Context: an optimization exercise on an open-source flow, tuned for a short achievable clock period and few clock cycles. The choices shown serve that exercise and are no tape-out recipe.
At most, simulation tests tie the RTL to the original design; equivalence was not proved.
Some runs may be left out. An edit can pass the tests and still lose a function that they never use.
Function not checked in run 2: the RTL went through the layout flow alone.
In run 5 the design's own scripts or RTL, not TritonCTS, make the clock network.
The clock input has no modelled driver; a real chip could not lean on it and would need a root buffer or a full tree.

Fig. 1: run 1, power grid
Bar = 100 um. Pins as bars on the die edge.
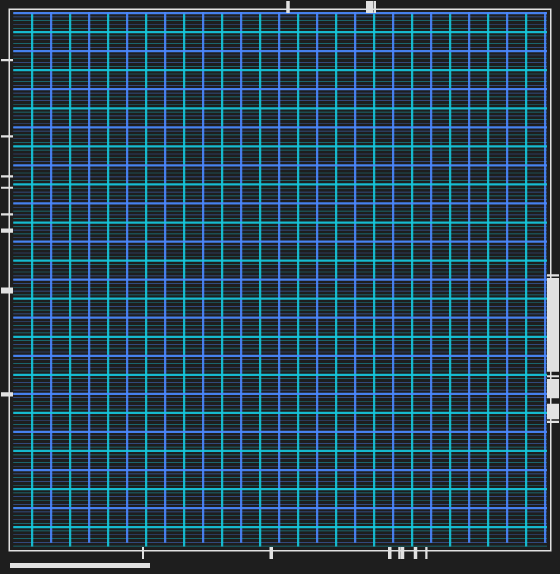
Fig. 2: run 1, sequential cells grouped by signal name
Bar = 100 um. Other sequential cells in the stronger grey, the rest of the logic in the fainter grey.
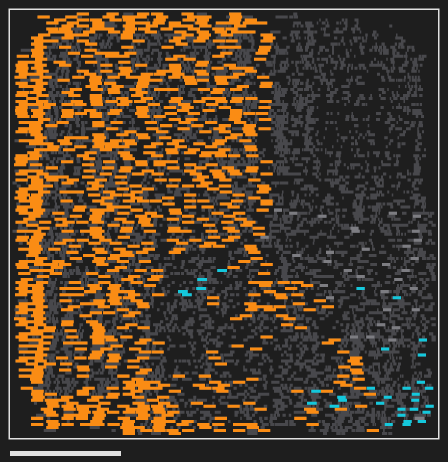
Fig. 3: run 1, the worst timing path
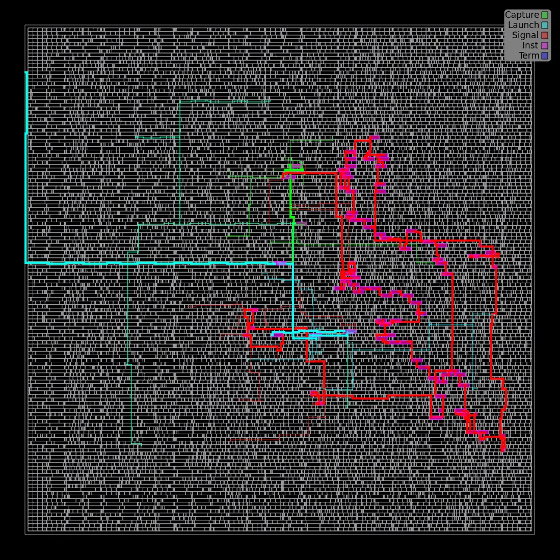
Fig. 4: run 1, cell classes on the final placement
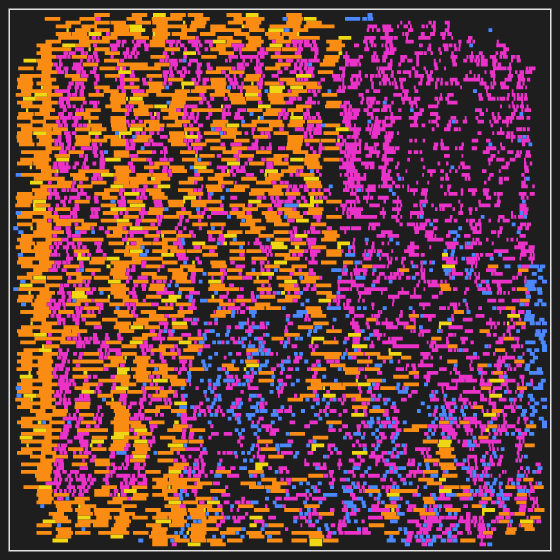
==> design.v <==
module partial_full_adder1b (
    input a, b, c_i,
    output s, p, g
);
wire w1;
    xor U1 (w1, a, b);
    xor U2 (s, w1, c_i);
    or U3 (p, a, b);
    and U4 (g, a, b);
endmodule
module cla_adder8b(
    input [7:0] a, b,  
    input c_i,  
    output c_o,  
    output [7:0] s
  );
    wire c1, c2, c3, c4, c5, c6, c7;
    wire p0, p1, p2, p3, p4, p5, p6, p7;
    wire pc1, pc2, pc3, pc4, pc5, pc6, pc7, pc8;
    wire g1, g2, g3, g4, g5, g6, g7, g8;
    and p01 (pc1, p0, c_i);
    or c01 (c1, g1, pc1);
    and p02 (pc2, p1, c1);
    or c02 (c2, g2, pc2);
    and p03 (pc3, p2, c2);
    or c03 (c3, g3, pc3);
    and p04 (pc4, p3, c3);
    or c04 (c4, g4, pc4);
    and p05 (pc5, p4, c4);
    or c05 (c5, g5, pc5);
    and p06 (pc6, p5, c5);
    or c06 (c6, g6, pc6);
    and p07 (pc7, p6, c6);
    or c07 (c7, g7, pc7);
    and p08 (pc8, p7, c7);
    or c08 (c_o, g8, pc8);
    partial_full_adder1b u0 (.a(a[0]), .b(b[0]), .c_i, .s(s[0]), .p(p0), .g(g1));
    partial_full_adder1b u1 (.a(a[1]), .b(b[1]), .c_i(c1), .s(s[1]), .p(p1), .g(g2));
    partial_full_adder1b u2 (.a(a[2]), .b(b[2]), .c_i(c2), .s(s[2]), .p(p2), .g(g3));
    partial_full_adder1b u3 (.a(a[3]), .b(b[3]), .c_i(c3), .s(s[3]), .p(p3), .g(g4));
    partial_full_adder1b u4 (.a(a[4]), .b(b[4]), .c_i(c4), .s(s[4]), .p(p4), .g(g5));
    partial_full_adder1b u5 (.a(a[5]), .b(b[5]), .c_i(c5), .s(s[5]), .p(p5), .g(g6));
    partial_full_adder1b u6 (.a(a[6]), .b(b[6]), .c_i(c6), .s(s[6]), .p(p6), .g(g7));
    partial_full_adder1b u7 (.a(a[7]), .b(b[7]), .c_i(c7), .s(s[7]), .p(p7), .g(g8));
endmodule
module adder32b (
    input [31:0] a, b,
    input sub,
    output c_o,
    output [31:0] s
);
    wire [31:0] c;
    wire c1, c2, c3;
    assign c = b ^ {32{sub}};
    cla_adder8b u7_0 (.a(a[7:0]), .b(c[7:0]), .c_i(sub), .s(s[7:0]), .c_o(c1));
    cla_adder8b u15_8 (.a(a[15:8]), .b(c[15:8]), .c_i(c1), .s(s[15:8]), .c_o(c2));
    cla_adder8b u23_16 (.a(a[23:16]), .b(c[23:16]), .c_i(c2), .s(s[23:16]), .c_o(c3));
    cla_adder8b u31_24 (.a(a[31:24]), .b(c[31:24]), .c_i(c3), .s(s[31:24]), .c_o(c_o));
endmodule
module and32b (
    input [31:0] a, b,
    output [31:0] s
);
    assign s = a & b;
endmodule
module or32b (
    input [31:0] a, b,
    output [31:0] s
);
    assign s = a | b;
endmodule
module xor32b (
    input [31:0] a, b,
    output [31:0] s
);
    assign s = a ^ b;
endmodule
module left_lshifter (
    input [31:0] a, b,
    output [31:0] s
    );
    assign s = a << b[4:0];
endmodule
module right_shifter (
    input signed [31:0] a, b,
    input sra,
    output reg [31:0] s
);
    always @ (a, b, sra)
        if (sra == 1'b0) s = a >> b[4:0];
        else s = a >>> b[4:0];
endmodule
module comparator_eq (
  input wire [31:0] s,  
  output wire eq
);
  assign eq = ~(|s);
endmodule
module comparator_lt_unsigned (
  input wire c_o, eq,  
  output wire lu 
);
  assign lu = ~(c_o | eq);  
endmodule
module comparator_lt_signed (
  input wire a_sign, b_sign, s_sign, eq,
  output wire ls
);
  assign ls = (a_sign & ~b_sign) | (~eq & s_sign) & (~b_sign | a_sign);
endmodule
module comparator (
  input wire a_sign, b_sign, c_o,  
  input wire [31:0] s,  
  output wire eq, lu, ls
);
  comparator_eq E0 (.s, .eq);
  comparator_lt_unsigned CU0 (.c_o, .eq, .lu);
  comparator_lt_signed CS0 (.a_sign, .b_sign, .s_sign(s[31]), .eq, .ls);
endmodule
module alu (
  input [31:0] a, b,  
  input [2:0] func,  
  input sub_sra,  
  output reg [31:0] s,  
  output wire eq, lu, ls  
);
  wire [31:0] add, b_xor, b_and, b_or, shift_right, shift_left;
  wire c_o;
  adder32b a0 (.a, .b, .s(add), .sub(sub_sra), .c_o);
  and32b band0 (.a, .b, .s(b_and));
  or32b bor0 (.a, .b, .s(b_or));
  xor32b bxor0 (.a, .b, .s(b_xor));
  left_lshifter lefts0 (.a, .b, .s(shift_left));
  right_shifter rights0 (.a, .b, .sra(sub_sra), .s(shift_right));
  comparator c0 (.a_sign(a[31]), .b_sign(b[31]), .s(add), .c_o, .eq, .ls, .lu);
  always @(*) begin
    case (func)
      3'b000: s = add;
      3'b001: s = shift_left;
      3'b010: s = {31'b0, ls};
      3'b011: s = {31'b0, lu};
      3'b100: s = b_xor;
      3'b101: s = shift_right;
      3'b110: s = b_or;
      3'b111: s = b_and;
    endcase
  end
endmodule
module op_decoder (
    input [31:0] insn,
    output [9:0] code
);
wire WU0, WU1, WU2;
    and A0 (code[0], WU0, WU1, ~insn[4]);  
    and A1 (code[1], WU0, ~WU1, ~insn[4]);  
    and A2 (code[2], WU0, WU1, insn[4]);  
    and A3 (code[3], WU0, ~WU1, insn[4]);  
    and A4 (code[4], ~WU0, ~WU1, ~insn[4], WU2);  
    and A5 (code[5], ~WU0, WU1, insn[4]);  
    and A6 (code[6], ~WU0, WU1, ~insn[4]);  
    and A7 (code[7], ~WU0, ~WU1, insn[4], ~WU2);  
    and A8 (code[8], ~WU0, ~WU1, ~insn[4], ~WU2);  
    and A9 (code[9], ~WU0, ~WU1, insn[4], WU2);  
    and U0 (WU0, insn[0], insn[1], insn[2]);
    xor U1 (WU1, insn[6], insn[5], insn[3]);
    and U2 (WU2, insn[6], insn[5]);
endmodule
module immx (
    input [31:0] insn,  
    input [9:0] code,  
    output [31:0] imm  
);
reg [31:0] imm_r;
always @(insn) begin
    case (code)
        10'b0000000001: imm_r = {{12{insn[31]}}, insn[19:12], insn[20], insn[30:21], 1'b0};  
        10'b0000000010, 10'b0010000000, 10'b0100000000: imm_r = {{20{insn[31]}}, insn[31:20]};  
        10'b0000000100, 10'b0000001000: imm_r = {insn[31:12], 12'b0};  
        10'b0000010000: imm_r = {{20{insn[31]}}, insn[7], insn[30:25], insn[11:8], 1'b0};   
        10'b0001000000, 10'b1000000000: imm_r = {{20{insn[31]}}, insn[31:25], insn[11:7]};  
        default: imm_r = 32'hxxxxxxxx;  
    endcase
end
assign imm = imm_r;
endmodule
module decoder_b_insn (
  input wire [31:0] insn,  
  input wire EQ, LS, LU,  
  output reg pc_alu_sel  
);
  wire [2:0] func;  
  assign func = insn[14:12]; 
  always @(insn, EQ, LS, LU) begin
    case (func)
      3'b000: pc_alu_sel = (EQ);
      3'b001: pc_alu_sel = (~EQ);
      3'b100: pc_alu_sel = (LS);
      3'b101: pc_alu_sel = (~LS);
      3'b110: pc_alu_sel = (LU);
      3'b111: pc_alu_sel = (~LU);
      default: pc_alu_sel = 1'bx;
    endcase
  end
endmodule
module decoder_i_insn_alu (
  input wire [31:0] insn,  
  output wire sub_sra  
);
  wire [2:0] func;   
  assign func = insn[14:12];
  assign sub_sra = (~func[2] & func[1]) | (func[2] & ~func[1] & func[0] & insn[30]);
endmodule
module decoder_r_insn (
  input wire [31:0] insn,  
  output wire sub_sra  
);
  assign sub_sra = ((~insn[14]) & insn[13]) | insn[30]; 
endmodule
module gate (
  input wire [9:0] code, dec_data,
  output wire S
);
  assign S = |(code & dec_data);
endmodule
module insn_decoder_clks (
  input wire [31:0] insn,  
  input wire [9:0] code,  
  input wire ex,  
  input wire EQ, LS, LU,  
  output wire sub_sra, addr_sel, pc_next_sel, pc_alu_sel,
  output wire rd_we, mem_we  
);
  wire sub_sra_IA, sub_sra_R;
  wire pc_alu_sel_B;
  wire [9:0] addr_sel_c, pc_next_sel_c, sub_sra_c, pc_alu_sel_c, rd_we_c, mem_we_c;
  decoder_b_insn D0 (.insn(insn), .EQ(EQ), .LS(LS), .LU(LU), .pc_alu_sel(pc_alu_sel_B));
  decoder_i_insn_alu D1 (.insn(insn), .sub_sra(sub_sra_IA));
  decoder_r_insn D5 (.insn(insn), .sub_sra(sub_sra_R));
  assign addr_sel_c = {1'b0, ex, 1'b0, ex, 1'b0, 1'b0, 1'b0, 1'b0, 1'b0, 1'b0};
  assign pc_next_sel_c = {1'b1, 1'b0, 1'b0, 1'b0, 1'b0, 1'b0, 1'b0, 1'b0, 1'b1, ex};
  assign sub_sra_c = {1'b0, 1'b0, sub_sra_IA, 1'b0, sub_sra_R, 1'b1, 1'b0, 1'bx, 1'b0, 1'b0};
  assign pc_alu_sel_c = {1'b0, 1'b0, 1'b0, 1'b0, 1'b0, pc_alu_sel_B, 1'b0,  1'b0, 1'b0, ~ex};
  assign rd_we_c = {1'b0, ex, ex, 1'b0, ex, 1'b0, ex, ex, ex, ex};
  assign mem_we_c = {1'b0, 1'b0, 1'b0, ex, 1'b0, 1'b0, 1'b0, 1'b0, 1'b0, 1'b0};
  gate G0 (.code(code), .dec_data(addr_sel_c), .S(addr_sel));
  gate G1 (.code(code), .dec_data(pc_next_sel_c), .S(pc_next_sel));
  gate G2 (.code(code), .dec_data(sub_sra_c), .S(sub_sra));
  gate G3 (.code(code), .dec_data(pc_alu_sel_c), .S(pc_alu_sel));
  gate G4 (.code(code), .dec_data(rd_we_c), .S(rd_we));
  gate G5 (.code(code), .dec_data(mem_we_c), .S(mem_we));
endmodule
module alu_sel_a (code, alu_sel_a, insn);
input [9:0] code;
input [31:0] insn;
output alu_sel_a;
wire W1;
    assign W1 = (~code[9] & ~code[8] & ~code[7] & ~code[6] & ~code[5] & ~code[4] & ~code[3] & ~code[2] & ~code[1] & code[0]) | (~code[9] & ~code[8] & ~code[7] & ~code[6] & ~code[5] & ~code[4] & code[3] & ~code[2] & ~code[1] & ~code[0]) ;
    assign alu_sel_a = W1 | (code[9] & insn[20]);
endmodule
module alu_sel_b (code, alu_sel_b);
input [9:0] code;
output alu_sel_b;
    assign alu_sel_b = (code[9]|code[8]|code[7]|code[6]|code[5]|~code[4]|code[3]|code[2]|code[1]|code[0]) & (code[9]|code[8]|code[7]|code[6]|~code[5]|code[4]|code[3]|code[2]|code[1]|code[0]);
endmodule
module func_mux (
    code, insn, func
);
    input [2:0] insn;  
    input [9:0] code;  
    output [2:0] func;  
    and U0 (func[0], insn[0], ~code[0], ~code[1], ~code[3], ~code[6], ~code[8], ~code[4]);
    and U1 (func[1], insn[1], ~code[0], ~code[1], ~code[3], ~code[6], ~code[8], ~code[4]);
    and U2 (func[2], insn[2], ~code[0], ~code[1], ~code[3], ~code[6], ~code[8], ~code[4]);
endmodule
module rd_sel (code, rd_sel);
input [9:0] code;
output [1:0] rd_sel;
    assign rd_sel[1] = (code[9]|~code[8]|code[7]|code[6]|code[5]|code[4]|code[3]|code[2]|code[1]|code[0]) & (code[9]|code[8]|code[7]|code[6]|code[5]|code[4]|code[3]|~code[2]|code[1]|code[0]);
    assign rd_sel[0] = (~code[9] & ~code[8] & ~code[7] & ~code[6] & ~code[5] & ~code[4] & ~code[3] & ~code[2] & ~code[1] & code[0]) | (~code[9] & ~code[8] & ~code[7] & ~code[6] & ~code[5] & ~code[4] & ~code[3] & ~code[2] & code[1] & ~code[0]) | (~code[9] & ~code[8] & ~code[7] & ~code[6] & ~code[5] & ~code[4] & ~code[3] & code[2] & ~code[1] & ~code[0]);
endmodule
module control_unit (
  input ex,  
  input [31:0] insn,  
  input LU, LS, EQ,  
  output addr_sel, alu_sel_a, alu_sel_b, pc_next_sel,  pc_alu_sel,  
  output rd_we, mem_we, pc_en, insn_en,  
  output sub_sra,  
  output [31:0] imm,  
  output [1:0] mem_size,  
  output [2:0] mem_extend,  
  output [2:0] func,  
  output [1:0] rd_sel,  
  output [4:0] rs1, rs2, rd  
);
  wire [9:0] code;
  op_decoder OPD0 (.insn(insn), .code(code));
  immx IMMX0 (.insn(insn), .imm(imm), .code(code));  
  insn_decoder_clks IDC0 (.insn(insn), .code(code), .ex(ex), .EQ(EQ), .LS(LS), .LU(LU), .addr_sel(addr_sel), .pc_next_sel(pc_next_sel), .sub_sra(sub_sra), .pc_alu_sel(pc_alu_sel), .rd_we(rd_we), .mem_we(mem_we));  
  alu_sel_a ASA0 (.code(code), .alu_sel_a(alu_sel_a), .insn(insn));  
  alu_sel_b ASB0 (.code(code), .alu_sel_b(alu_sel_b));  
  func_mux F3M0 (.code(code), .insn(insn[14:12]), .func(func));  
  rd_sel RS0 (.code(code), .rd_sel(rd_sel));  
  assign rs1 = insn[19:15];
  assign rs2 = insn[24:20];
  assign rd = insn[11:7];
  assign mem_extend = insn[14:12];
  assign mem_size = insn[13:12];
  assign insn_en = ~ex;
  assign pc_en = ex;
endmodule
module memsx (
    input [2:0] mem_extend,  
    input [31:0] mem_value,  
    output [31:0] mem_extended  
);
reg [31:0] mem_extended_r;
always @(*) begin
    case (mem_extend)
        3'b000: mem_extended_r = {{24{mem_value[7]}},mem_value[7:0]};  
        3'b001: mem_extended_r = {{16{mem_value[15]}}, mem_value[15:0]};  
        3'b010: mem_extended_r = mem_value;  
        3'b100: mem_extended_r = {{24{1'b0}}, mem_value[7:0]};  
        3'b101: mem_extended_r = {{16{1'b0}}, mem_value[15:0]};  
        default: mem_extended_r = 32'hxxxxxxxx;
    endcase    
end
assign mem_extended = mem_extended_r;
endmodule
module mux2to1 (
  input select,  
  input [31:0] I0, I1,  
  output [31:0] data_o  
);
  reg [31:0] data_o_r;  
  always @(*) begin
    case (select)
      1'd0: data_o_r = I0;  
      1'd1: data_o_r = I1;  
    endcase
  end
  assign data_o = data_o_r;
endmodule
module mux4to1 (
  input [1:0] select,  
  input [31:0] I0, I1, I2, I3,  
  output [31:0] data_o  
);
  reg [31:0] data_o_r;  
  always @(*) begin
    case (select)
      2'd0: data_o_r = I0;  
      2'd1: data_o_r = I1;  
      2'd2: data_o_r = I2;  
      2'd3: data_o_r = I3;  
    endcase
  end
  assign data_o = data_o_r;
endmodule
module decoder #(
	parameter InputSize = 3  
) (
    input [InputSize - 1:0] data_i,  
    output reg [(1 << InputSize) - 1:0] data_o  
);
	always @* begin
		data_o = 0;
		data_o[data_i] = 1'b1; 
	end
endmodule
module register #(
    parameter Size = 1  
) (
    input clk,  
    input [Size - 1:0] data_i,  
    input load,  
    output reg [Size - 1:0] data_o  
);
    always @(posedge clk) begin
      if (load) data_o <= data_i;  
    end
endmodule
module regfile #(
    parameter Size = 32
) (
    input clk,  
    input load,  
    input [4:0] rd_addr,  
    input [4:0] rs1_addr,  
    input [4:0] rs2_addr,  
    input [Size - 1:0] rd_i,  
    output [Size - 1:0] rs1_o,  
    output [Size - 1:0] rs2_o  
);
    wire [Size - 1:0] rs[31:0];  
    wire [31:0] dec_o;
	wire [31:0] load_reg;  
    assign rs[0] = {Size{1'b0}};  
    assign load_reg = dec_o & {32{load}};
    assign rs1_o = rs[rs1_addr];
    assign rs2_o = rs[rs2_addr];
    decoder #(5) dec5to32 (.data_i(rd_addr), .data_o(dec_o));
    genvar i;
    generate
        for (i = 1; i < 32; i = i + 1) begin : registers
            register #(.Size(Size)) ri (.clk, .data_i(rd_i), .load(load_reg[i]), .data_o(rs[i]));
		end
	endgenerate   
endmodule
module reg32bit (
    input clk,  
    input rs_i,  
    input en,  
    input [31:0] data_i,
    output reg [31:0] data_o
);
    always @(posedge clk) begin
      if (rs_i) begin
        data_o <= 32'h00000000;
      end
      else if (en) begin
        data_o <= data_i;
      end
    end
endmodule
module dataflow (
  input clk,  
  input sub_sra,  
  input insn_en, pc_en, rd_we,  
  input reset,  
  input pc_next_sel,  
  input pc_alu_sel,  
  input alu_sel_a, alu_sel_b,  
  input addr_sel,  
  input [1:0] rd_sel,  
  input [2:0] func, mem_extend,  
  input [4:0] rs1, rs2, rd,  
  input [31:0] data_o,  
  input [31:0] imm,  
  output [31:0] addr,  
  output [31:0] insn_out,  
  output [31:0] rs2_mem_i,  
  output EQ, LS, LU  
);
  wire [31:0] mem_extended;  
  wire [31:0] insn;  
  wire [31:0] alu_val;  
  wire [31:0] pc;  
  wire [31:0] pc_inc;  
  wire [31:0] pc_selected;  
  wire [31:0] rd_val;  
  wire [31:0] pc_alu_selected;   
  wire [31:0] rs1_val;  
  wire [31:0] rs2_val;  
  wire [31:0] alu_val_a, alu_val_b;  
  wire pc_add_c_o;  
  memsx M0 (.mem_value(data_o), .mem_extended(mem_extended), .mem_extend(mem_extend));
  reg32bit INSNreg (.clk(clk), .rs_i(reset), .en(insn_en), .data_i({data_o[7:0], data_o[15:8], data_o[23:16], data_o[31:24]}), .data_o(insn));
  mux2to1 PCNEXTSEL (.select(pc_next_sel), .I0(pc_inc), .I1(alu_val), .data_o(pc_selected));
  reg32bit PCreg (.clk(clk), .rs_i(reset), .en(pc_en), .data_i(pc_selected), .data_o(pc));
  adder32b PCADD (.a(pc), .b(pc_alu_selected), .sub(1'b0), .s(pc_inc), .c_o(pc_add_c_o));
  mux2to1 PCALUSEL (.select(pc_alu_sel), .I0(32'h00000004), .I1(imm), .data_o(pc_alu_selected));
  mux4to1 RDSEL (.select(rd_sel), .I0(mem_extended), .I1(imm), .I2(alu_val), .I3(pc_inc), .data_o(rd_val));
  regfile #(.Size(32)) REG (.clk(clk), .load(rd_we), .rd_addr(rd), .rs1_addr(rs1), .rs2_addr(rs2), .rd_i(rd_val), .rs1_o(rs1_val), .rs2_o(rs2_val));
  mux2to1 ALUASEL (.select(alu_sel_a), .I0(rs1_val), .I1(pc), .data_o(alu_val_a));
  mux2to1 ALUBSEL (.select(alu_sel_b), .I0(rs2_val), .I1(imm), .data_o(alu_val_b));
  alu ALU0 (.a(alu_val_a), .b(alu_val_b), .func(func), .sub_sra(sub_sra), .s(alu_val), .eq(EQ), .ls(LS), .lu(LU));
  mux2to1 ADDRSEL (.select(addr_sel), .I0(pc), .I1(alu_val), .data_o(addr));
  assign rs2_mem_i = rs2_val;
  assign insn_out = insn;
endmodule
module phase_gen (
    input clk,
    input reset,  
    output reg ex
);
    always @(posedge clk) begin
      if (reset) ex <= 1'b0;
      else ex <= ~ex;
    end
endmodule
module cpu (
  input clk,
  input reset,  
	input wire [31:0] data_o,  
	output mem_we,  
	output [1:0] mem_size,
	output [31:0] addr, data_i
);
  wire sub_sra;  
  wire insn_en, pc_en, rd_we;  
  wire pc_next_sel;  
  wire pc_alu_sel;  
  wire alu_sel_a, alu_sel_b;  
  wire addr_sel;  
  wire [1:0] rd_sel;  
  wire [2:0] func, mem_extend;  
  wire [4:0] rs1, rs2, rd;  
  wire [31:0] insn, imm, dout, rs2_mem_i;  
  wire EQ, LS, LU;  
  wire ex;  
  phase_gen PH0 (.clk(clk), .reset(reset), .ex(ex));
  control_unit CONTROL0 (
    .addr_sel(addr_sel)
    ,.insn(insn)
    ,.pc_next_sel(pc_next_sel)
    ,.pc_alu_sel(pc_alu_sel)
    ,.sub_sra(sub_sra)
    ,.rd_we(rd_we)
    ,.mem_we(mem_we)
    ,.alu_sel_a(alu_sel_a)
    ,.alu_sel_b(alu_sel_b)
    ,.pc_en(pc_en)
    ,.insn_en(insn_en)
    ,.mem_size(mem_size)
    ,.mem_extend(mem_extend)
    ,.func(func)
    ,.rd_sel(rd_sel)
    ,.rs1(rs1)
    ,.rs2(rs2)
    ,.rd(rd)
    ,.EQ(EQ)
    ,.LS(LS)
    ,.LU(LU)
    ,.imm(imm)
    ,.ex(ex));
  dataflow DF0 (
    .clk(clk)
    ,.sub_sra(sub_sra)
    ,.insn_out(insn)
    ,.insn_en(insn_en)
    ,.pc_en(pc_en)
    ,.rd_we(rd_we)
    ,.reset(reset)
    ,.pc_next_sel(pc_next_sel)
    ,.pc_alu_sel(pc_alu_sel)
    ,.alu_sel_a(alu_sel_a)
    ,.alu_sel_b(alu_sel_b)
    ,.addr_sel(addr_sel)
    ,.rd_sel(rd_sel)
    ,.func(func)
    ,.mem_extend(mem_extend)
    ,.rs1(rs1)
    ,.rs2(rs2)
    ,.rd(rd)
    ,.data_o(data_o)
    ,.addr(addr)
    ,.rs2_mem_i(data_i)
    ,.EQ(EQ)
    ,.LS(LS)
    ,.LU(LU)
    ,.imm(imm)
  );
endmodule
==> run.sh <==
#!/bin/bash
# synth_recipe.tcl (not shown) runs the flow's synth.tcl, then flattens the netlist and writes it again
# the make line also repeats each setting of config.mk as NAME=value (left out here)
make -C /OpenROAD-flow-scripts/flow DESIGN_CONFIG=/design/flow/config.mk WORK_HOME=/design/flow/orfs CLKGATE_MAP_FILE= SYNTH_SCRIPT=/design/flow/synth_recipe.tcl finish
==> config.mk <==
export PLATFORM = sky130hd
export DESIGN_NAME = cpu
export DESIGN_NICKNAME = cpu
export VERILOG_FILES = /design/flow/design.v
export SDC_FILE = /design/flow/constraint.sdc
export NUM_CORES = 4
export LEC_CHECK = 0
export CAP_MARGIN = 20
export CORE_MARGIN = 2
export CORE_UTILIZATION = 40
export SLEW_MARGIN = 20
==> constraint.sdc <==
create_clock -name core_clock -period 28.0 [get_ports {clk}]
set_input_delay 5.6000 -clock core_clock [delete_from_list [all_inputs] [get_ports {clk}]]
set_output_delay 5.6000 -clock core_clock [all_outputs]
set_load 0.01 [all_outputs]
==> run notes, run 1 <==
wire length on met3=62140 um; met1 usage in global routing=0.6281; fin crit share=0.9802; crit path from=DF0.INSNreg.data_o[17]$_SDFFE_PP0N_; Yosys top cell area share=0.5111; worst slack, placed=-1.011 ns; Avg Vias per Cell=7.720; Arr. time, crit path=between 20 and 30 ns; count leader, synth=edfxtp_1; post-CTS sizing=50; placed inst area=0.06600 mm^2; Netlist cell types=roughly 110; DRC errors left=0; post-route ant nets=0; asr flop ratio synth=0; met3 GRT Util=0.2167; complex-gate fraction of the synthesized area=0.2005; CTS tree=yes; worst setup path end=DF0.REG.registers[20].ri.data_o[30]$_DFFE_PP_; hold bufs inserted after CTS=0; sequential cell area share=0.4417; crit-path max FO=15; Buf/Inv on CP=12; metal2 WL=about 150000 um; multi-input logic portion of the cell area=0.3718; Tapcells=1917; Buffers excl. clock=about 770; Synth area leader=edfxtp_1; Util after Layout=0.4853; CP Capture Type=flop; Die H=~390 um; WHS Path Cells=2; Ports=between 100 and 150; top cells by area, synth=edfxtp_1 (51%), a22oi_1 (5.1%), and3_1 (2.9%); Worst EP required=28.51 ns; DR vias=~59000; Worst path slowest cell=nor3_4; syn nets=5323; CTS root buf=clkbuf_16; outcome=finished clean; number of global-route vias before repair=about 54000; clock network area share=0.05610; fin area=between 0.07 and 0.08 mm^2; FMAX=around 0.036 GHz; GRT Max-Usage Layer=met2; buffer share of cell area=0.08884; sequential cell count=between 1000 and 1500; Worst path depth=between 80 and 90; met2 Use GR=0.7089; max incr delay on CP=around 0.55 ns; Routed Wire Length=393800 um; Final setup viols=0; top cell category=sequential cells; Top cell by count, worst path=fa_2; post-layout worst setup margin=about 0.55 ns; # fillers=approximately 13000; Mapped Cells=between 5000 and 6000; gpl congestion=around 1.1; H-tree levels=3; CTS sink cnt=about 1100; DP HPWL=269200 um; NumNets Final=roughly 5800; flops & latches, synth=~1100; Synth top cells by count=edfxtp_1 (992), a22oi_1 (394), nor2_1 (359); die area=between 0.1 and 0.15 mm^2; clk buf depth=3; initial antenna violation count=between 40 and 50; Antenna diodes=33; Seq. cell area=a little over 0.03 mm^2; kind of cell adding the most delay to the critical path=adder cells; Max-slew headroom=0.1388; Die X=slightly below 400 um; CTS clk-pin slew, worst paths=~0.070 ns; transition time of the tightest slew-check pin=~1.3 ns; Worst Path Class, Setup=flop to flop; max-cap violations=0; area grow syn2layout=20.91%; post-DR wirelength/cell=51.30 um; sequential share of the synthesized area=0.5334; Top Metal Used=met5; Reg-to-Reg Start=DF0.INSNreg.data_o[17]$_SDFFE_PP0N_; Initial Utilization=0.4014; clock buffers=between 100 and 150; Post-Syn Area per Cell=11.30 um^2; share of cells above drive strength 1=0.2136; EDFF count, synth=about 990; Global Route Usage Sum=0.5150; synth warn=12; #MultiIn Comb=about 3600; Worst-Skew Late Latency=~0.80 ns; gr ovfl total=0; Hold Path Class=flop to flop; post-synthesis mux area share=0.03787; CTS Buf Count=between 100 and 150; Final Max Slew Viols=0; register-to-register setup slack=about 0.55 ns; Mapped Area=between 0.05 and 0.06 mm^2; Hold Path End=DF0.PCreg.data_o[15]$_SDFFE_PP0P_; Site Rows=140; area of the multi-input gates=around 0.026 mm^2; largest net degree at the start of global routing=between 70 and 80; Final Hold Vio Count=0; Buffers on Ports=100; Post-CTS Setup Inserts=7; simple-gate share of the synthesized area=0.1463; metal1 wirelength=about 140000 um; Post-Route Skew=0.08564 ns; unrepaired setup endpoints after global routing=false; Inst Count DP=roughly 7400; Synth Area in XOR/XNOR=0.006311; adder-cell share of the synthesized area=0.03641; first-pass GRT wire length=between 500000 and 600000 um; initial DRC count=approximately 13000; Hold Slack=~0.50 ns; reg-to-reg endpoint=DF0.REG.registers[20].ri.data_o[30]$_DFFE_PP_; main combinational cell family by area after synthesis=compound AO/OA/AOI/OAI gates
Testbench counts for the RTL of run 1, summed over its fixed seeds: cycles 250,908.
## Picture notes: Fig. 1
Key: VSS = cyan; VDD = blue
28 straps on met5. 101 signal pins sit on the boundary. 141 met1 rails follow the rows. The core has 140 rows. 28 straps on met4.
Core ar.: 0.1452 mm^2

## Picture notes: Fig. 2
Key: `DF0.REG.registers.ri.data_o` = orange [sequential cells 992]; `DF0.INSNreg.data_o` = cyan [sequential cells 32]

## Picture notes: Fig. 3
fin crit period: 27.45 ns
final setup TNS: 0 ns
fin cells: 7676

## Picture notes: Fig. 4
Key: flops = orange [cells 1057, share of their area 46%]; clock drivers and dummy loads = yellow [cells 216, share of their area 5.8%]; other buffers and delay cells = blue [cells 771, share of their area 9.2%]; combinational and other logic = magenta [cells 3682, share of their area 39%]

==> run 1: kinds of logic (layout without fill, tap and decap cells) <==
kind of cell               Yosys count  in the layout
and+or+nand+nor                   1604           1604
AOI/OAI and AO/OA                 1574           1575
DFF                               1057           1057
buffers and inverters              536           1105
muxes                              209            209
adders and majority gates          133            133
xor gates and xnor gates            42             42
other                                1             34
==> run 1: sequential cells by signal (all words and copies together) (netlist names) <==
| signal | cells |
|---|---|
| DF0.REG.registers.ri.data_o | 992 |
| PH0.ex | 1 |
| DF0.INSNreg.data_o | 32 |
| DF0.PCreg.data_o | 32 |
==> run 1: cells in the final DEF (no fill, tap or decap), drive strengths merged, types with 24 or more instances in the layout <==
master and n:
and4 28, o32ai 40, nor4 40, and3 268, a211oi 88, o22ai 28
dfxtp 65, xnor2 37, nand3 218, nor2 368, a21oi 220, nand3b 38
o21ai 182, edfxtp 992, a22o 96, inv 123, a2111oi 77, o21a 24
nand4 104, nor3 114, a221oi 98, clkbuf 140, buf 671, ha 72
clkdlybuf4s50 99, mux2i 168, o211ai 44, a31oi 39, fa 61, diode 33
or3 24, mux2 36, nand2 230, clkinv 46, a22oi 394
Fig. 5: run 1, I/O pins on the die edge
Pins as bars across the die edge, other pins in grey.
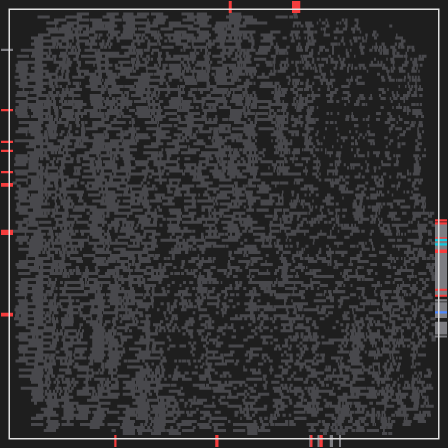

--- run 2 (changed files replaced; the others as in run 1) ---
removed: run.sh
==> design.v <==
module cpu (
  input clk,
  input reset,  
  input wire [31:0] data_o,  
  output mem_we,  
  output [1:0] mem_size,
  output [31:0] addr, data_i
);
  parameter BTB_BITS = 4;  
  parameter [1:0] INIT_CTR = 2'b10;
  localparam NB = 1 << BTB_BITS;
  parameter TAGW = 8;   
  localparam TGTW = 12;  
  reg [31:0] addr_q;    
  reg        we_q;      
  reg [1:0]  size_q;
  reg [31:0] wdata_q;
  reg        mem_q;     
  reg        ld_q;      
  reg [4:0]  ldrd_q;    
  reg [2:0]  ldf3_q;
  reg [31:0] npc_q;     
  reg        lw_q;      
  reg [31:0] lwdata_q;
  reg [31:0] ir_q;      
  reg [31:0] irpc_q;    
  reg        irv_q;     
  reg        irpred_q;  
  reg        halt_q;    
  assign addr = addr_q;
  assign mem_we = we_q;
  assign mem_size = size_q;
  assign data_i = wdata_q;
  reg [NB-1:0]   bv;
  reg [TAGW-1:0] btag [0:NB-1];
  reg [TGTW-1:0] btgt [0:NB-1];
  reg [1:0]      bctr [0:NB-1];  
  wire [BTB_BITS-1:0] fidx = addr_q[BTB_BITS+1:2];
  wire fhit = bv[fidx] && bctr[fidx][1] && (btag[fidx] == addr_q[BTB_BITS+TAGW+1:BTB_BITS+2]);
  wire [31:0] fpc4 = addr_q + 32'd4;
  wire [31:0] pred_next = fhit ? {addr_q[31:TGTW+2], btgt[fidx], 2'b00} : fpc4;
  wire [31:0] ir = ir_q;
  wire [4:0] op = ir[6:2];
  wire [2:0] f3 = ir[14:12];
  wire [4:0] rs1 = ir[19:15];
  wire [4:0] rs2 = ir[24:20];
  wire [4:0] rd = ir[11:7];
  wire is_lui   = op == 5'b01101;
  wire is_auipc = op == 5'b00101;
  wire is_jal   = op == 5'b11011;
  wire is_jalr  = op == 5'b11001;
  wire is_br    = op == 5'b11000;
  wire is_ld    = op == 5'b00000;
  wire is_st    = op == 5'b01000;
  wire is_opi   = op == 5'b00100;
  wire is_op    = op == 5'b01100;
  wire is_sys   = op == 5'b11100;
  wire [31:0] immI = {{20{ir[31]}}, ir[31:20]};
  wire [31:0] immS = {{20{ir[31]}}, ir[31:25], ir[11:7]};
  wire [31:0] immB = {{19{ir[31]}}, ir[31], ir[7], ir[30:25], ir[11:8], 1'b0};
  wire [31:0] immU = {ir[31:12], 12'b0};
  wire [31:0] immJ = {{11{ir[31]}}, ir[31], ir[19:12], ir[20], ir[30:21], 1'b0};
  wire ev = irv_q & ~mem_q & ~halt_q;  
  reg [31:0] lv;  
  always @(*) begin
    case (ldf3_q)
      3'b000: lv = {{24{lwdata_q[7]}}, lwdata_q[7:0]};
      3'b001: lv = {{16{lwdata_q[15]}}, lwdata_q[15:0]};
      3'b100: lv = {24'b0, lwdata_q[7:0]};
      3'b101: lv = {16'b0, lwdata_q[15:0]};
      default: lv = lwdata_q;
    endcase
  end
  wire [32*32-1:0] rfw;
  wire weE;
  wire [31:0] resE;
  assign rfw[31:0] = 32'b0;
  genvar gi;
  generate
    for (gi = 1; gi < 32; gi = gi + 1) begin : g_rf
      reg [31:0] r;
      always @(posedge clk) begin
        if (weE && rd == gi) r <= resE;
        else if (lw_q && ldrd_q == gi) r <= lv;
      end
      assign rfw[gi*32 +: 32] = r;
    end
  endgenerate
  wire [31:0] rf1 = rfw[rs1*32 +: 32];
  wire [31:0] rf2 = rfw[rs2*32 +: 32];
  wire byp1 = lw_q && ldrd_q == rs1 && rs1 != 5'd0;
  wire byp2 = lw_q && ldrd_q == rs2 && rs2 != 5'd0;
  wire [31:0] rs1v = byp1 ? lv : rf1;
  wire [31:0] rs2v = byp2 ? lv : rf2;
  wire [31:0] a = rs1v;
  wire [31:0] b = is_op ? rs2v : (is_st ? immS : immI);
  wire [31:0] sum = a + b;
  wire [31:0] diff = a - b;
  wire signed [31:0] as = a;
  wire signed [31:0] bs = b;
  wire slt = as < bs;
  wire sltu = a < b;
  wire [4:0] sh = b[4:0];
  wire [31:0] sra = as >>> sh;
  reg [31:0] alu;
  always @(*) begin
    case (f3)
      3'd0: alu = (is_op & ir[30]) ? diff : sum;
      3'd1: alu = a << sh;
      3'd2: alu = {31'b0, slt};
      3'd3: alu = {31'b0, sltu};
      3'd4: alu = a ^ b;
      3'd5: alu = ir[30] ? sra : (a >> sh);
      3'd6: alu = a | b;
      default: alu = a & b;
    endcase
  end
  wire [31:0] pc4 = irpc_q + 32'd4;
  wire [31:0] pcimm = irpc_q + (is_jal ? immJ : is_br ? immB : immU);
  assign resE = is_lui ? immU : is_auipc ? pcimm : (is_jal | is_jalr) ? pc4 : alu;
  assign weE = ev & (is_lui | is_auipc | is_jal | is_jalr | is_op | is_opi) & (rd != 5'd0);
  wire beq = rs1v == rs2v;
  wire signed [31:0] rs1s = rs1v;
  wire signed [31:0] rs2s = rs2v;
  wire blt = rs1s < rs2s;
  wire bltu = rs1v < rs2v;
  reg cond;
  always @(*) begin
    case (f3)
      3'b000: cond = beq;
      3'b001: cond = ~beq;
      3'b100: cond = blt;
      3'b101: cond = ~blt;
      3'b110: cond = bltu;
      default: cond = ~bltu;
    endcase
  end
  wire taken = is_jal | is_jalr | (is_br & cond);
  wire [31:0] target = is_jalr ? sum : pcimm;
  wire [31:0] actual_next = taken ? target : pc4;
  wire mispred = taken ? (target != addr_q) : irpred_q;
  wire [31:0] fw = {data_o[7:0], data_o[15:8], data_o[23:16], data_o[31:24]};
  always @(posedge clk) begin
    if (reset) begin
      addr_q <= 32'b0;
      we_q <= 1'b0;
      mem_q <= 1'b0;
      ld_q <= 1'b0;
      lw_q <= 1'b0;
      irv_q <= 1'b0;
      halt_q <= 1'b0;
    end else if (halt_q) begin
      we_q <= 1'b0;
      lw_q <= 1'b0;
    end else if (mem_q) begin
      we_q <= 1'b0;
      mem_q <= 1'b0;
      ld_q <= 1'b0;
      addr_q <= npc_q;
      lw_q <= ld_q;
      lwdata_q <= data_o;
    end else begin
      lw_q <= 1'b0;
      if (ev && is_sys) begin
        halt_q <= 1'b1;
        irv_q <= 1'b0;
      end else if (ev && (is_ld || is_st)) begin
        mem_q <= 1'b1;
        ld_q <= is_ld;
        we_q <= is_st & ~(f3[1] & f3[0]);
        size_q <= f3[1:0];
        wdata_q <= rs2v;
        addr_q <= sum;
        ldrd_q <= rd;
        ldf3_q <= f3;
        if (mispred) begin
          irv_q <= 1'b0;
          npc_q <= pc4;
        end else begin
          ir_q <= fw;
          irpc_q <= addr_q;
          irv_q <= 1'b1;
          irpred_q <= fhit;
          npc_q <= pred_next;
        end
      end else if (ev && mispred) begin
        irv_q <= 1'b0;
        addr_q <= actual_next;
      end else begin
        ir_q <= fw;
        irpc_q <= addr_q;
        irv_q <= 1'b1;
        irpred_q <= fhit;
        addr_q <= pred_next;
      end
    end
  end
  wire [BTB_BITS-1:0] eidx = irpc_q[BTB_BITS+1:2];
  wire ehit = bv[eidx] && (btag[eidx] == irpc_q[BTB_BITS+TAGW+1:BTB_BITS+2]);
  wire ectl = is_br | is_jal | is_jalr;
  wire [1:0] ectr = bctr[eidx];
  always @(posedge clk) begin
    if (reset) begin
      bv <= {NB{1'b0}};
    end else if (ev && !mem_q && !halt_q) begin
      if (ectl && taken) begin
        bv[eidx] <= 1'b1;
        btag[eidx] <= irpc_q[BTB_BITS+TAGW+1:BTB_BITS+2];
        btgt[eidx] <= target[TGTW+1:2];
        bctr[eidx] <= !ehit ? INIT_CTR : (ectr == 2'b11) ? 2'b11 : ectr + 2'b01;
      end else if (ectl && ehit) begin
        bctr[eidx] <= (ectr == 2'b00) ? 2'b00 : ectr - 2'b01;
      end else if (!ectl && irpred_q) begin
        bv[eidx] <= 1'b0;
      end
    end
  end
endmodule
==> flow/run.sh <==
#!/bin/bash
# Own layout flow: the standard ORFS flow (standard.sh, unchanged synthesis), run with
# repair_timing asked for extra setup slack (SETUP_SLACK_MARGIN) so that it optimises the
# paths towards a short clock period. The SDC, clock period and I/O constraints are unchanged.
# make's full output goes to flow_standard.log; ORFS's per-step logs stay under orfs/logs.
set -euo pipefail
MARGIN=$(cat flow/margin.txt)
bash standard.sh SETUP_SLACK_MARGIN="$MARGIN" finish > flow_standard.log 2>&1
==> flow/margin.txt <==
21
==> standard.sh <==
#!/bin/bash
# synth_recipe.tcl (not shown) runs the flow's synth.tcl, then flattens the netlist and writes it again
# the make line also repeats each setting of config.mk as NAME=value (left out here)
make -C /OpenROAD-flow-scripts/flow DESIGN_CONFIG=/design/flow/config.mk WORK_HOME=/design/flow/orfs CLKGATE_MAP_FILE= SYNTH_SCRIPT=/design/flow/synth_recipe.tcl "${@:-finish}"
==> config.mk <==
export PLATFORM = sky130hd
export DESIGN_NAME = cpu
export DESIGN_NICKNAME = cpu
export VERILOG_FILES = /design/flow/design.v
export SDC_FILE = /design/flow/constraint.sdc
export NUM_CORES = 4
export LEC_CHECK = 0
export ABC_CLOCK_PERIOD_IN_PS = 5000
export CAP_MARGIN = 20
export CORE_MARGIN = 2
export CORE_UTILIZATION = 40
export SLEW_MARGIN = 20
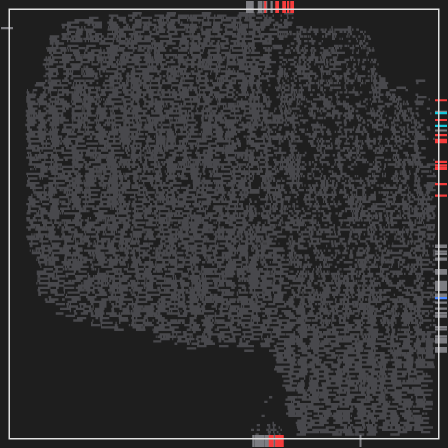
Fig. 6. I/O pins on the die edge (run 2).
Pins as bars across the die edge, other pins in grey.
Key: `mem_we` = blue [pins 1, direction output, edge right]; `data_i` = red [pins 32, direction output, edge 12 bottom, 11 right, 9 top]; `mem_size` = cyan [pins 2, direction output, edge right]
Buffers on Ports: 100
Die H: 500.2 um

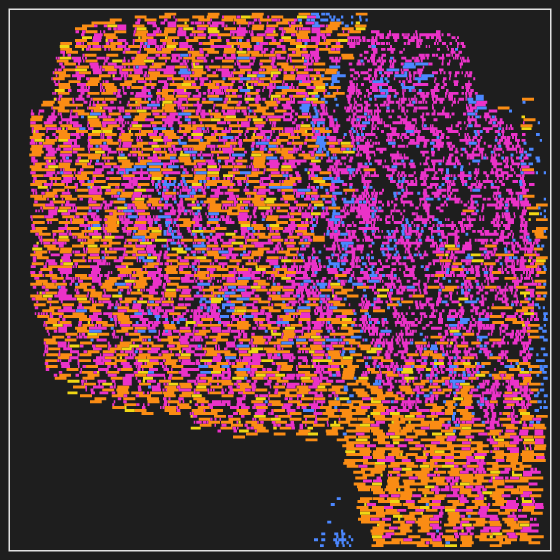
Fig. 7. Cell classes on the final placement (run 2).
Key: other buffers and delay cells = blue [cells 825, share of their area 8.0%]; combinational and other logic = magenta [cells 6399, share of their area 46%]; flops = orange [cells 1573, share of their area 41%]; clock drivers and dummy loads = yellow [cells 321, share of their area 5.2%]

==> run 2 against run 1 <==
  * Utilization fell by 0.73 points
  * Critical path depth fell by 87
  * First-iteration DRC count rose by 22%
  * Sequential cell count rose by 516
  * Global-route usage fell by 15 points
  * Critical endpoint is now data_i[9]
  * Still clean on timing, DRC and antenna
==> run notes, run 2 <==
gr ovfl total=0; hold bufs inserted after CTS=0; Max-slew headroom=0.1167; Synth area leader=edfxtp_1; Final Hold Vio Count=0; # fillers=21680; Post-Route Skew=a little over 0.1 ns; die area=approximately 0.25 mm^2; final setup TNS=0 ns; adder-cell share of the synthesized area=0.02144; fin area=about 0.12 mm^2; outcome=finished clean; crit-path max FO=1; Antenna diodes=15; clk buf depth=3; post-route ant nets=0; multi-input logic portion of the cell area=0.4340; number of global-route vias before repair=between 80000 and 90000; largest net degree at the start of global routing=between 60 and 70; syn nets=approximately 9000; Inst Count DP=~12000; most flop-heavy register=g_rf.r; Mapped Cells=slightly below 9000; most common cell after layout, fill and taps aside=edfxtp_1; EDFF count, synth=about 1500; synth warn=1; DRC errors left=0; kind of cell adding the most delay to the critical path=flip-flops; flops & latches, synth=around 1600; NumNets Final=~9200; Buf/Inv on CP=1; DR vias=between 80000 and 90000; Seq. cell area=approximately 0.047 mm^2; FMAX=approximately 0.14 GHz; Reg-to-Reg Start=ir_q[17]$_DFFE_PP_; share of cells above drive strength 1=0.2642; post-CTS sizing=~870; Post-Syn Area per Cell=~11 um^2; Tapcells=3220; CTS tree=yes; Initial Utilization=0.4012; #MultiIn Comb=approximately 6200; top cells by area, synth=edfxtp_1 (46%), mux4_2 (14%), a21oi_1 (4.4%); buffer share of cell area=0.07693; CTS sink cnt=between 1500 and 2000; Post-CTS Setup Inserts=roughly 170; clock buffers=between 200 and 250; CTS Buf Count=roughly 180; max-cap violations=0; area of the multi-input gates=0.05092 mm^2; count leader, synth=edfxtp_1; Yosys top cell area share=0.4607; sequential share of the synthesized area=0.4733; crit path from=wdata_q[9]$_DFFE_PP_; Buffers excl. clock=about 830; Worst Path Class, Setup=flop to output port; Mapped Area=0.09849 mm^2; sequential cell area share=0.3983; fin crit share=0.2595; initial antenna violation count=37; transition time of the tightest slew-check pin=around 1.3 ns; Ports=approximately 100; top cell category=multi-input gates; simple-gate share of the synthesized area=0.1058; largest registers=g_rf.r (992), btgt (192), btag (128); post-synthesis mux area share=0.1892; sequential cell count=between 1500 and 2000; Synth top cells by count=edfxtp_1 (1511), nand2_1 (907), nor2_1 (897); Hold Slack=around 0.48 ns; Site Rows=roughly 180; CTS clk-pin slew, worst paths=0.07 ns; Avg Vias per Cell=roughly 7.0; complex-gate fraction of the synthesized area=0.1483; Global Route Usage Sum=0.3667; placed inst area=0.1034 mm^2; unrepaired setup endpoints after global routing=true; Worst path depth=1; Largest register FFs=around 990; post-DR wirelength/cell=38.64 um; Worst path slowest cell=edfxtp_1; Final setup viols=0; area grow syn2layout=19.13%; asr flop ratio synth=0; Synth Area in XOR/XNOR=0.01682; Netlist cell types=111; clock network area share=0.05038; CP Capture Type=output port; gpl congestion=~1.1; initial DRC count=15600
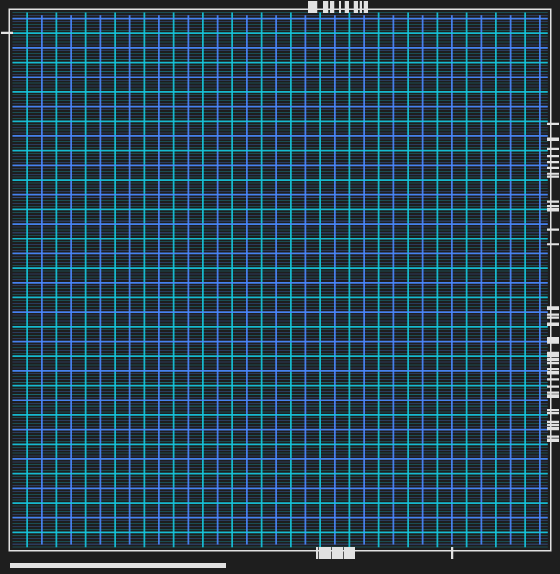
Fig. 8. Power grid (run 2).
Bar = 200 um. Pins as bars on the die edge.
Key: VSS = cyan; VDD = blue
101 signal pins sit on the boundary. 36 straps on met5. 36 straps on met4. The core has 182 rows. 183 met1 rails follow the rows.
Die X: 500.2 um
Core ar.: 0.2455 mm^2

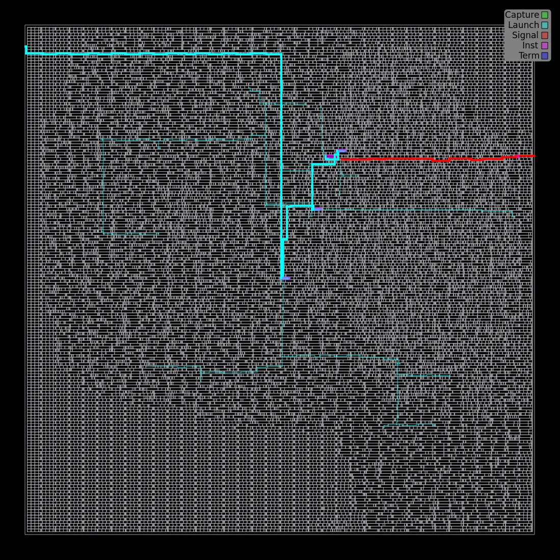
Fig. 9. The worst timing path (run 2).
fin cells: 12350
post-layout worst setup margin: 20.74 ns
fin crit period: 7.265 ns
Util after Layout: 0.4780

## run 2: cell count changes in the layout (fill, tap and decap cells not counted), moves of 124 or more
cell,change
nand2_1,+663
edfxtp_1,+519
a21oi_1,+612
o21ai_0,+411
and3_1,-226
nor2_1,+549
nand3_1,-124
mux4_2,+617
a22oi_1,-321
## run 2: final timing paths
check | slack [ns] | to
worst min register to register | 0.48 | flop
worst min-delay path | 0.48 | flop
worst max-delay path | 20.74 | data_i[9]
worst max register to register | 20.90 | bctr[11][1]$_DFFE_PP_
## run 2: metal layers
metal / track usage / vias to the layer above / part of all wire
met2: 0.5356 / 7727 / 0.42
li1: - / 34040 / -
met1: 0.4472 / 42190 / 0.33
met3: 0.1298 / 1955 / 0.15
met4: 0.2698 / 32 / 0.093
met5: 0 / - / 0.00047
Fig. 10: run 2, sequential cells grouped by signal name
Bar = 200 um. Other sequential cells in the stronger grey, the rest of the logic in the fainter grey.
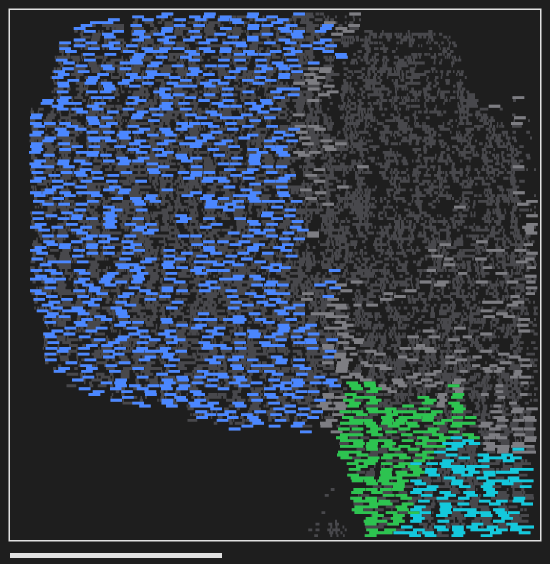

## Run 3: what changed since run 2
--- a/design.v
+++ b/design.v
@@ -9,6 +9,4 @@
   parameter BTB_BITS = 4;  
-  parameter [1:0] INIT_CTR = 2'b10;
   localparam NB = 1 << BTB_BITS;
-  parameter TAGW = 8;   
-  localparam TGTW = 12;  
+  localparam TAGW = 30 - BTB_BITS;
   reg [31:0] addr_q;    
@@ -35,8 +33,7 @@
   reg [TAGW-1:0] btag [0:NB-1];
-  reg [TGTW-1:0] btgt [0:NB-1];
-  reg [1:0]      bctr [0:NB-1];  
+  reg [29:0]     btgt [0:NB-1];
   wire [BTB_BITS-1:0] fidx = addr_q[BTB_BITS+1:2];
-  wire fhit = bv[fidx] && bctr[fidx][1] && (btag[fidx] == addr_q[BTB_BITS+TAGW+1:BTB_BITS+2]);
+  wire fhit = bv[fidx] && (btag[fidx] == addr_q[31:BTB_BITS+2]);
   wire [31:0] fpc4 = addr_q + 32'd4;
-  wire [31:0] pred_next = fhit ? {addr_q[31:TGTW+2], btgt[fidx], 2'b00} : fpc4;
+  wire [31:0] pred_next = fhit ? {btgt[fidx], 2'b00} : fpc4;
   wire [31:0] ir = ir_q;
@@ -198,5 +195,2 @@
   wire [BTB_BITS-1:0] eidx = irpc_q[BTB_BITS+1:2];
-  wire ehit = bv[eidx] && (btag[eidx] == irpc_q[BTB_BITS+TAGW+1:BTB_BITS+2]);
-  wire ectl = is_br | is_jal | is_jalr;
-  wire [1:0] ectr = bctr[eidx];
   always @(posedge clk) begin
@@ -204,11 +198,8 @@
       bv <= {NB{1'b0}};
-    end else if (ev && !mem_q && !halt_q) begin
-      if (ectl && taken) begin
+    end else if (ev && !is_sys) begin
+      if (taken) begin
         bv[eidx] <= 1'b1;
-        btag[eidx] <= irpc_q[BTB_BITS+TAGW+1:BTB_BITS+2];
-        btgt[eidx] <= target[TGTW+1:2];
-        bctr[eidx] <= !ehit ? INIT_CTR : (ectr == 2'b11) ? 2'b11 : ectr + 2'b01;
-      end else if (ectl && ehit) begin
-        bctr[eidx] <= (ectr == 2'b00) ? 2'b00 : ectr - 2'b01;
-      end else if (!ectl && irpred_q) begin
+        btag[eidx] <= irpc_q[31:BTB_BITS+2];
+        btgt[eidx] <= target[31:2];
+      end else if (irpred_q) begin
         bv[eidx] <= 1'b0;
==> run.sh (new file) <==
#!/bin/bash
# synth_recipe.tcl (not shown) runs the flow's synth.tcl, then flattens the netlist and writes it again
# the make line also repeats each setting of config.mk as NAME=value (left out here)
make -C /OpenROAD-flow-scripts/flow DESIGN_CONFIG=/design/flow/config.mk WORK_HOME=/design/flow/orfs CLKGATE_MAP_FILE= SYNTH_SCRIPT=/design/flow/synth_recipe.tcl finish
--- a/config.mk
+++ b/config.mk
@@ -7,3 +7,2 @@
 export LEC_CHECK = 0
-export ABC_CLOCK_PERIOD_IN_PS = 5000
 export CAP_MARGIN = 20
removed: flow/run.sh
removed: flow/margin.txt
removed: standard.sh
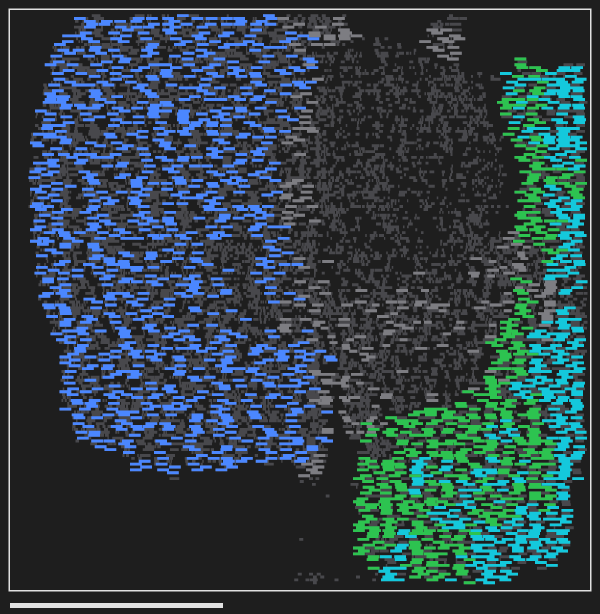
Fig. 11. Sequential cells grouped by signal name (run 3).
Bar = 200 um. Other sequential cells in the stronger grey, the rest of the logic in the fainter grey.
Key: `g_rf.r` = blue [sequential cells 992]; `btag` = cyan [sequential cells 416, where a vertical strip on the right]; `btgt` = green [sequential cells 480]
Another 225 sequential cells are not coloured.

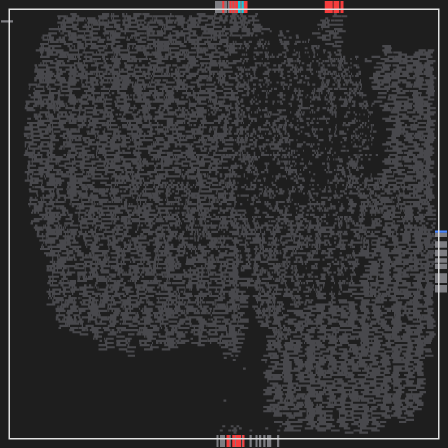
Fig. 12. I/O pins on the die edge (run 3).
Pins as bars across the die edge, other pins in grey.
Key: `mem_we` = blue [pins 1, direction output, edge right]; `data_i` = red [pins 32, direction output, edge 24 top, 8 bottom]; `mem_size` = cyan [pins 2, direction output, edge top]
Die X: 545.2 um
Die H: 545.2 um

==> run 3 against run 2 <==
  * Cell count up 9.2%
  * Highest routed layer unchanged
  * Sequential cell count up 540
  * Clock skew up 0.0033 ns
  * Global-route usage down 4.7 points
==> run notes, run 3 <==
kind of cell adding the most delay to the critical path=buffers and inverters; largest net degree at the start of global routing=around 110; post-DR wirelength/cell=roughly 36 um; Arr. time, crit path=approximately 12 ns; crit-path max FO=roughly 100; H-tree levels=4; count leader, synth=edfxtp_1; share of cells above drive strength 1=0.1836; Antenna diodes=6; Ports=about 100; DP HPWL=between 300000 and 400000 um; commonest non-fill, non-tap cells in the layout=edfxtp_1 (2055), nor2_1 (920), a21oi_1 (912), nand2_1 (884), mux4_2 (686); transition time of the tightest slew-check pin=1.301 ns; buffer share of cell area=0.03185; gr ovfl total=0; largest registers=g_rf.r (992), btgt (480), btag (416); sequential share of the synthesized area=0.5367; Hold Path Class=flop to flop; max incr delay on CP=0.81 ns; top cell category=sequential cells; DR pass1 iterations=9; Final setup viols=0; unrepaired setup endpoints after global routing=false; CTS sink cnt=2113; clk buf depth=4; Largest register FFs=roughly 990; post-route ant nets=0; Max-slew headroom=0.1252; Buffers excl. clock=501; worst slack, placed=~17 ns; Final Max Slew Viols=0; fin crit share=0.3934; Worst path depth=25; post-layout worst setup margin=~17 ns; Post-CTS Setup Inserts=0; initial DRC count=about 14000; Reg-to-Reg Start=ir_q[16]$_DFFE_PP_; post-CTS sizing=0; Netlist cell types=between 100 and 150; reg-to-reg endpoint=irpc_q[6]$_DFFE_PP_; max-cap violations=0; Post-Syn Area per Cell=~12 um^2; Global Route Usage Sum=0.3197; # fillers=about 26000; EDFF count, synth=between 2000 and 2500; CTS tree=yes; Non-clk invs=167; gpl congestion=1.008; Buffers on Ports=100; CTS Buf Count=roughly 230; Worst-Skew Late Latency=0.96 ns; hold bufs inserted after CTS=0; FMAX=0.09079 GHz; Initial Utilization=0.4024; Mapped Cells=9572; Top cell by count, worst path=buf_4; most common cell after layout, fill and taps aside=edfxtp_1; CP Capture Type=flop; WHS Path Cells=2; flops & latches, synth=between 2000 and 2500; Yosys top cell area share=0.5268; Routed Wire Length=a little under 500000 um; area of the multi-input gates=0.05084 mm^2; area grow syn2layout=11.62%; asr flop ratio synth=0; multi-input logic portion of the cell area=0.3888; Worst EP required=~29 ns; outcome=finished clean; Worst path slowest cell=buf_4; hold_sp=npc_q[27]$_DFFE_PP_; CTS clk-pin slew, worst paths=around 0.06 ns; top cells by area, synth=edfxtp_1 (53%), mux4_2 (13%), a21oi_1 (3.9%); DRC errors left=0; fin cells=about 13000; Mapped Area=between 0.1 and 0.15 mm^2; clock buffers=about 270; Inst Count DP=roughly 13000; Post-synth top flop=edfxtp_1; first-pass GRT wire length=between 600000 and 700000 um; Final Hold Vio Count=0; Tapcells=3900; synth warn=1; Avg Vias per Cell=around 6.6; register-to-register setup slack=about 17 ns; CTS root buf=clkbuf_16; most flop-heavy register=g_rf.r; Post-Route Skew=0.1053 ns; worst setup path end=irpc_q[6]$_DFFE_PP_; final setup TNS=0 ns; placed inst area=0.1234 mm^2; Buf/Inv on CP=8; fin crit period=between 10 and 15 ns; crit path from=ir_q[16]$_DFFE_PP_; Synth area leader=edfxtp_1; initial antenna violation count=20; DR vias=88980; Synth top cells by count=edfxtp_1 (2055), nor2_1 (952), a21oi_1 (919); number of global-route vias before repair=84700; syn nets=approximately 10000; Worst Path Class, Setup=flop to flop; #MultiIn Comb=roughly 6400; NumNets Final=approximately 9600; Worst setup SP type=flop; Hold Path End=addr_q[27]$_SDFFE_PP0P_; Hold Slack=between 0.4 and 0.5 ns; Seq. cell area=around 0.063 mm^2; sequential cell count=2113; clock network area share=0.05619; cells on worst reg2reg path=25; die area=approximately 0.30 mm^2
Testbench counts for the RTL of run 3, summed over its fixed seeds: cycles 147,209.
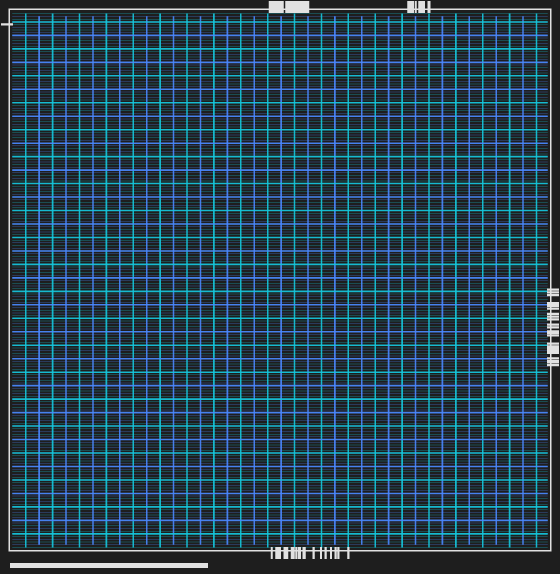
Fig. 13. Power grid (run 3).
Bar = 200 um. Pins as bars on the die edge.
Key: VDD = blue; VSS = cyan
39 straps on met5. 199 met1 rails follow the rows. The core has 198 rows. 101 signal pins sit on the boundary. 39 straps on met4.
Core ar.: 0.2911 mm^2

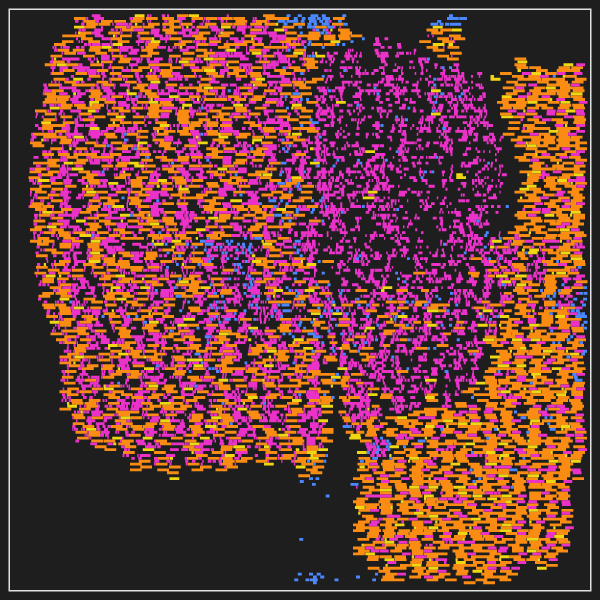
Fig. 14. Cell classes on the final placement (run 3).
Key: other buffers and delay cells = blue [cells 501, share of their area 3.3%]; combinational and other logic = magenta [cells 6549, share of their area 41%]; flops = orange [cells 2113, share of their area 50%]; clock drivers and dummy loads = yellow [cells 416, share of their area 5.8%]
Site Rows: 198
fin area: 0.1308 mm^2
Util after Layout: 0.4492
sequential cell area share: 0.4809

## run 3: routing by layer
layer	up-vias	part of all wire	GRT usage
li1	36240	-	-
met1	44640	0.35	0.3929
met2	6472	0.45	0.5030
met3	1616	0.11	0.07315
met4	20	0.084	0.2159
met5	-	0.00030	0
## run 3: kinds of logic (layout without fill, tap and decap cells)
logic type,after synthesis,count (layout),share of synthesized area
buffers and inverters,1077,1084,0.03748
AOI/OAI and AO/OA,2374,2374,0.1224
other,0,6,0
adders and majority gates,167,167,0.01803
and+or+nand+nor,2356,2356,0.08534
muxes,1288,1288,0.1850
DFF,2113,2113,0.5367
xor gates and xnor gates,197,197,0.01508
Fig. 15: run 3, the worst timing path
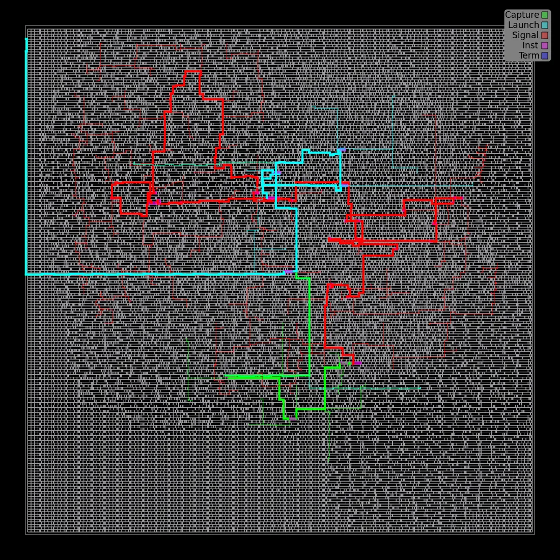

==> run 4: a larger rewrite; changed files in full <==
removed: run.sh
==> design.v <==
module cpu (
  input clk,
  input reset,  
  input wire [31:0] data_o,  
  output mem_we,  
  output [1:0] mem_size,
  output [31:0] addr, data_i
);
  parameter BTB_BITS = 4;  
  parameter [1:0] INIT_CTR = 2'b10;  
  parameter TAGW = 8;   
  localparam TGTW = 12;  
  localparam NB = 1 << BTB_BITS;
  reg [31:0] addr_q;    
  reg [31:0] pc_q;      
  reg        we_q;      
  reg [1:0]  size_q;
  reg [31:0] wdata_q;
  reg        mem_q;     
  reg        ld_q;      
  reg [31:0] ldoh_q;    
  reg [2:0]  ldf3_q;    
  reg [31:0] ir_q;      
  reg [31:0] s1oh_q, s2oh_q, rdoh_q;  
  reg [31:0] irpc_q;    
  reg        irv_q;     
  reg        irpred_q;  
  reg        halt_q;    
  assign addr = addr_q;
  assign mem_we = we_q;
  assign mem_size = size_q;
  assign data_i = wdata_q;
  reg [NB-1:0]   bv;
  reg [TAGW-1:0] btag [0:NB-1];
  reg [TGTW-1:0] btgt [0:NB-1];
  reg [1:0]      bctr [0:NB-1];  
  wire [BTB_BITS-1:0] fidx = pc_q[BTB_BITS+1:2];
  wire fhit = bv[fidx] && bctr[fidx][1] && (btag[fidx] == pc_q[BTB_BITS+TAGW+1:BTB_BITS+2]);
  wire [31:0] fpc4 = pc_q + 32'd4;
  wire [31:0] pred_next = fhit ? {pc_q[31:TGTW+2], btgt[fidx], 2'b00} : fpc4;
  wire [31:0] ir = ir_q;
  wire [4:0] op = ir[6:2];
  wire [2:0] f3 = ir[14:12];
  wire is_lui   = op == 5'b01101;
  wire is_auipc = op == 5'b00101;
  wire is_jal   = op == 5'b11011;
  wire is_jalr  = op == 5'b11001;
  wire is_br    = op == 5'b11000;
  wire is_ld    = op == 5'b00000;
  wire is_st    = op == 5'b01000;
  wire is_opi   = op == 5'b00100;
  wire is_op    = op == 5'b01100;
  wire is_sys   = op == 5'b11100;
  wire [31:0] immI = {{20{ir[31]}}, ir[31:20]};
  wire [31:0] immS = {{20{ir[31]}}, ir[31:25], ir[11:7]};
  wire [31:0] immB = {{19{ir[31]}}, ir[31], ir[7], ir[30:25], ir[11:8], 1'b0};
  wire [31:0] immU = {ir[31:12], 12'b0};
  wire [31:0] immJ = {{11{ir[31]}}, ir[31], ir[19:12], ir[20], ir[30:21], 1'b0};
  wire ev = irv_q & ~mem_q & ~halt_q;  
  reg [31:0] lv;  
  always @(*) begin
    case (ldf3_q)
      3'b000: lv = {{24{data_o[7]}}, data_o[7:0]};
      3'b001: lv = {{16{data_o[15]}}, data_o[15:0]};
      3'b100: lv = {24'b0, data_o[7:0]};
      3'b101: lv = {16'b0, data_o[15:0]};
      default: lv = data_o;
    endcase
  end
  wire weE;
  wire [31:0] resE;
  wire ldw = mem_q & ld_q;
  wire [31:0] wval = mem_q ? lv : resE;
  wire [32*32-1:0] rfw;
  assign rfw[31:0] = 32'b0;
  genvar gi;
  generate
    for (gi = 1; gi < 32; gi = gi + 1) begin : g_rf
      reg [31:0] r;
      always @(posedge clk) begin
        if ((weE & rdoh_q[gi]) | (ldw & ldoh_q[gi])) r <= wval;
      end
      assign rfw[gi*32 +: 32] = r;
    end
  endgenerate
  reg [31:0] rs1v, rs2v;
  integer k;
  always @(*) begin
    rs1v = 32'b0;
    rs2v = 32'b0;
    for (k = 1; k < 32; k = k + 1) begin
      rs1v = rs1v | ({32{s1oh_q[k]}} & rfw[k*32 +: 32]);
      rs2v = rs2v | ({32{s2oh_q[k]}} & rfw[k*32 +: 32]);
    end
  end
  wire [31:0] a = rs1v;
  wire [31:0] b = is_op ? rs2v : (is_st ? immS : immI);
  wire [31:0] sum = a + b;
  wire [31:0] diff = a - b;
  wire signed [31:0] as = a;
  wire signed [31:0] bs = b;
  wire slt = as < bs;
  wire sltu = a < b;
  wire [4:0] sh = b[4:0];
  wire [31:0] sra = as >>> sh;
  reg [31:0] alu;
  always @(*) begin
    case (f3)
      3'd0: alu = (is_op & ir[30]) ? diff : sum;
      3'd1: alu = a << sh;
      3'd2: alu = {31'b0, slt};
      3'd3: alu = {31'b0, sltu};
      3'd4: alu = a ^ b;
      3'd5: alu = ir[30] ? sra : (a >> sh);
      3'd6: alu = a | b;
      default: alu = a & b;
    endcase
  end
  wire [31:0] pc4 = irpc_q + 32'd4;
  wire [31:0] pcimm = irpc_q + (is_jal ? immJ : is_br ? immB : immU);
  assign resE = is_lui ? immU : is_auipc ? pcimm : (is_jal | is_jalr) ? pc4 : alu;
  assign weE = ev & (is_lui | is_auipc | is_jal | is_jalr | is_op | is_opi);
  wire signed [31:0] rs1s = rs1v;
  wire signed [31:0] rs2s = rs2v;
  wire beq = rs1v == rs2v;
  wire blt = rs1s < rs2s;
  wire bltu = rs1v < rs2v;
  reg cond;
  always @(*) begin
    case (f3)
      3'b000: cond = beq;
      3'b001: cond = ~beq;
      3'b100: cond = blt;
      3'b101: cond = ~blt;
      3'b110: cond = bltu;
      default: cond = ~bltu;
    endcase
  end
  wire taken = is_jal | is_jalr | (is_br & cond);
  wire [31:0] ea = rs1v + (is_st ? immS : immI);  
  wire [31:0] target = is_jalr ? ea : pcimm;
  wire [31:0] actual_next = taken ? target : pc4;
  wire [31:0] ta = is_jalr ? rs1v : irpc_q;
  wire [31:0] tb = is_jalr ? immI : is_jal ? immJ : immB;
  wire [31:0] tc = ta ^ tb ^ pc_q;
  wire [31:0] tco = (ta & tb) | ((ta ^ tb) & tc);
  wire target_ok = ~tc[0] & (tco[30:0] == tc[31:1]);
  wire mispred = taken ? ~target_ok : irpred_q;
  wire [31:0] fw = {data_o[7:0], data_o[15:8], data_o[23:16], data_o[31:24]};
  wire ir_load = ~mem_q & ~halt_q;  
  always @(posedge clk) begin
    if (ir_load) begin
      ir_q <= fw;
      irpc_q <= pc_q;
      irpred_q <= fhit;
      s1oh_q <= 32'b1 << fw[19:15];
      s2oh_q <= 32'b1 << fw[24:20];
      rdoh_q <= 32'b1 << fw[11:7];
    end
  end
  wire ex_mem = ev & (is_ld | is_st);
  always @(posedge clk) begin
    if (reset) begin
      irv_q <= 1'b0;
      halt_q <= 1'b0;
      mem_q <= 1'b0;
      we_q <= 1'b0;
    end else begin
      if (ir_load) irv_q <= ~(ev & (mispred | is_sys));
      if (ev & is_sys) halt_q <= 1'b1;
      mem_q <= ex_mem;
      we_q <= ex_mem & is_st & ~(f3[1] & f3[0]);
    end
  end
  wire [31:0] next_fetch = (ev & mispred) ? actual_next : pred_next;
  always @(posedge clk) begin
    if (reset) begin
      pc_q <= 32'b0;
      addr_q <= 32'b0;
    end else if (mem_q | halt_q) begin
      addr_q <= pc_q;
    end else begin
      pc_q <= next_fetch;
      addr_q <= ex_mem ? ea : next_fetch;
    end
  end
  always @(posedge clk) begin
    if (ex_mem) begin
      ld_q <= is_ld;
      ldoh_q <= rdoh_q;
      ldf3_q <= f3;
    end
  end
  always @(posedge clk) begin
    size_q <= f3[1:0];
    wdata_q <= rs2v;
  end
  wire [BTB_BITS-1:0] eidx = irpc_q[BTB_BITS+1:2];
  wire ehit = bv[eidx] && (btag[eidx] == irpc_q[BTB_BITS+TAGW+1:BTB_BITS+2]);
  wire ectl = is_br | is_jal | is_jalr;
  wire [1:0] ectr = bctr[eidx];
  always @(posedge clk) begin
    if (reset) begin
      bv <= {NB{1'b0}};
    end else if (ev) begin
      if (ectl && taken) begin
        bv[eidx] <= 1'b1;
        btag[eidx] <= irpc_q[BTB_BITS+TAGW+1:BTB_BITS+2];
        btgt[eidx] <= target[TGTW+1:2];
        bctr[eidx] <= !ehit ? INIT_CTR : (ectr == 2'b11) ? 2'b11 : ectr + 2'b01;
      end else if (ectl && ehit) begin
        bctr[eidx] <= (ectr == 2'b00) ? 2'b00 : ectr - 2'b01;
      end else if (!ectl && irpred_q) begin
        bv[eidx] <= 1'b0;
      end
    end
  end
endmodule
==> flow/run.sh <==
#!/bin/bash
# Own layout flow: the standard ORFS flow (standard.sh, unchanged synthesis), run with
# repair_timing asked for extra setup slack (SETUP_SLACK_MARGIN) so that it optimises the
# paths towards a short clock period. The SDC, clock period and I/O constraints are unchanged.
# make's full output goes to flow_standard.log; ORFS's per-step logs stay under orfs/logs.
set -euo pipefail
MARGIN=$(cat flow/margin.txt)
bash standard.sh SETUP_SLACK_MARGIN="$MARGIN" finish > flow_standard.log 2>&1
==> flow/margin.txt <==
21.5
==> standard.sh <==
#!/bin/bash
# synth_recipe.tcl (not shown) runs the flow's synth.tcl, then flattens the netlist and writes it again
# the make line also repeats each setting of config.mk as NAME=value (left out here)
make -C /OpenROAD-flow-scripts/flow DESIGN_CONFIG=/design/flow/config.mk WORK_HOME=/design/flow/orfs CLKGATE_MAP_FILE= SYNTH_SCRIPT=/design/flow/synth_recipe.tcl "${@:-finish}"
==> config.mk <==
export PLATFORM = sky130hd
export DESIGN_NAME = cpu
export DESIGN_NICKNAME = cpu
export VERILOG_FILES = /design/flow/design.v
export SDC_FILE = /design/flow/constraint.sdc
export NUM_CORES = 4
export LEC_CHECK = 0
export ABC_CLOCK_PERIOD_IN_PS = 5000
export CAP_MARGIN = 20
export CORE_MARGIN = 2
export CORE_UTILIZATION = 45
export SLEW_MARGIN = 20
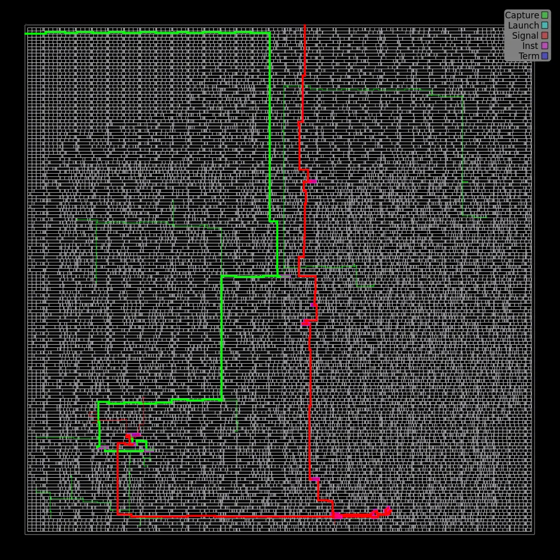
Fig. 16. The worst timing path (run 4).
fin cells: 9793
fin crit period: 7.172 ns
Util after Layout: 0.5364
post-layout worst setup margin: 20.83 ns

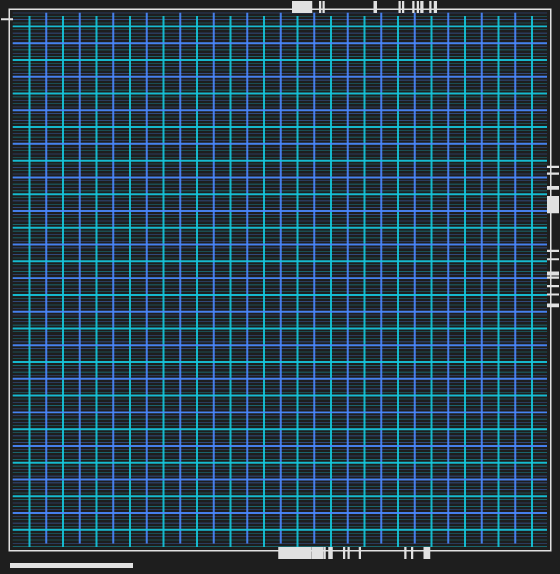
Fig. 17. Power grid (run 4).
Bar = 100 um. Pins as bars on the die edge.
Key: VSS = cyan; VDD = blue
31 straps on met4. 31 straps on met5.
Die X: 437.6 um
Core ar.: 0.1872 mm^2

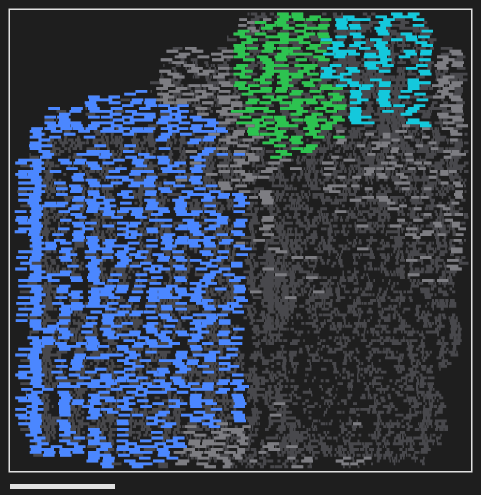
Fig. 18. Sequential cells grouped by signal name (run 4).
Bar = 100 um. Other sequential cells in the stronger grey, the rest of the logic in the fainter grey.
Key: `btag` = cyan [sequential cells 128, where top right]; `g_rf.r` = blue [sequential cells 992]; `btgt` = green [sequential cells 192, where top middle]
Another 349 sequential cells are not coloured.

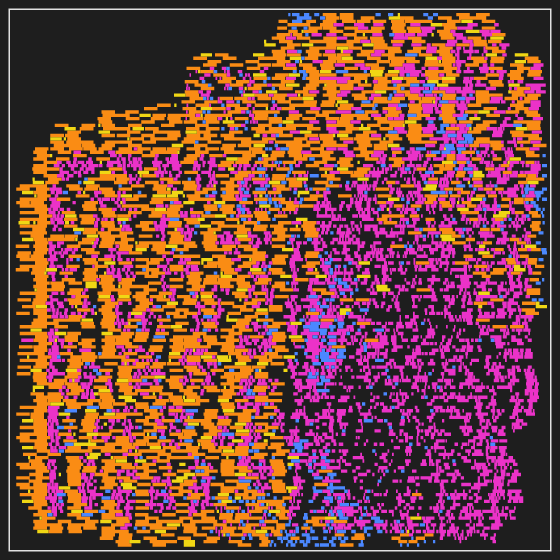
Fig. 19. Cell classes on the final placement (run 4).
Key: other buffers and delay cells = blue [cells 588, share of their area 6.3%]; clock drivers and dummy loads = yellow [cells 317, share of their area 5.8%]; flops = orange [cells 1661, share of their area 50%]; combinational and other logic = magenta [cells 4697, share of their area 38%]
sequential cell area share: 0.4852
fin area: 0.1004 mm^2
Site Rows: 159

==> run 4 against run 3 <==
  * Cell area decreased by 23%
  * The layout now fails its checks (max-capacitance violations, max-slew violations)
  * Routed wire length is 9.5% lower
  * Global-route usage is 13 points higher
  * Critical path depth is 10 lower
  * Count of clock-buffer cells in the layout down 55
  * Maximum frequency increased by 54%
  * Die area down 36%
  * Utilization increased by 8.7 points
  * Clock skew decreased by 0.039 ns
==> run notes, run 4 <==
CTS sink cnt=1661; number of global-route vias before repair=roughly 70000; Post-synth top flop=edfxtp_1; area of the multi-input gates=around 0.036 mm^2; Max-slew headroom=-0.1079; post-synthesis mux area share=0.06352; gr ovfl total=0; placed inst area=around 0.090 mm^2; Seq. cell area=roughly 0.049 mm^2; hold bufs inserted after CTS=0; Synth top cells by count=edfxtp_1 (1535), a22oi_1 (735), nor2_1 (418); initial antenna violation count=25; largest registers=g_rf.r (992), btgt (192), btag (128); synth warn=1; cells on worst reg2reg path=21; Buffers on Ports=100; DP HPWL=255900 um; CTS root buf=clkbuf_16; Hold Slack=approximately 0.38 ns; fin crit share=0.2561; Avg Vias per Cell=7.744; most common cell after layout, fill and taps aside=edfxtp_1; Worst-Skew Late Latency=0.88 ns; post-CTS sizing=665; Failing Checks=max-capacitance violations, max-slew violations; Netlist cell types=around 100; most flop-heavy register=g_rf.r; CTS Buf Count=172; simple-gate share of the synthesized area=0.08974; Reg-to-Reg Start=s1oh_q[11]$_SDFFCE_PP0P_; max-cap violations=1; WHS Path Cells=0; Mapped Cells=roughly 6800; met1 usage in global routing=0.5406; die area=roughly 0.19 mm^2; max incr delay on CP=approximately 0.25 ns; Buf/Inv on CP=5; metal2 WL=~170000 um; GRT Max-Usage Layer=met2; crit-path max FO=8; Post-Route Skew=approximately 0.067 ns; syn nets=approximately 7100; transition time of the tightest slew-check pin=between 1.5 and 2 ns; asr flop ratio synth=0; Top Metal Used=met5; Final Hold Vio Count=0; Initial Utilization=0.4519; worst slack, placed=~19 ns; outcome=finished with violations; Hold Path End=size_q[0]$_DFF_P_; met2 Use GR=0.6055; Worst Path Class, Setup=input port to flop; Worst EP required=roughly 29 ns; first-pass GRT wire length=just under 600000 um; DRC errors left=0; Worst path slowest cell=nor4_1; Yosys top cell area share=0.5448; CTS tree=yes; NumNets Final=between 7000 and 8000; Hold Path Class=flop to flop; Arr. time, crit path=roughly 7.8 ns; post-route ant nets=0; Top cell by count, worst path=buf_12; commonest non-fill, non-tap cells in the layout=edfxtp_1 (1535), a22oi_1 (734), nor2_1 (378), nand2_1 (335), buf_4 (317); kind of cell adding the most delay to the critical path=compound AO/OA/AOI/OAI gates; count leader, synth=edfxtp_1; CTS clk-pin slew, worst paths=~0.06 ns; complex-gate fraction of the synthesized area=0.1836; post-DR wirelength/cell=between 40 and 50 um; hold_sp=ir_q[12]$_DFFE_PP_; main combinational cell family by area after synthesis=compound AO/OA/AOI/OAI gates; # fillers=about 16000; Global Route Usage Sum=0.4468; clk buf depth=3; sequential share of the synthesized area=0.5747; Inst Count DP=around 9200; FMAX=approximately 0.14 GHz; Post-CTS Setup Inserts=around 140; Synth area leader=edfxtp_1; share of cells above drive strength 1=0.1995; metal1 wirelength=~150000 um; final setup TNS=0 ns; adder-cell share of the synthesized area=0.03739; Routed Wire Length=between 400000 and 500000 um; met3 GRT Util=0.2296; area grow syn2layout=18.69%; Largest register FFs=992; reg-to-reg endpoint=g_rf[11].r[24]$_DFFE_PP_; wire length on met3=approximately 81000 um; Post-Syn Area per Cell=between 10 and 15 um^2; Mapped Area=0.08460 mm^2; flops & latches, synth=1661; DR pass1 iterations=12; gpl congestion=1.069; largest net degree at the start of global routing=82; Ports=101; Synth Area in XOR/XNOR=0.01936; unrepaired setup endpoints after global routing=true; DR vias=around 76000; Final Max Slew Viols=3; Worst setup SP type=input port; register-to-register setup slack=approximately 21 ns; initial DRC count=around 17000; H-tree levels=4; top cells by area, synth=edfxtp_1 (54%), a22oi_1 (6.5%), mux4_2 (3.8%); Final setup viols=0; EDFF count, synth=about 1500
Testbench counts for the RTL of run 4, summed over its fixed seeds: cycles 145,442.
==> run 4: final cells by class <==
class / count / area share
Sequential cell: 1661 / 0.4852
Multi-Input combinational cell: 4519 / 0.3588
Timing Repair Buffer: 588 / 0.06053
Clock buffer: 216 / 0.04647
Tap cell: 2495 / 0.03109
Clock inverter: 101 / 0.01014
Inverter: 177 / 0.006866
Antenna cell: 35 / 0.0008723
Timing Repair inverter: 1 / 0.00007476
==> run 4: how the worst max path moves through the flow <==
| stage | cells past startpoint | startpoint | endpoint | slack, ns |
|---|---|---|---|---|
| after floorplan | 6 | data_o[15] | g_rf[10].r[19]$_DFFE_PP_ | 20.50 |
| after global routing | 15 | data_o[15] | g_rf[16].r[29]$_DFFE_PP_ | 20.77 |
| after CTS | 1 | wdata_q[5]$_DFF_P_ | data_i[5] | 20.94 |
| after global placement | 9 | data_o[15] | g_rf[23].r[30]$_DFFE_PP_ | 19.27 |
| after detailed placement | 11 | data_o[15] | g_rf[18].r[27]$_DFFE_PP_ | 19.25 |
| final | 15 | data_o[15] | g_rf[3].r[29]$_DFFE_PP_ | 20.83 |
Fig. 20: run 4, I/O pins on the die edge
Pins as bars across the die edge, other pins in grey.
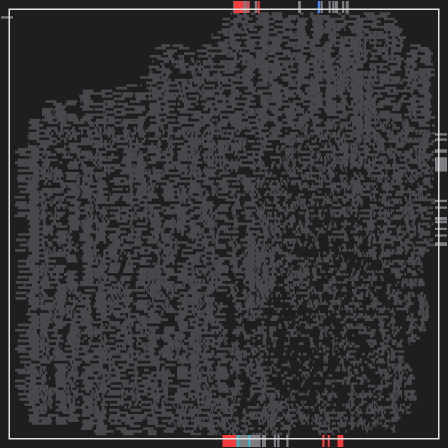

==> run 5: too many edits to list; what changed since run 4 <==
design.v: 218 -> 260 lines; modules unchanged: 0
  cpu: edited, 218 -> 260 lines
==> module cpu as of run 5 <==
module cpu (
  input clk,
  input reset,  
  input wire [31:0] data_o,  
  output mem_we,  
  output [1:0] mem_size,
  output [31:0] addr, data_i
);
  parameter BTB_BITS = 4;  
  parameter [1:0] INIT_CTR = 2'b10;  
  parameter TAGW = 8;   
  localparam TGTW = 12;  
  localparam NB = 1 << BTB_BITS;
  reg [31:0] addr_q;    
  reg [31:0] pc_q;      
  reg        we_q;      
  reg [1:0]  size_q;
  reg [31:0] wdata_q;
  reg        mem_q;     
  reg        ld_q;      
  reg [31:0] ldoh_q;    
  reg [4:0]  ldrd_q;    
  reg [2:0]  ldf3_q;    
  reg        lw_q;      
  reg [31:0] lw_data_q;
  reg [31:0] ir_q;      
  reg [31:0] s1oh_q, s2oh_q, rdoh_q;  
  reg [31:0] irpc_q;    
  reg        irv_q;     
  reg        irpred_q;  
  reg        halt_q;    
  assign addr = addr_q;
  assign mem_we = we_q;
  assign mem_size = size_q;
  assign data_i = wdata_q;
  reg [NB-1:0]   bv;
  reg [TAGW-1:0] btag [0:NB-1];
  reg [TGTW-1:0] btgt [0:NB-1];
  reg [1:0]      bctr [0:NB-1];  
  wire [BTB_BITS-1:0] fidx = pc_q[BTB_BITS+1:2];
  wire fhit = bv[fidx] && bctr[fidx][1] && (btag[fidx] == pc_q[BTB_BITS+TAGW+1:BTB_BITS+2]);
  wire [31:0] fpc4 = pc_q + 32'd4;
  wire [31:0] pred_next = fhit ? {pc_q[31:TGTW+2], btgt[fidx], 2'b00} : fpc4;
  wire [31:0] fw = {data_o[7:0], data_o[15:8], data_o[23:16], data_o[31:24]};
  wire ir_load;  
  wire [4:0] fop = fw[6:2];
  wire [31:0] f_immI = {{20{fw[31]}}, fw[31:20]};
  wire [31:0] f_immS = {{20{fw[31]}}, fw[31:25], fw[11:7]};
  wire [31:0] f_immB = {{19{fw[31]}}, fw[31], fw[7], fw[30:25], fw[11:8], 1'b0};
  wire [31:0] f_immU = {fw[31:12], 12'b0};
  wire [31:0] f_immJ = {{11{fw[31]}}, fw[31], fw[19:12], fw[20], fw[30:21], 1'b0};
  reg is_lui, is_auipc, is_jal, is_jalr, is_br, is_ld, is_st, is_opi, is_op, is_sys;
  reg [31:0] imm_alu;  
  reg [31:0] imm_pc;   
  always @(posedge clk) begin
    if (ir_load) begin
      is_lui   <= fop == 5'b01101;
      is_auipc <= fop == 5'b00101;
      is_jal   <= fop == 5'b11011;
      is_jalr  <= fop == 5'b11001;
      is_br    <= fop == 5'b11000;
      is_ld    <= fop == 5'b00000;
      is_st    <= fop == 5'b01000;
      is_opi   <= fop == 5'b00100;
      is_op    <= fop == 5'b01100;
      is_sys   <= fop == 5'b11100;
      imm_alu  <= (fop == 5'b01000) ? f_immS : f_immI;
      imm_pc   <= (fop == 5'b11011) ? f_immJ : (fop == 5'b11000) ? f_immB : f_immU;
    end
  end
  wire [31:0] ir = ir_q;
  wire [2:0] f3 = ir[14:12];
  wire [31:0] immU = {ir[31:12], 12'b0};
  wire uses_rs2 = is_op | is_st | is_br;
  wire hazard = lw_q & (ldrd_q != 5'd0) &
                ((ldrd_q == ir[19:15]) | (uses_rs2 & (ldrd_q == ir[24:20])));
  wire stall = mem_q | halt_q | hazard;  
  wire ev = irv_q & ~stall;  
  reg [31:0] lv;  
  always @(*) begin
    case (ldf3_q)
      3'b000: lv = {{24{data_o[7]}}, data_o[7:0]};
      3'b001: lv = {{16{data_o[15]}}, data_o[15:0]};
      3'b100: lv = {24'b0, data_o[7:0]};
      3'b101: lv = {16'b0, data_o[15:0]};
      default: lv = data_o;
    endcase
  end
  wire weE;
  wire [31:0] resE;
  always @(posedge clk) begin
    lw_data_q <= lv;
    if (reset) lw_q <= 1'b0;
    else lw_q <= mem_q & ld_q;
  end
  wire [32*32-1:0] rfw;
  assign rfw[31:0] = 32'b0;
  genvar gi;
  generate
    for (gi = 1; gi < 32; gi = gi + 1) begin : g_rf
      reg [31:0] r;
      always @(posedge clk) begin
        if (weE & rdoh_q[gi]) r <= resE;
        else if (lw_q & ldoh_q[gi]) r <= lw_data_q;
      end
      assign rfw[gi*32 +: 32] = r;
    end
  endgenerate
  reg [31:0] rs1v, rs2v;
  integer k;
  always @(*) begin
    rs1v = 32'b0;
    rs2v = 32'b0;
    for (k = 1; k < 32; k = k + 1) begin
      rs1v = rs1v | ({32{s1oh_q[k]}} & rfw[k*32 +: 32]);
      rs2v = rs2v | ({32{s2oh_q[k]}} & rfw[k*32 +: 32]);
    end
  end
  wire [31:0] a = rs1v;
  wire [31:0] b = is_op ? rs2v : imm_alu;
  wire [31:0] sum = a + b;
  wire [31:0] diff = a - b;
  wire signed [31:0] as = a;
  wire signed [31:0] bs = b;
  wire slt = as < bs;
  wire sltu = a < b;
  wire [4:0] sh = b[4:0];
  wire [31:0] sra = as >>> sh;
  reg [31:0] alu;
  always @(*) begin
    case (f3)
      3'd0: alu = (is_op & ir[30]) ? diff : sum;
      3'd1: alu = a << sh;
      3'd2: alu = {31'b0, slt};
      3'd3: alu = {31'b0, sltu};
      3'd4: alu = a ^ b;
      3'd5: alu = ir[30] ? sra : (a >> sh);
      3'd6: alu = a | b;
      default: alu = a & b;
    endcase
  end
  wire [31:0] pc4 = irpc_q + 32'd4;
  wire [31:0] pcimm = irpc_q + imm_pc;
  assign resE = is_lui ? immU : is_auipc ? pcimm : (is_jal | is_jalr) ? pc4 : alu;
  assign weE = ev & (is_lui | is_auipc | is_jal | is_jalr | is_op | is_opi);
  wire signed [31:0] rs1s = rs1v;
  wire signed [31:0] rs2s = rs2v;
  wire beq = rs1v == rs2v;
  wire blt = rs1s < rs2s;
  wire bltu = rs1v < rs2v;
  reg cond;
  always @(*) begin
    case (f3)
      3'b000: cond = beq;
      3'b001: cond = ~beq;
      3'b100: cond = blt;
      3'b101: cond = ~blt;
      3'b110: cond = bltu;
      default: cond = ~bltu;
    endcase
  end
  wire taken = is_jal | is_jalr | (is_br & cond);
  wire [31:0] ea = rs1v + imm_alu;  
  wire [31:0] target = is_jalr ? ea : pcimm;
  wire [31:0] actual_next = taken ? target : pc4;
  wire [31:0] ta = is_jalr ? rs1v : irpc_q;
  wire [31:0] tb = is_jalr ? imm_alu : imm_pc;
  wire [31:0] tc = ta ^ tb ^ pc_q;
  wire [31:0] tco = (ta & tb) | ((ta ^ tb) & tc);
  wire target_ok = ~tc[0] & (tco[30:0] == tc[31:1]);
  wire mispred = taken ? ~target_ok : irpred_q;
  assign ir_load = ~stall;
  always @(posedge clk) begin
    if (ir_load) begin
      ir_q <= fw;
      irpc_q <= pc_q;
      irpred_q <= fhit;
      s1oh_q <= 32'b1 << fw[19:15];
      s2oh_q <= 32'b1 << fw[24:20];
      rdoh_q <= 32'b1 << fw[11:7];
    end
  end
  wire ex_mem = ev & (is_ld | is_st);
  always @(posedge clk) begin
    if (reset) begin
      irv_q <= 1'b0;
      halt_q <= 1'b0;
      mem_q <= 1'b0;
      we_q <= 1'b0;
    end else begin
      if (ir_load) irv_q <= ~(ev & (mispred | is_sys));
      if (ev & is_sys) halt_q <= 1'b1;
      mem_q <= ex_mem;
      we_q <= ex_mem & is_st & ~(f3[1] & f3[0]);
    end
  end
  wire [31:0] next_fetch = (ev & mispred) ? actual_next : pred_next;
  always @(posedge clk) begin
    if (reset) begin
      pc_q <= 32'b0;
      addr_q <= 32'b0;
    end else if (stall) begin
      addr_q <= pc_q;
    end else begin
      pc_q <= next_fetch;
      addr_q <= ex_mem ? ea : next_fetch;
    end
  end
  always @(posedge clk) begin
    if (ex_mem) begin
      ld_q <= is_ld;
      ldoh_q <= rdoh_q;
      ldrd_q <= ir[11:7];
      ldf3_q <= f3;
    end
  end
  always @(posedge clk) begin
    size_q <= f3[1:0];
    wdata_q <= rs2v;
  end
  wire [BTB_BITS-1:0] eidx = irpc_q[BTB_BITS+1:2];
  wire ehit = bv[eidx] && (btag[eidx] == irpc_q[BTB_BITS+TAGW+1:BTB_BITS+2]);
  wire ectl = is_br | is_jal | is_jalr;
  wire [1:0] ectr = bctr[eidx];
  reg u_set, u_clr, u_ctr_only;
  reg [BTB_BITS-1:0] u_idx;
  reg [TAGW-1:0] u_tag;
  reg [TGTW-1:0] u_tgt;
  reg [1:0] u_ctr;
  always @(posedge clk) begin
    if (reset) begin
      u_set <= 1'b0;
      u_clr <= 1'b0;
      u_ctr_only <= 1'b0;
    end else begin
      u_set <= ev & ectl & taken;
      u_ctr_only <= ev & ectl & ~taken & ehit;
      u_clr <= ev & ~ectl & irpred_q;
    end
    u_idx <= eidx;
    u_tag <= irpc_q[BTB_BITS+TAGW+1:BTB_BITS+2];
    u_tgt <= target[TGTW+1:2];
    u_ctr <= taken ? (!ehit ? INIT_CTR : (ectr == 2'b11) ? 2'b11 : ectr + 2'b01)
                   : ((ectr == 2'b00) ? 2'b00 : ectr - 2'b01);
  end
  always @(posedge clk) begin
    if (reset) begin
      bv <= {NB{1'b0}};
    end else if (u_set) begin
      bv[u_idx] <= 1'b1;
      btag[u_idx] <= u_tag;
      btgt[u_idx] <= u_tgt;
      bctr[u_idx] <= u_ctr;
    end else if (u_ctr_only) begin
      bctr[u_idx] <= u_ctr;
    end else if (u_clr) begin
      bv[u_idx] <= 1'b0;
    end
  end
endmodule
==> flow/run.sh (replaced) <==
#!/bin/bash
# Own layout flow: the standard ORFS flow (standard.sh, unchanged synthesis), with
#  - repair_timing asked for extra setup slack (SETUP_SLACK_MARGIN), so that it optimises
#    the paths towards a short clock period (the SDC, clock period and I/O constraints are
#    unchanged);
#  - a two-level clock tree built by flow/manual_cts.tcl (ORFS's PRE_CTS_TCL hook) in
#    place of TritonCTS's three-level one, for a shorter clock insertion delay; it also
#    moves each output port's flip-flop next to the port's buffer;
#  - port buffers of buf_4 (not the delay cells buffer_ports picks by default), and
#    repair allowed to swap a cell for one of another footprint (MATCH_CELL_FOOTPRINT 0);
#  - a last max-slew/max-capacitance repair after global routing (flow/post_grt.tcl).
# make's full output goes to flow_standard.log; ORFS's per-step logs stay under orfs/logs.
set -euo pipefail
MARGIN=$(cat flow/margin.txt)
bash standard.sh SETUP_SLACK_MARGIN="$MARGIN" PRE_CTS_TCL="$PWD/flow/manual_cts.tcl" \
  MATCH_CELL_FOOTPRINT=0 "BUFFER_PORTS_ARGS=-buffer_cell sky130_fd_sc_hd__buf_4" \
  POST_GLOBAL_ROUTE_TCL="$PWD/flow/post_grt.tcl" finish > flow_standard.log 2>&1
==> flow/manual_cts.tcl (new file) <==
# Clock tree built by hand, in place of TritonCTS: a two- or three-level tree of
# clkbuf_16. The clock port drives 4 first-level buffers (one per quarter of the sinks),
# each of which drives the leaf buffers of its quarter (through a middle level when a
# quarter has more than max_leaves); each leaf buffer drives a cluster of about
# leaf_sinks flip-flops. Clusters start as equal-count strips of the sinks sorted by
# position and are then made compact by k-means (Lloyd) iterations, so every leaf
# drives a short net.
# Sourced as ORFS's PRE_CTS_TCL hook; clock_tree_synthesis then does nothing.

proc mcts_split {items n key} {
  # items: list of {x y payload}; split into n groups of near-equal count by key (0=x, 1=y)
  set sorted [lsort -real -index $key $items]
  set total [llength $sorted]
  set groups {}
  for {set g 0} {$g < $n} {incr g} {
    set a [expr {($g * $total) / $n}]
    set b [expr {(($g + 1) * $total) / $n - 1}]
    lappend groups [lrange $sorted $a $b]
  }
  return $groups
}

proc mcts_center {items} {
  set sx 0.0; set sy 0.0
  foreach it $items { set sx [expr {$sx + [lindex $it 0]}]; set sy [expr {$sy + [lindex $it 1]}] }
  set n [llength $items]
  return [list [expr {$sx / $n}] [expr {$sy / $n}]]
}

# a cluster whose bounding box half-perimeter is over maxhp (dbu) is cut in two
# across its longer side, until every piece is small enough
proc mcts_compact {cl maxhp} {
  if {[llength $cl] < 4} { return [list $cl] }
  set xs [lsort -real [lmap s $cl {lindex $s 0}]]
  set ys [lsort -real [lmap s $cl {lindex $s 1}]]
  set w [expr {[lindex $xs end] - [lindex $xs 0]}]
  set h [expr {[lindex $ys end] - [lindex $ys 0]}]
  if {$w + $h <= $maxhp} { return [list $cl] }
  set parts [mcts_split $cl 2 [expr {$w >= $h ? 0 : 1}]]
  return [concat [mcts_compact [lindex $parts 0] $maxhp] [mcts_compact [lindex $parts 1] $maxhp]]
}

# Lloyd iterations on clusters (lists of {x y payload}); returns compact clusters.
proc mcts_kmeans {clusters iters} {
  set cs {}
  foreach cl $clusters { lappend cs [mcts_center $cl] }
  set items [concat {*}$clusters]
  for {set it 0} {$it < $iters} {incr it} {
    set k [llength $cs]
    set buckets [lrepeat $k {}]
    foreach s $items {
      set sx [lindex $s 0]; set sy [lindex $s 1]
      set best 0; set bd 1e18; set i 0
      foreach c $cs {
        set d [expr {abs($sx - [lindex $c 0]) + abs($sy - [lindex $c 1])}]
        if {$d < $bd} { set bd $d; set best $i }
        incr i
      }
      lset buckets $best [concat [lindex $buckets $best] [list $s]]
    }
    set cs {}
    set nb {}
    foreach b $buckets { if {[llength $b] > 0} { lappend cs [mcts_center $b]; lappend nb $b } }
    set clusters $nb
  }
  return $clusters
}

proc mcts_place {inst x y} {
  set block [ord::get_db_block]
  set master [$inst getMaster]
  set w [$master getWidth]
  set h [$master getHeight]
  $inst setLocation [expr {int($x - $w / 2)}] [expr {int($y - $h / 2)}]
  $inst setPlacementStatus PLACED
}

proc manual_clock_tree {} {
  set leaf_sinks 18
  set maxhp [expr {100000 * 1000}]
  set max_leaves 30
  
  set nroot 4
  set block [ord::get_db_block]
  set db [ord::get_db]
  set buf [$db findMaster sky130_fd_sc_hd__clkbuf_16]
  set clknet [$block findNet clk]

  # sinks: every instance pin on the clock net
  set sinks {}
  foreach it [$clknet getITerms] {
    set inst [$it getInst]
    set bb [$inst getBBox]
    set x [expr {([$bb xMin] + [$bb xMax]) / 2.0}]
    set y [expr {([$bb yMin] + [$bb yMax]) / 2.0}]
    lappend sinks [list $x $y $it]
  }
  set n [llength $sinks]
  set nleaf [expr {int(ceil(double($n) / $leaf_sinks))}]
  # leaves per root quarter, and strips inside a quarter
  set per_root [expr {int(ceil(double($nleaf) / $nroot))}]
  set rows [expr {int(ceil(sqrt($per_root)))}]
  puts "manual CTS: $n sinks, $nroot roots, $per_root leaves each ($rows strips)"

  set li 0
  set ri 0
  set mi 0
  # quarters: 2 strips by y, each split in 2 by x
  foreach half [mcts_split $sinks 2 1] {
    foreach quarter [mcts_split $half 2 0] {
      set rnet [odb::dbNet_create $block "clknet_mr_$ri"]
      $rnet setSigType CLOCK
      set rinst [odb::dbInst_create $block $buf "clkbuf_mr_$ri"]
      [$rinst findITerm A] connect $clknet
      [$rinst findITerm X] connect $rnet
      set leaves {}
      # leaf clusters: strips by y, each cut by x
      set qn [llength $quarter]
      set nl $per_root
      set rr [expr {min($rows, $nl)}]
      set strips [mcts_split $quarter $rr 1]
      set left $nl
      set si 0
      set qpieces {}
      foreach strip $strips {
        set cols [expr {int(round(double($left) / ($rr - $si)))}]
        if {$cols < 1} { set cols 1 }
        set left [expr {$left - $cols}]
        incr si
        set pieces {}
        foreach cl0 [mcts_split $strip $cols 0] {
          if {[llength $cl0] == 0} { continue }
          set pieces [concat $pieces [mcts_compact $cl0 $maxhp]]
        }
        set qpieces [concat $qpieces $pieces]
      }
      foreach cl [mcts_kmeans $qpieces 10] {
          set lnet [odb::dbNet_create $block "clknet_ml_$li"]
          $lnet setSigType CLOCK
          set linst [odb::dbInst_create $block $buf "clkbuf_ml_$li"]
          [$linst findITerm X] connect $lnet
          foreach s $cl {
            set it [lindex $s 2]
            $it disconnect
            $it connect $lnet
          }
          set c [mcts_center $cl]
          mcts_place $linst [lindex $c 0] [lindex $c 1]
          lappend leaves [list [lindex $c 0] [lindex $c 1] $linst]
          incr li
      }
      # A root drives its leaves directly, or, when it has more than max_leaves, through
      # a middle level of buffers that each drive a group of nearby leaves.
      if {[llength $leaves] <= $max_leaves} {
        foreach l $leaves { [[lindex $l 2] findITerm A] connect $rnet }
        set c [mcts_center $leaves]
      } else {
        set ng [expr {int(ceil(double([llength $leaves]) / $max_leaves))}]
        set gr [expr {int(ceil(sqrt($ng)))}]
        set gleft $ng
        set mids {}
        set gi 0
        foreach gstrip [mcts_split $leaves $gr 1] {
          set gc [expr {int(round(double($gleft) / ($gr - $gi)))}]
          if {$gc < 1} { set gc 1 }
          set gleft [expr {$gleft - $gc}]
          incr gi
          foreach grp [mcts_split $gstrip $gc 0] {
            if {[llength $grp] == 0} { continue }
            set mnet [odb::dbNet_create $block "clknet_mm_$mi"]
            $mnet setSigType CLOCK
            set minst [odb::dbInst_create $block $buf "clkbuf_mm_$mi"]
            [$minst findITerm A] connect $rnet
            [$minst findITerm X] connect $mnet
            foreach l $grp { [[lindex $l 2] findITerm A] connect $mnet }
            set mc [mcts_center $grp]
            mcts_place $minst [lindex $mc 0] [lindex $mc 1]
            lappend mids [list [lindex $mc 0] [lindex $mc 1] $minst]
            incr mi
          }
        }
        set c [mcts_center $mids]
      }
      mcts_place $rinst [lindex $c 0] [lindex $c 1]
      incr ri
    }
  }
  puts "manual CTS: $ri first-level, $mi middle and $li leaf buffers"
}

# Each output port's flip-flop, when it drives only the port's buffer, is moved next
# to that buffer (detailed placement then legalises it), so the flip-flop to output
# path is a short wire.
proc move_output_flops {} {
  set block [ord::get_db_block]
  set core [$block getCoreArea]
  set cx [expr {([$core xMin] + [$core xMax]) / 2}]
  set cy [expr {([$core yMin] + [$core yMax]) / 2}]
  set moved 0
  foreach bt [$block getBTerms] {
    if {[$bt getIoType] ne "OUTPUT"} { continue }
    set net [$bt getNet]
    if {$net eq "NULL"} { continue }
    set drv ""
    foreach it [$net getITerms] { if {[$it isOutputSignal]} { set drv $it } }
    if {$drv eq ""} { continue }
    set obuf [$drv getInst]
    set a ""
    foreach it [$obuf getITerms] { if {[$it isInputSignal]} { set a $it } }
    if {$a eq ""} { continue }
    set anet [$a getNet]
    if {$anet eq "NULL"} { continue }
    set q ""
    set loads 0
    foreach it [$anet getITerms] { if {[$it isOutputSignal]} { set q $it } else { incr loads } }
    if {$q eq "" || $loads != 1} { continue }
    set ff [$q getInst]
    if {![[$ff getMaster] isSequential]} { continue }
    set bb [$obuf getBBox]
    set bx [expr {([$bb xMin] + [$bb xMax]) / 2}]
    set by [expr {([$bb yMin] + [$bb yMax]) / 2}]
    # one cell further into the core than the buffer
    set dx [expr {$cx - $bx}]
    set dy [expr {$cy - $by}]
    set step 4000
    if {abs($dx) > abs($dy)} {
      set nx [expr {$bx + ($dx > 0 ? $step : -$step)}]
      set ny $by
    } else {
      set nx $bx
      set ny [expr {$by + ($dy > 0 ? $step : -$step)}]
    }
    mcts_place $ff $nx $ny
    incr moved
  }
  puts "moved $moved output flip-flops next to their port buffers"
}

move_output_flops
manual_clock_tree
rename clock_tree_synthesis mcts_unused_clock_tree_synthesis
proc clock_tree_synthesis {args} {
  puts "clock tree built by manual_cts.tcl"
  set_propagated_clock [all_clocks]
}
==> flow/margin.txt (replaced) <==
21.6
==> flow/post_grt.tcl (new file) <==
# POST_GLOBAL_ROUTE_TCL hook: after ORFS's repairs on global-route parasitics (the last
# of which is repair_timing), repair max slew and max capacitance once more with wider
# margins, so that the detailed route's real wires stay within the library's limits.
log_cmd estimate_parasitics -global_routing
repair_design -slew_margin 40 -cap_margin 40 -verbose
log_cmd global_route -start_incremental
log_cmd detailed_placement
log_cmd global_route -end_incremental
--- a/config.mk
+++ b/config.mk
@@ -7,6 +7,6 @@
 export LEC_CHECK = 0
 export ABC_CLOCK_PERIOD_IN_PS = 5000
-export CAP_MARGIN = 20
+export CAP_MARGIN = 30
 export CORE_MARGIN = 2
 export CORE_UTILIZATION = 45
-export SLEW_MARGIN = 20
+export SLEW_MARGIN = 30
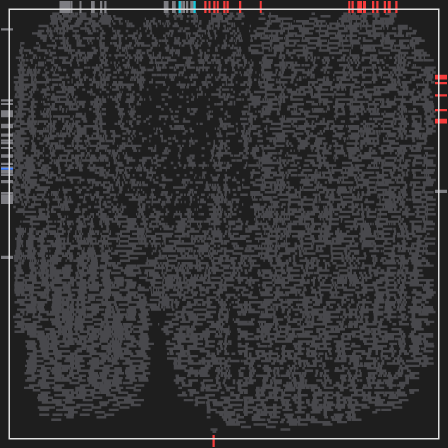
Fig. 21. I/O pins on the die edge (run 5).
Pins as bars across the die edge, other pins in grey.
Key: `data_i` = red [pins 32, direction output, edge 22 top, 9 right, 1 bottom]; `mem_we` = blue [pins 1, direction output, edge left]; `mem_size` = cyan [pins 2, direction output, edge top]

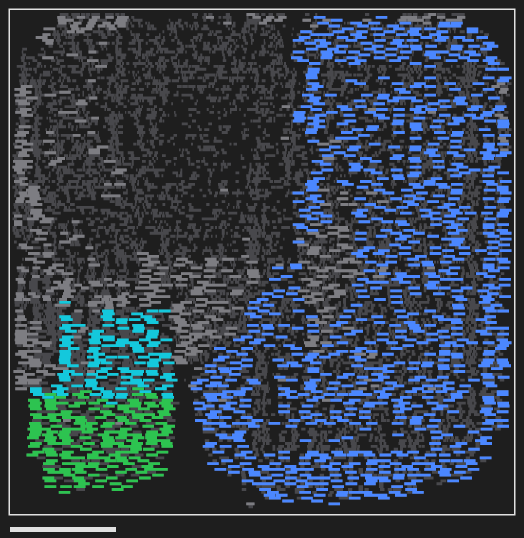
Fig. 22. Sequential cells grouped by signal name (run 5).
Bar = 100 um. Other sequential cells in the stronger grey, the rest of the logic in the fainter grey.
Key: `btag` = cyan [sequential cells 128]; `g_rf.r` = blue [sequential cells 992]; `btgt` = green [sequential cells 192, where bottom left]

==> run 5 against run 4 <==
  * Now clean on timing, DRC and antenna
  * Clock skew grew 0.087 ns
  * Register-to-register slack gained 0.41 ns
  * Worst hold slack gained 0.046 ns
  * Critical path depth shrank 14
==> run notes, run 5 <==
sequential cell count=between 1500 and 2000; multi-input logic portion of the cell area=0.4179; worst setup path end=addr[10]; Final Max Slew Viols=0; hold bufs inserted after CTS=0; Seq. cell area=approximately 0.05 mm^2; final setup TNS=0 ns; Buffers on Ports=100; sequential cell area share=0.4636; Max-slew headroom=0.3439; largest net degree at the start of global routing=roughly 140; Worst path depth=1; #MultiIn Comb=slightly above 6000; Post-CTS Setup Inserts=67; main combinational cell family by area after synthesis=compound AO/OA/AOI/OAI gates; DRC errors left=0; Avg Vias per Cell=7.673; fin crit share=0.2421; max incr delay on CP=0.33 ns; simple-gate share of the synthesized area=0.1028; Ports=between 100 and 150; CTS clk-pin slew, worst paths=approximately 0.11 ns; share of cells above drive strength 1=0.2015; outcome=finished clean; initial antenna violation count=55; Yosys top cell area share=0.4729; Worst setup SP type=flop; fin crit period=6.780 ns; top cell category=sequential cells; Synth area leader=edfxtp_1; DP HPWL=about 330000 um; largest registers=g_rf.r (992), btgt (192), btag (128); fin area=0.1107 mm^2; Inst Count DP=approximately 12000; DR vias=91160; NumNets Final=around 9100; DR pass1 iterations=15; Mapped Cells=9013; Mapped Area=approximately 0.10 mm^2; cells on worst reg2reg path=23; number of global-route vias before repair=a little over 80000; Final Hold Vio Count=0; count leader, synth=edfxtp_1; Hold Path Class=flop to flop; Final setup viols=0; Buf/Inv on CP=1; FMAX=between 0.1 and 0.15 GHz; Routed Wire Length=about 550000 um; Synth Area in XOR/XNOR=0.01632; Antenna diodes=57; kind of cell adding the most delay to the critical path=flip-flops; post-synthesis mux area share=0.1058; Post-synth top flop=edfxtp_1; Hold Slack=approximately 0.43 ns; most common cell after layout, fill and taps aside=edfxtp_1; gpl congestion=between 1 and 1.5; transition time of the tightest slew-check pin=a little under 1 ns; register-to-register setup slack=21.39 ns; Die X=about 480 um; post-CTS sizing=281; synth warn=1; placed inst area=0.1049 mm^2; gr ovfl total=0; Synth top cells by count=edfxtp_1 (1580), nand2_1 (868), a22oi_1 (684); area grow syn2layout=10.38%; Arr. time, crit path=1.18 ns; Initial Utilization=0.4522; Post-Syn Area per Cell=11.13 um^2; crit path from=addr_q[10]$_SDFF_PP0_; first-pass GRT wire length=about 720000 um; most flop-heavy register=g_rf.r
Testbench counts for the RTL of run 5, summed over its fixed seeds: cycles 145,473.
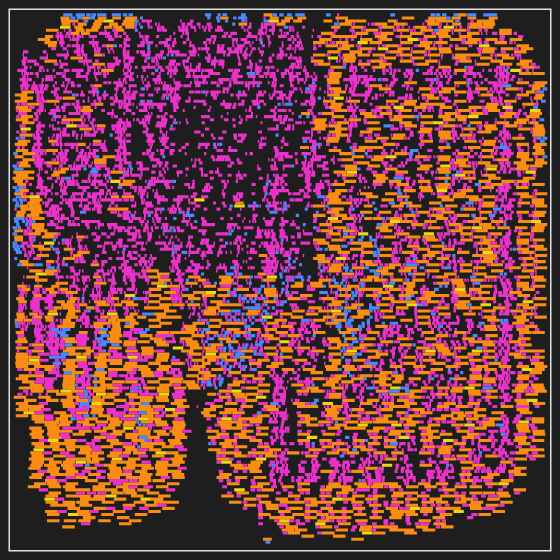
Fig. 23. Cell classes on the final placement (run 5).
Key: clock drivers = yellow [cells 104, share of their area 2.4%]; other buffers and delay cells = blue [cells 596, share of their area 5.4%]; combinational and other logic = magenta [cells 6381, share of their area 44%]; flops = orange [cells 1768, share of their area 48%]
Util after Layout: 0.4992
Site Rows: 173

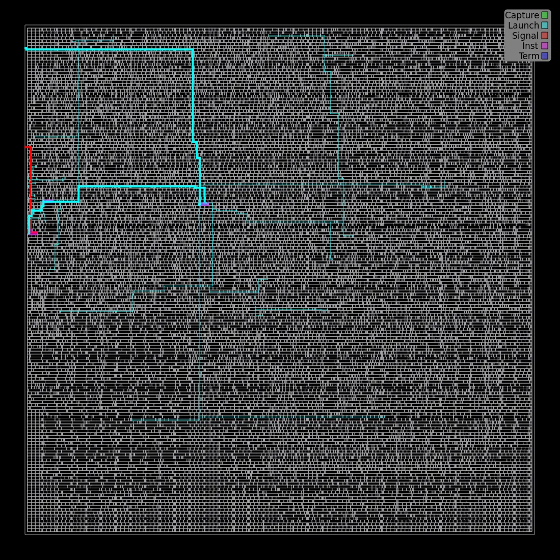
Fig. 24. The worst timing path (run 5).
fin cells: 11880
post-layout worst setup margin: 21.22 ns

run 5: logic make-up after synthesis:
logic type,count (synthesis)
AND/OR/NAND/NOR,2235
adder cells (fa/ha/maj),232
multiplexers,787
buffers and inverters,1102
flip-flops,1768
XOR/XNOR,187
AO/OA/AOI/OAI,2702
run 5: worst min-delay path by stage:
stage	start	end	slack (ns)	depth (start not counted)
finish	ir_q[11]$_DFFE_PN_	ldrd_q[4]$_DFFE_PP_	0.43	0
CTS	ir_q[11]$_DFFE_PN_	ldrd_q[4]$_DFFE_PP_	0.43	0
detailed placement	ir_q[11]$_DFFE_PN_	ldrd_q[4]$_DFFE_PP_	0.40	0
global placement	ir_q[9]$_DFFE_PN_	ldrd_q[2]$_DFFE_PP_	0.41	0
floorplan	ir_q[13]$_DFFE_PN_	size_q[1]$_DFF_P_	0.36	0
run 5: layer usage:
layer	up-vias	part of all wire	track usage
met1	44100	0.34	0.5593
met3	2979	0.16	0.2086
li1	34530	-	-
met5	-	0.0021	0.02983
met2	9495	0.40	0.6338
met4	48	0.099	0.3318

==> port drivers added, routing unchanged <==
In the flow no input, the clock included, has a driving cell. The finished layouts below were timed again as built, in two steps.
Step 1 sets driving cells, clkbuf_16 on the clock port and buf_2 on the other inputs (assumed; they add their load-dependent delay and slew).
Step 2 adds t to the input delays and takes it off the output delays; t is the mean of the earliest and latest rising clock arrival at the registers after step 1. Input paths then give back, and output paths get back, about the clock's delay inside the block.
Three values: no drivers, after step 1, after step 2; two values: the first two.
run | shift t [ns] | setup WS [ns] | hold slack, ns | worst data-port slew with drivers (ns) | cell pins on the clock port's net
run 1 | 0.839 | 0.554 / 0.554 / 0.554 | 0.503 / 0.503 / 0.503 | 0.07 | 1
run 2 | 0.955 | 20.735 / 20.627 / 20.118 | 0.476 / 0.476 / 0.476 | 0.13 | 1
run 3 | 1.008 | 16.985 / 16.985 / 16.985 | 0.493 / 0.493 / 0.493 | 0.08 | 1
run 4 | 0.927 | 20.828 / 20.748 / 19.820 | 0.382 / 0.382 / 0.382 | 0.25 | 1
run 5 | 0.897 | 21.220 / 20.980 / 20.890 | 0.428 / 0.428 / 0.428 | 0.22 | 4
The setup slack of run 4, which loses most, moves by -0.080 ns with the drivers and by -1.008 ns with both steps.
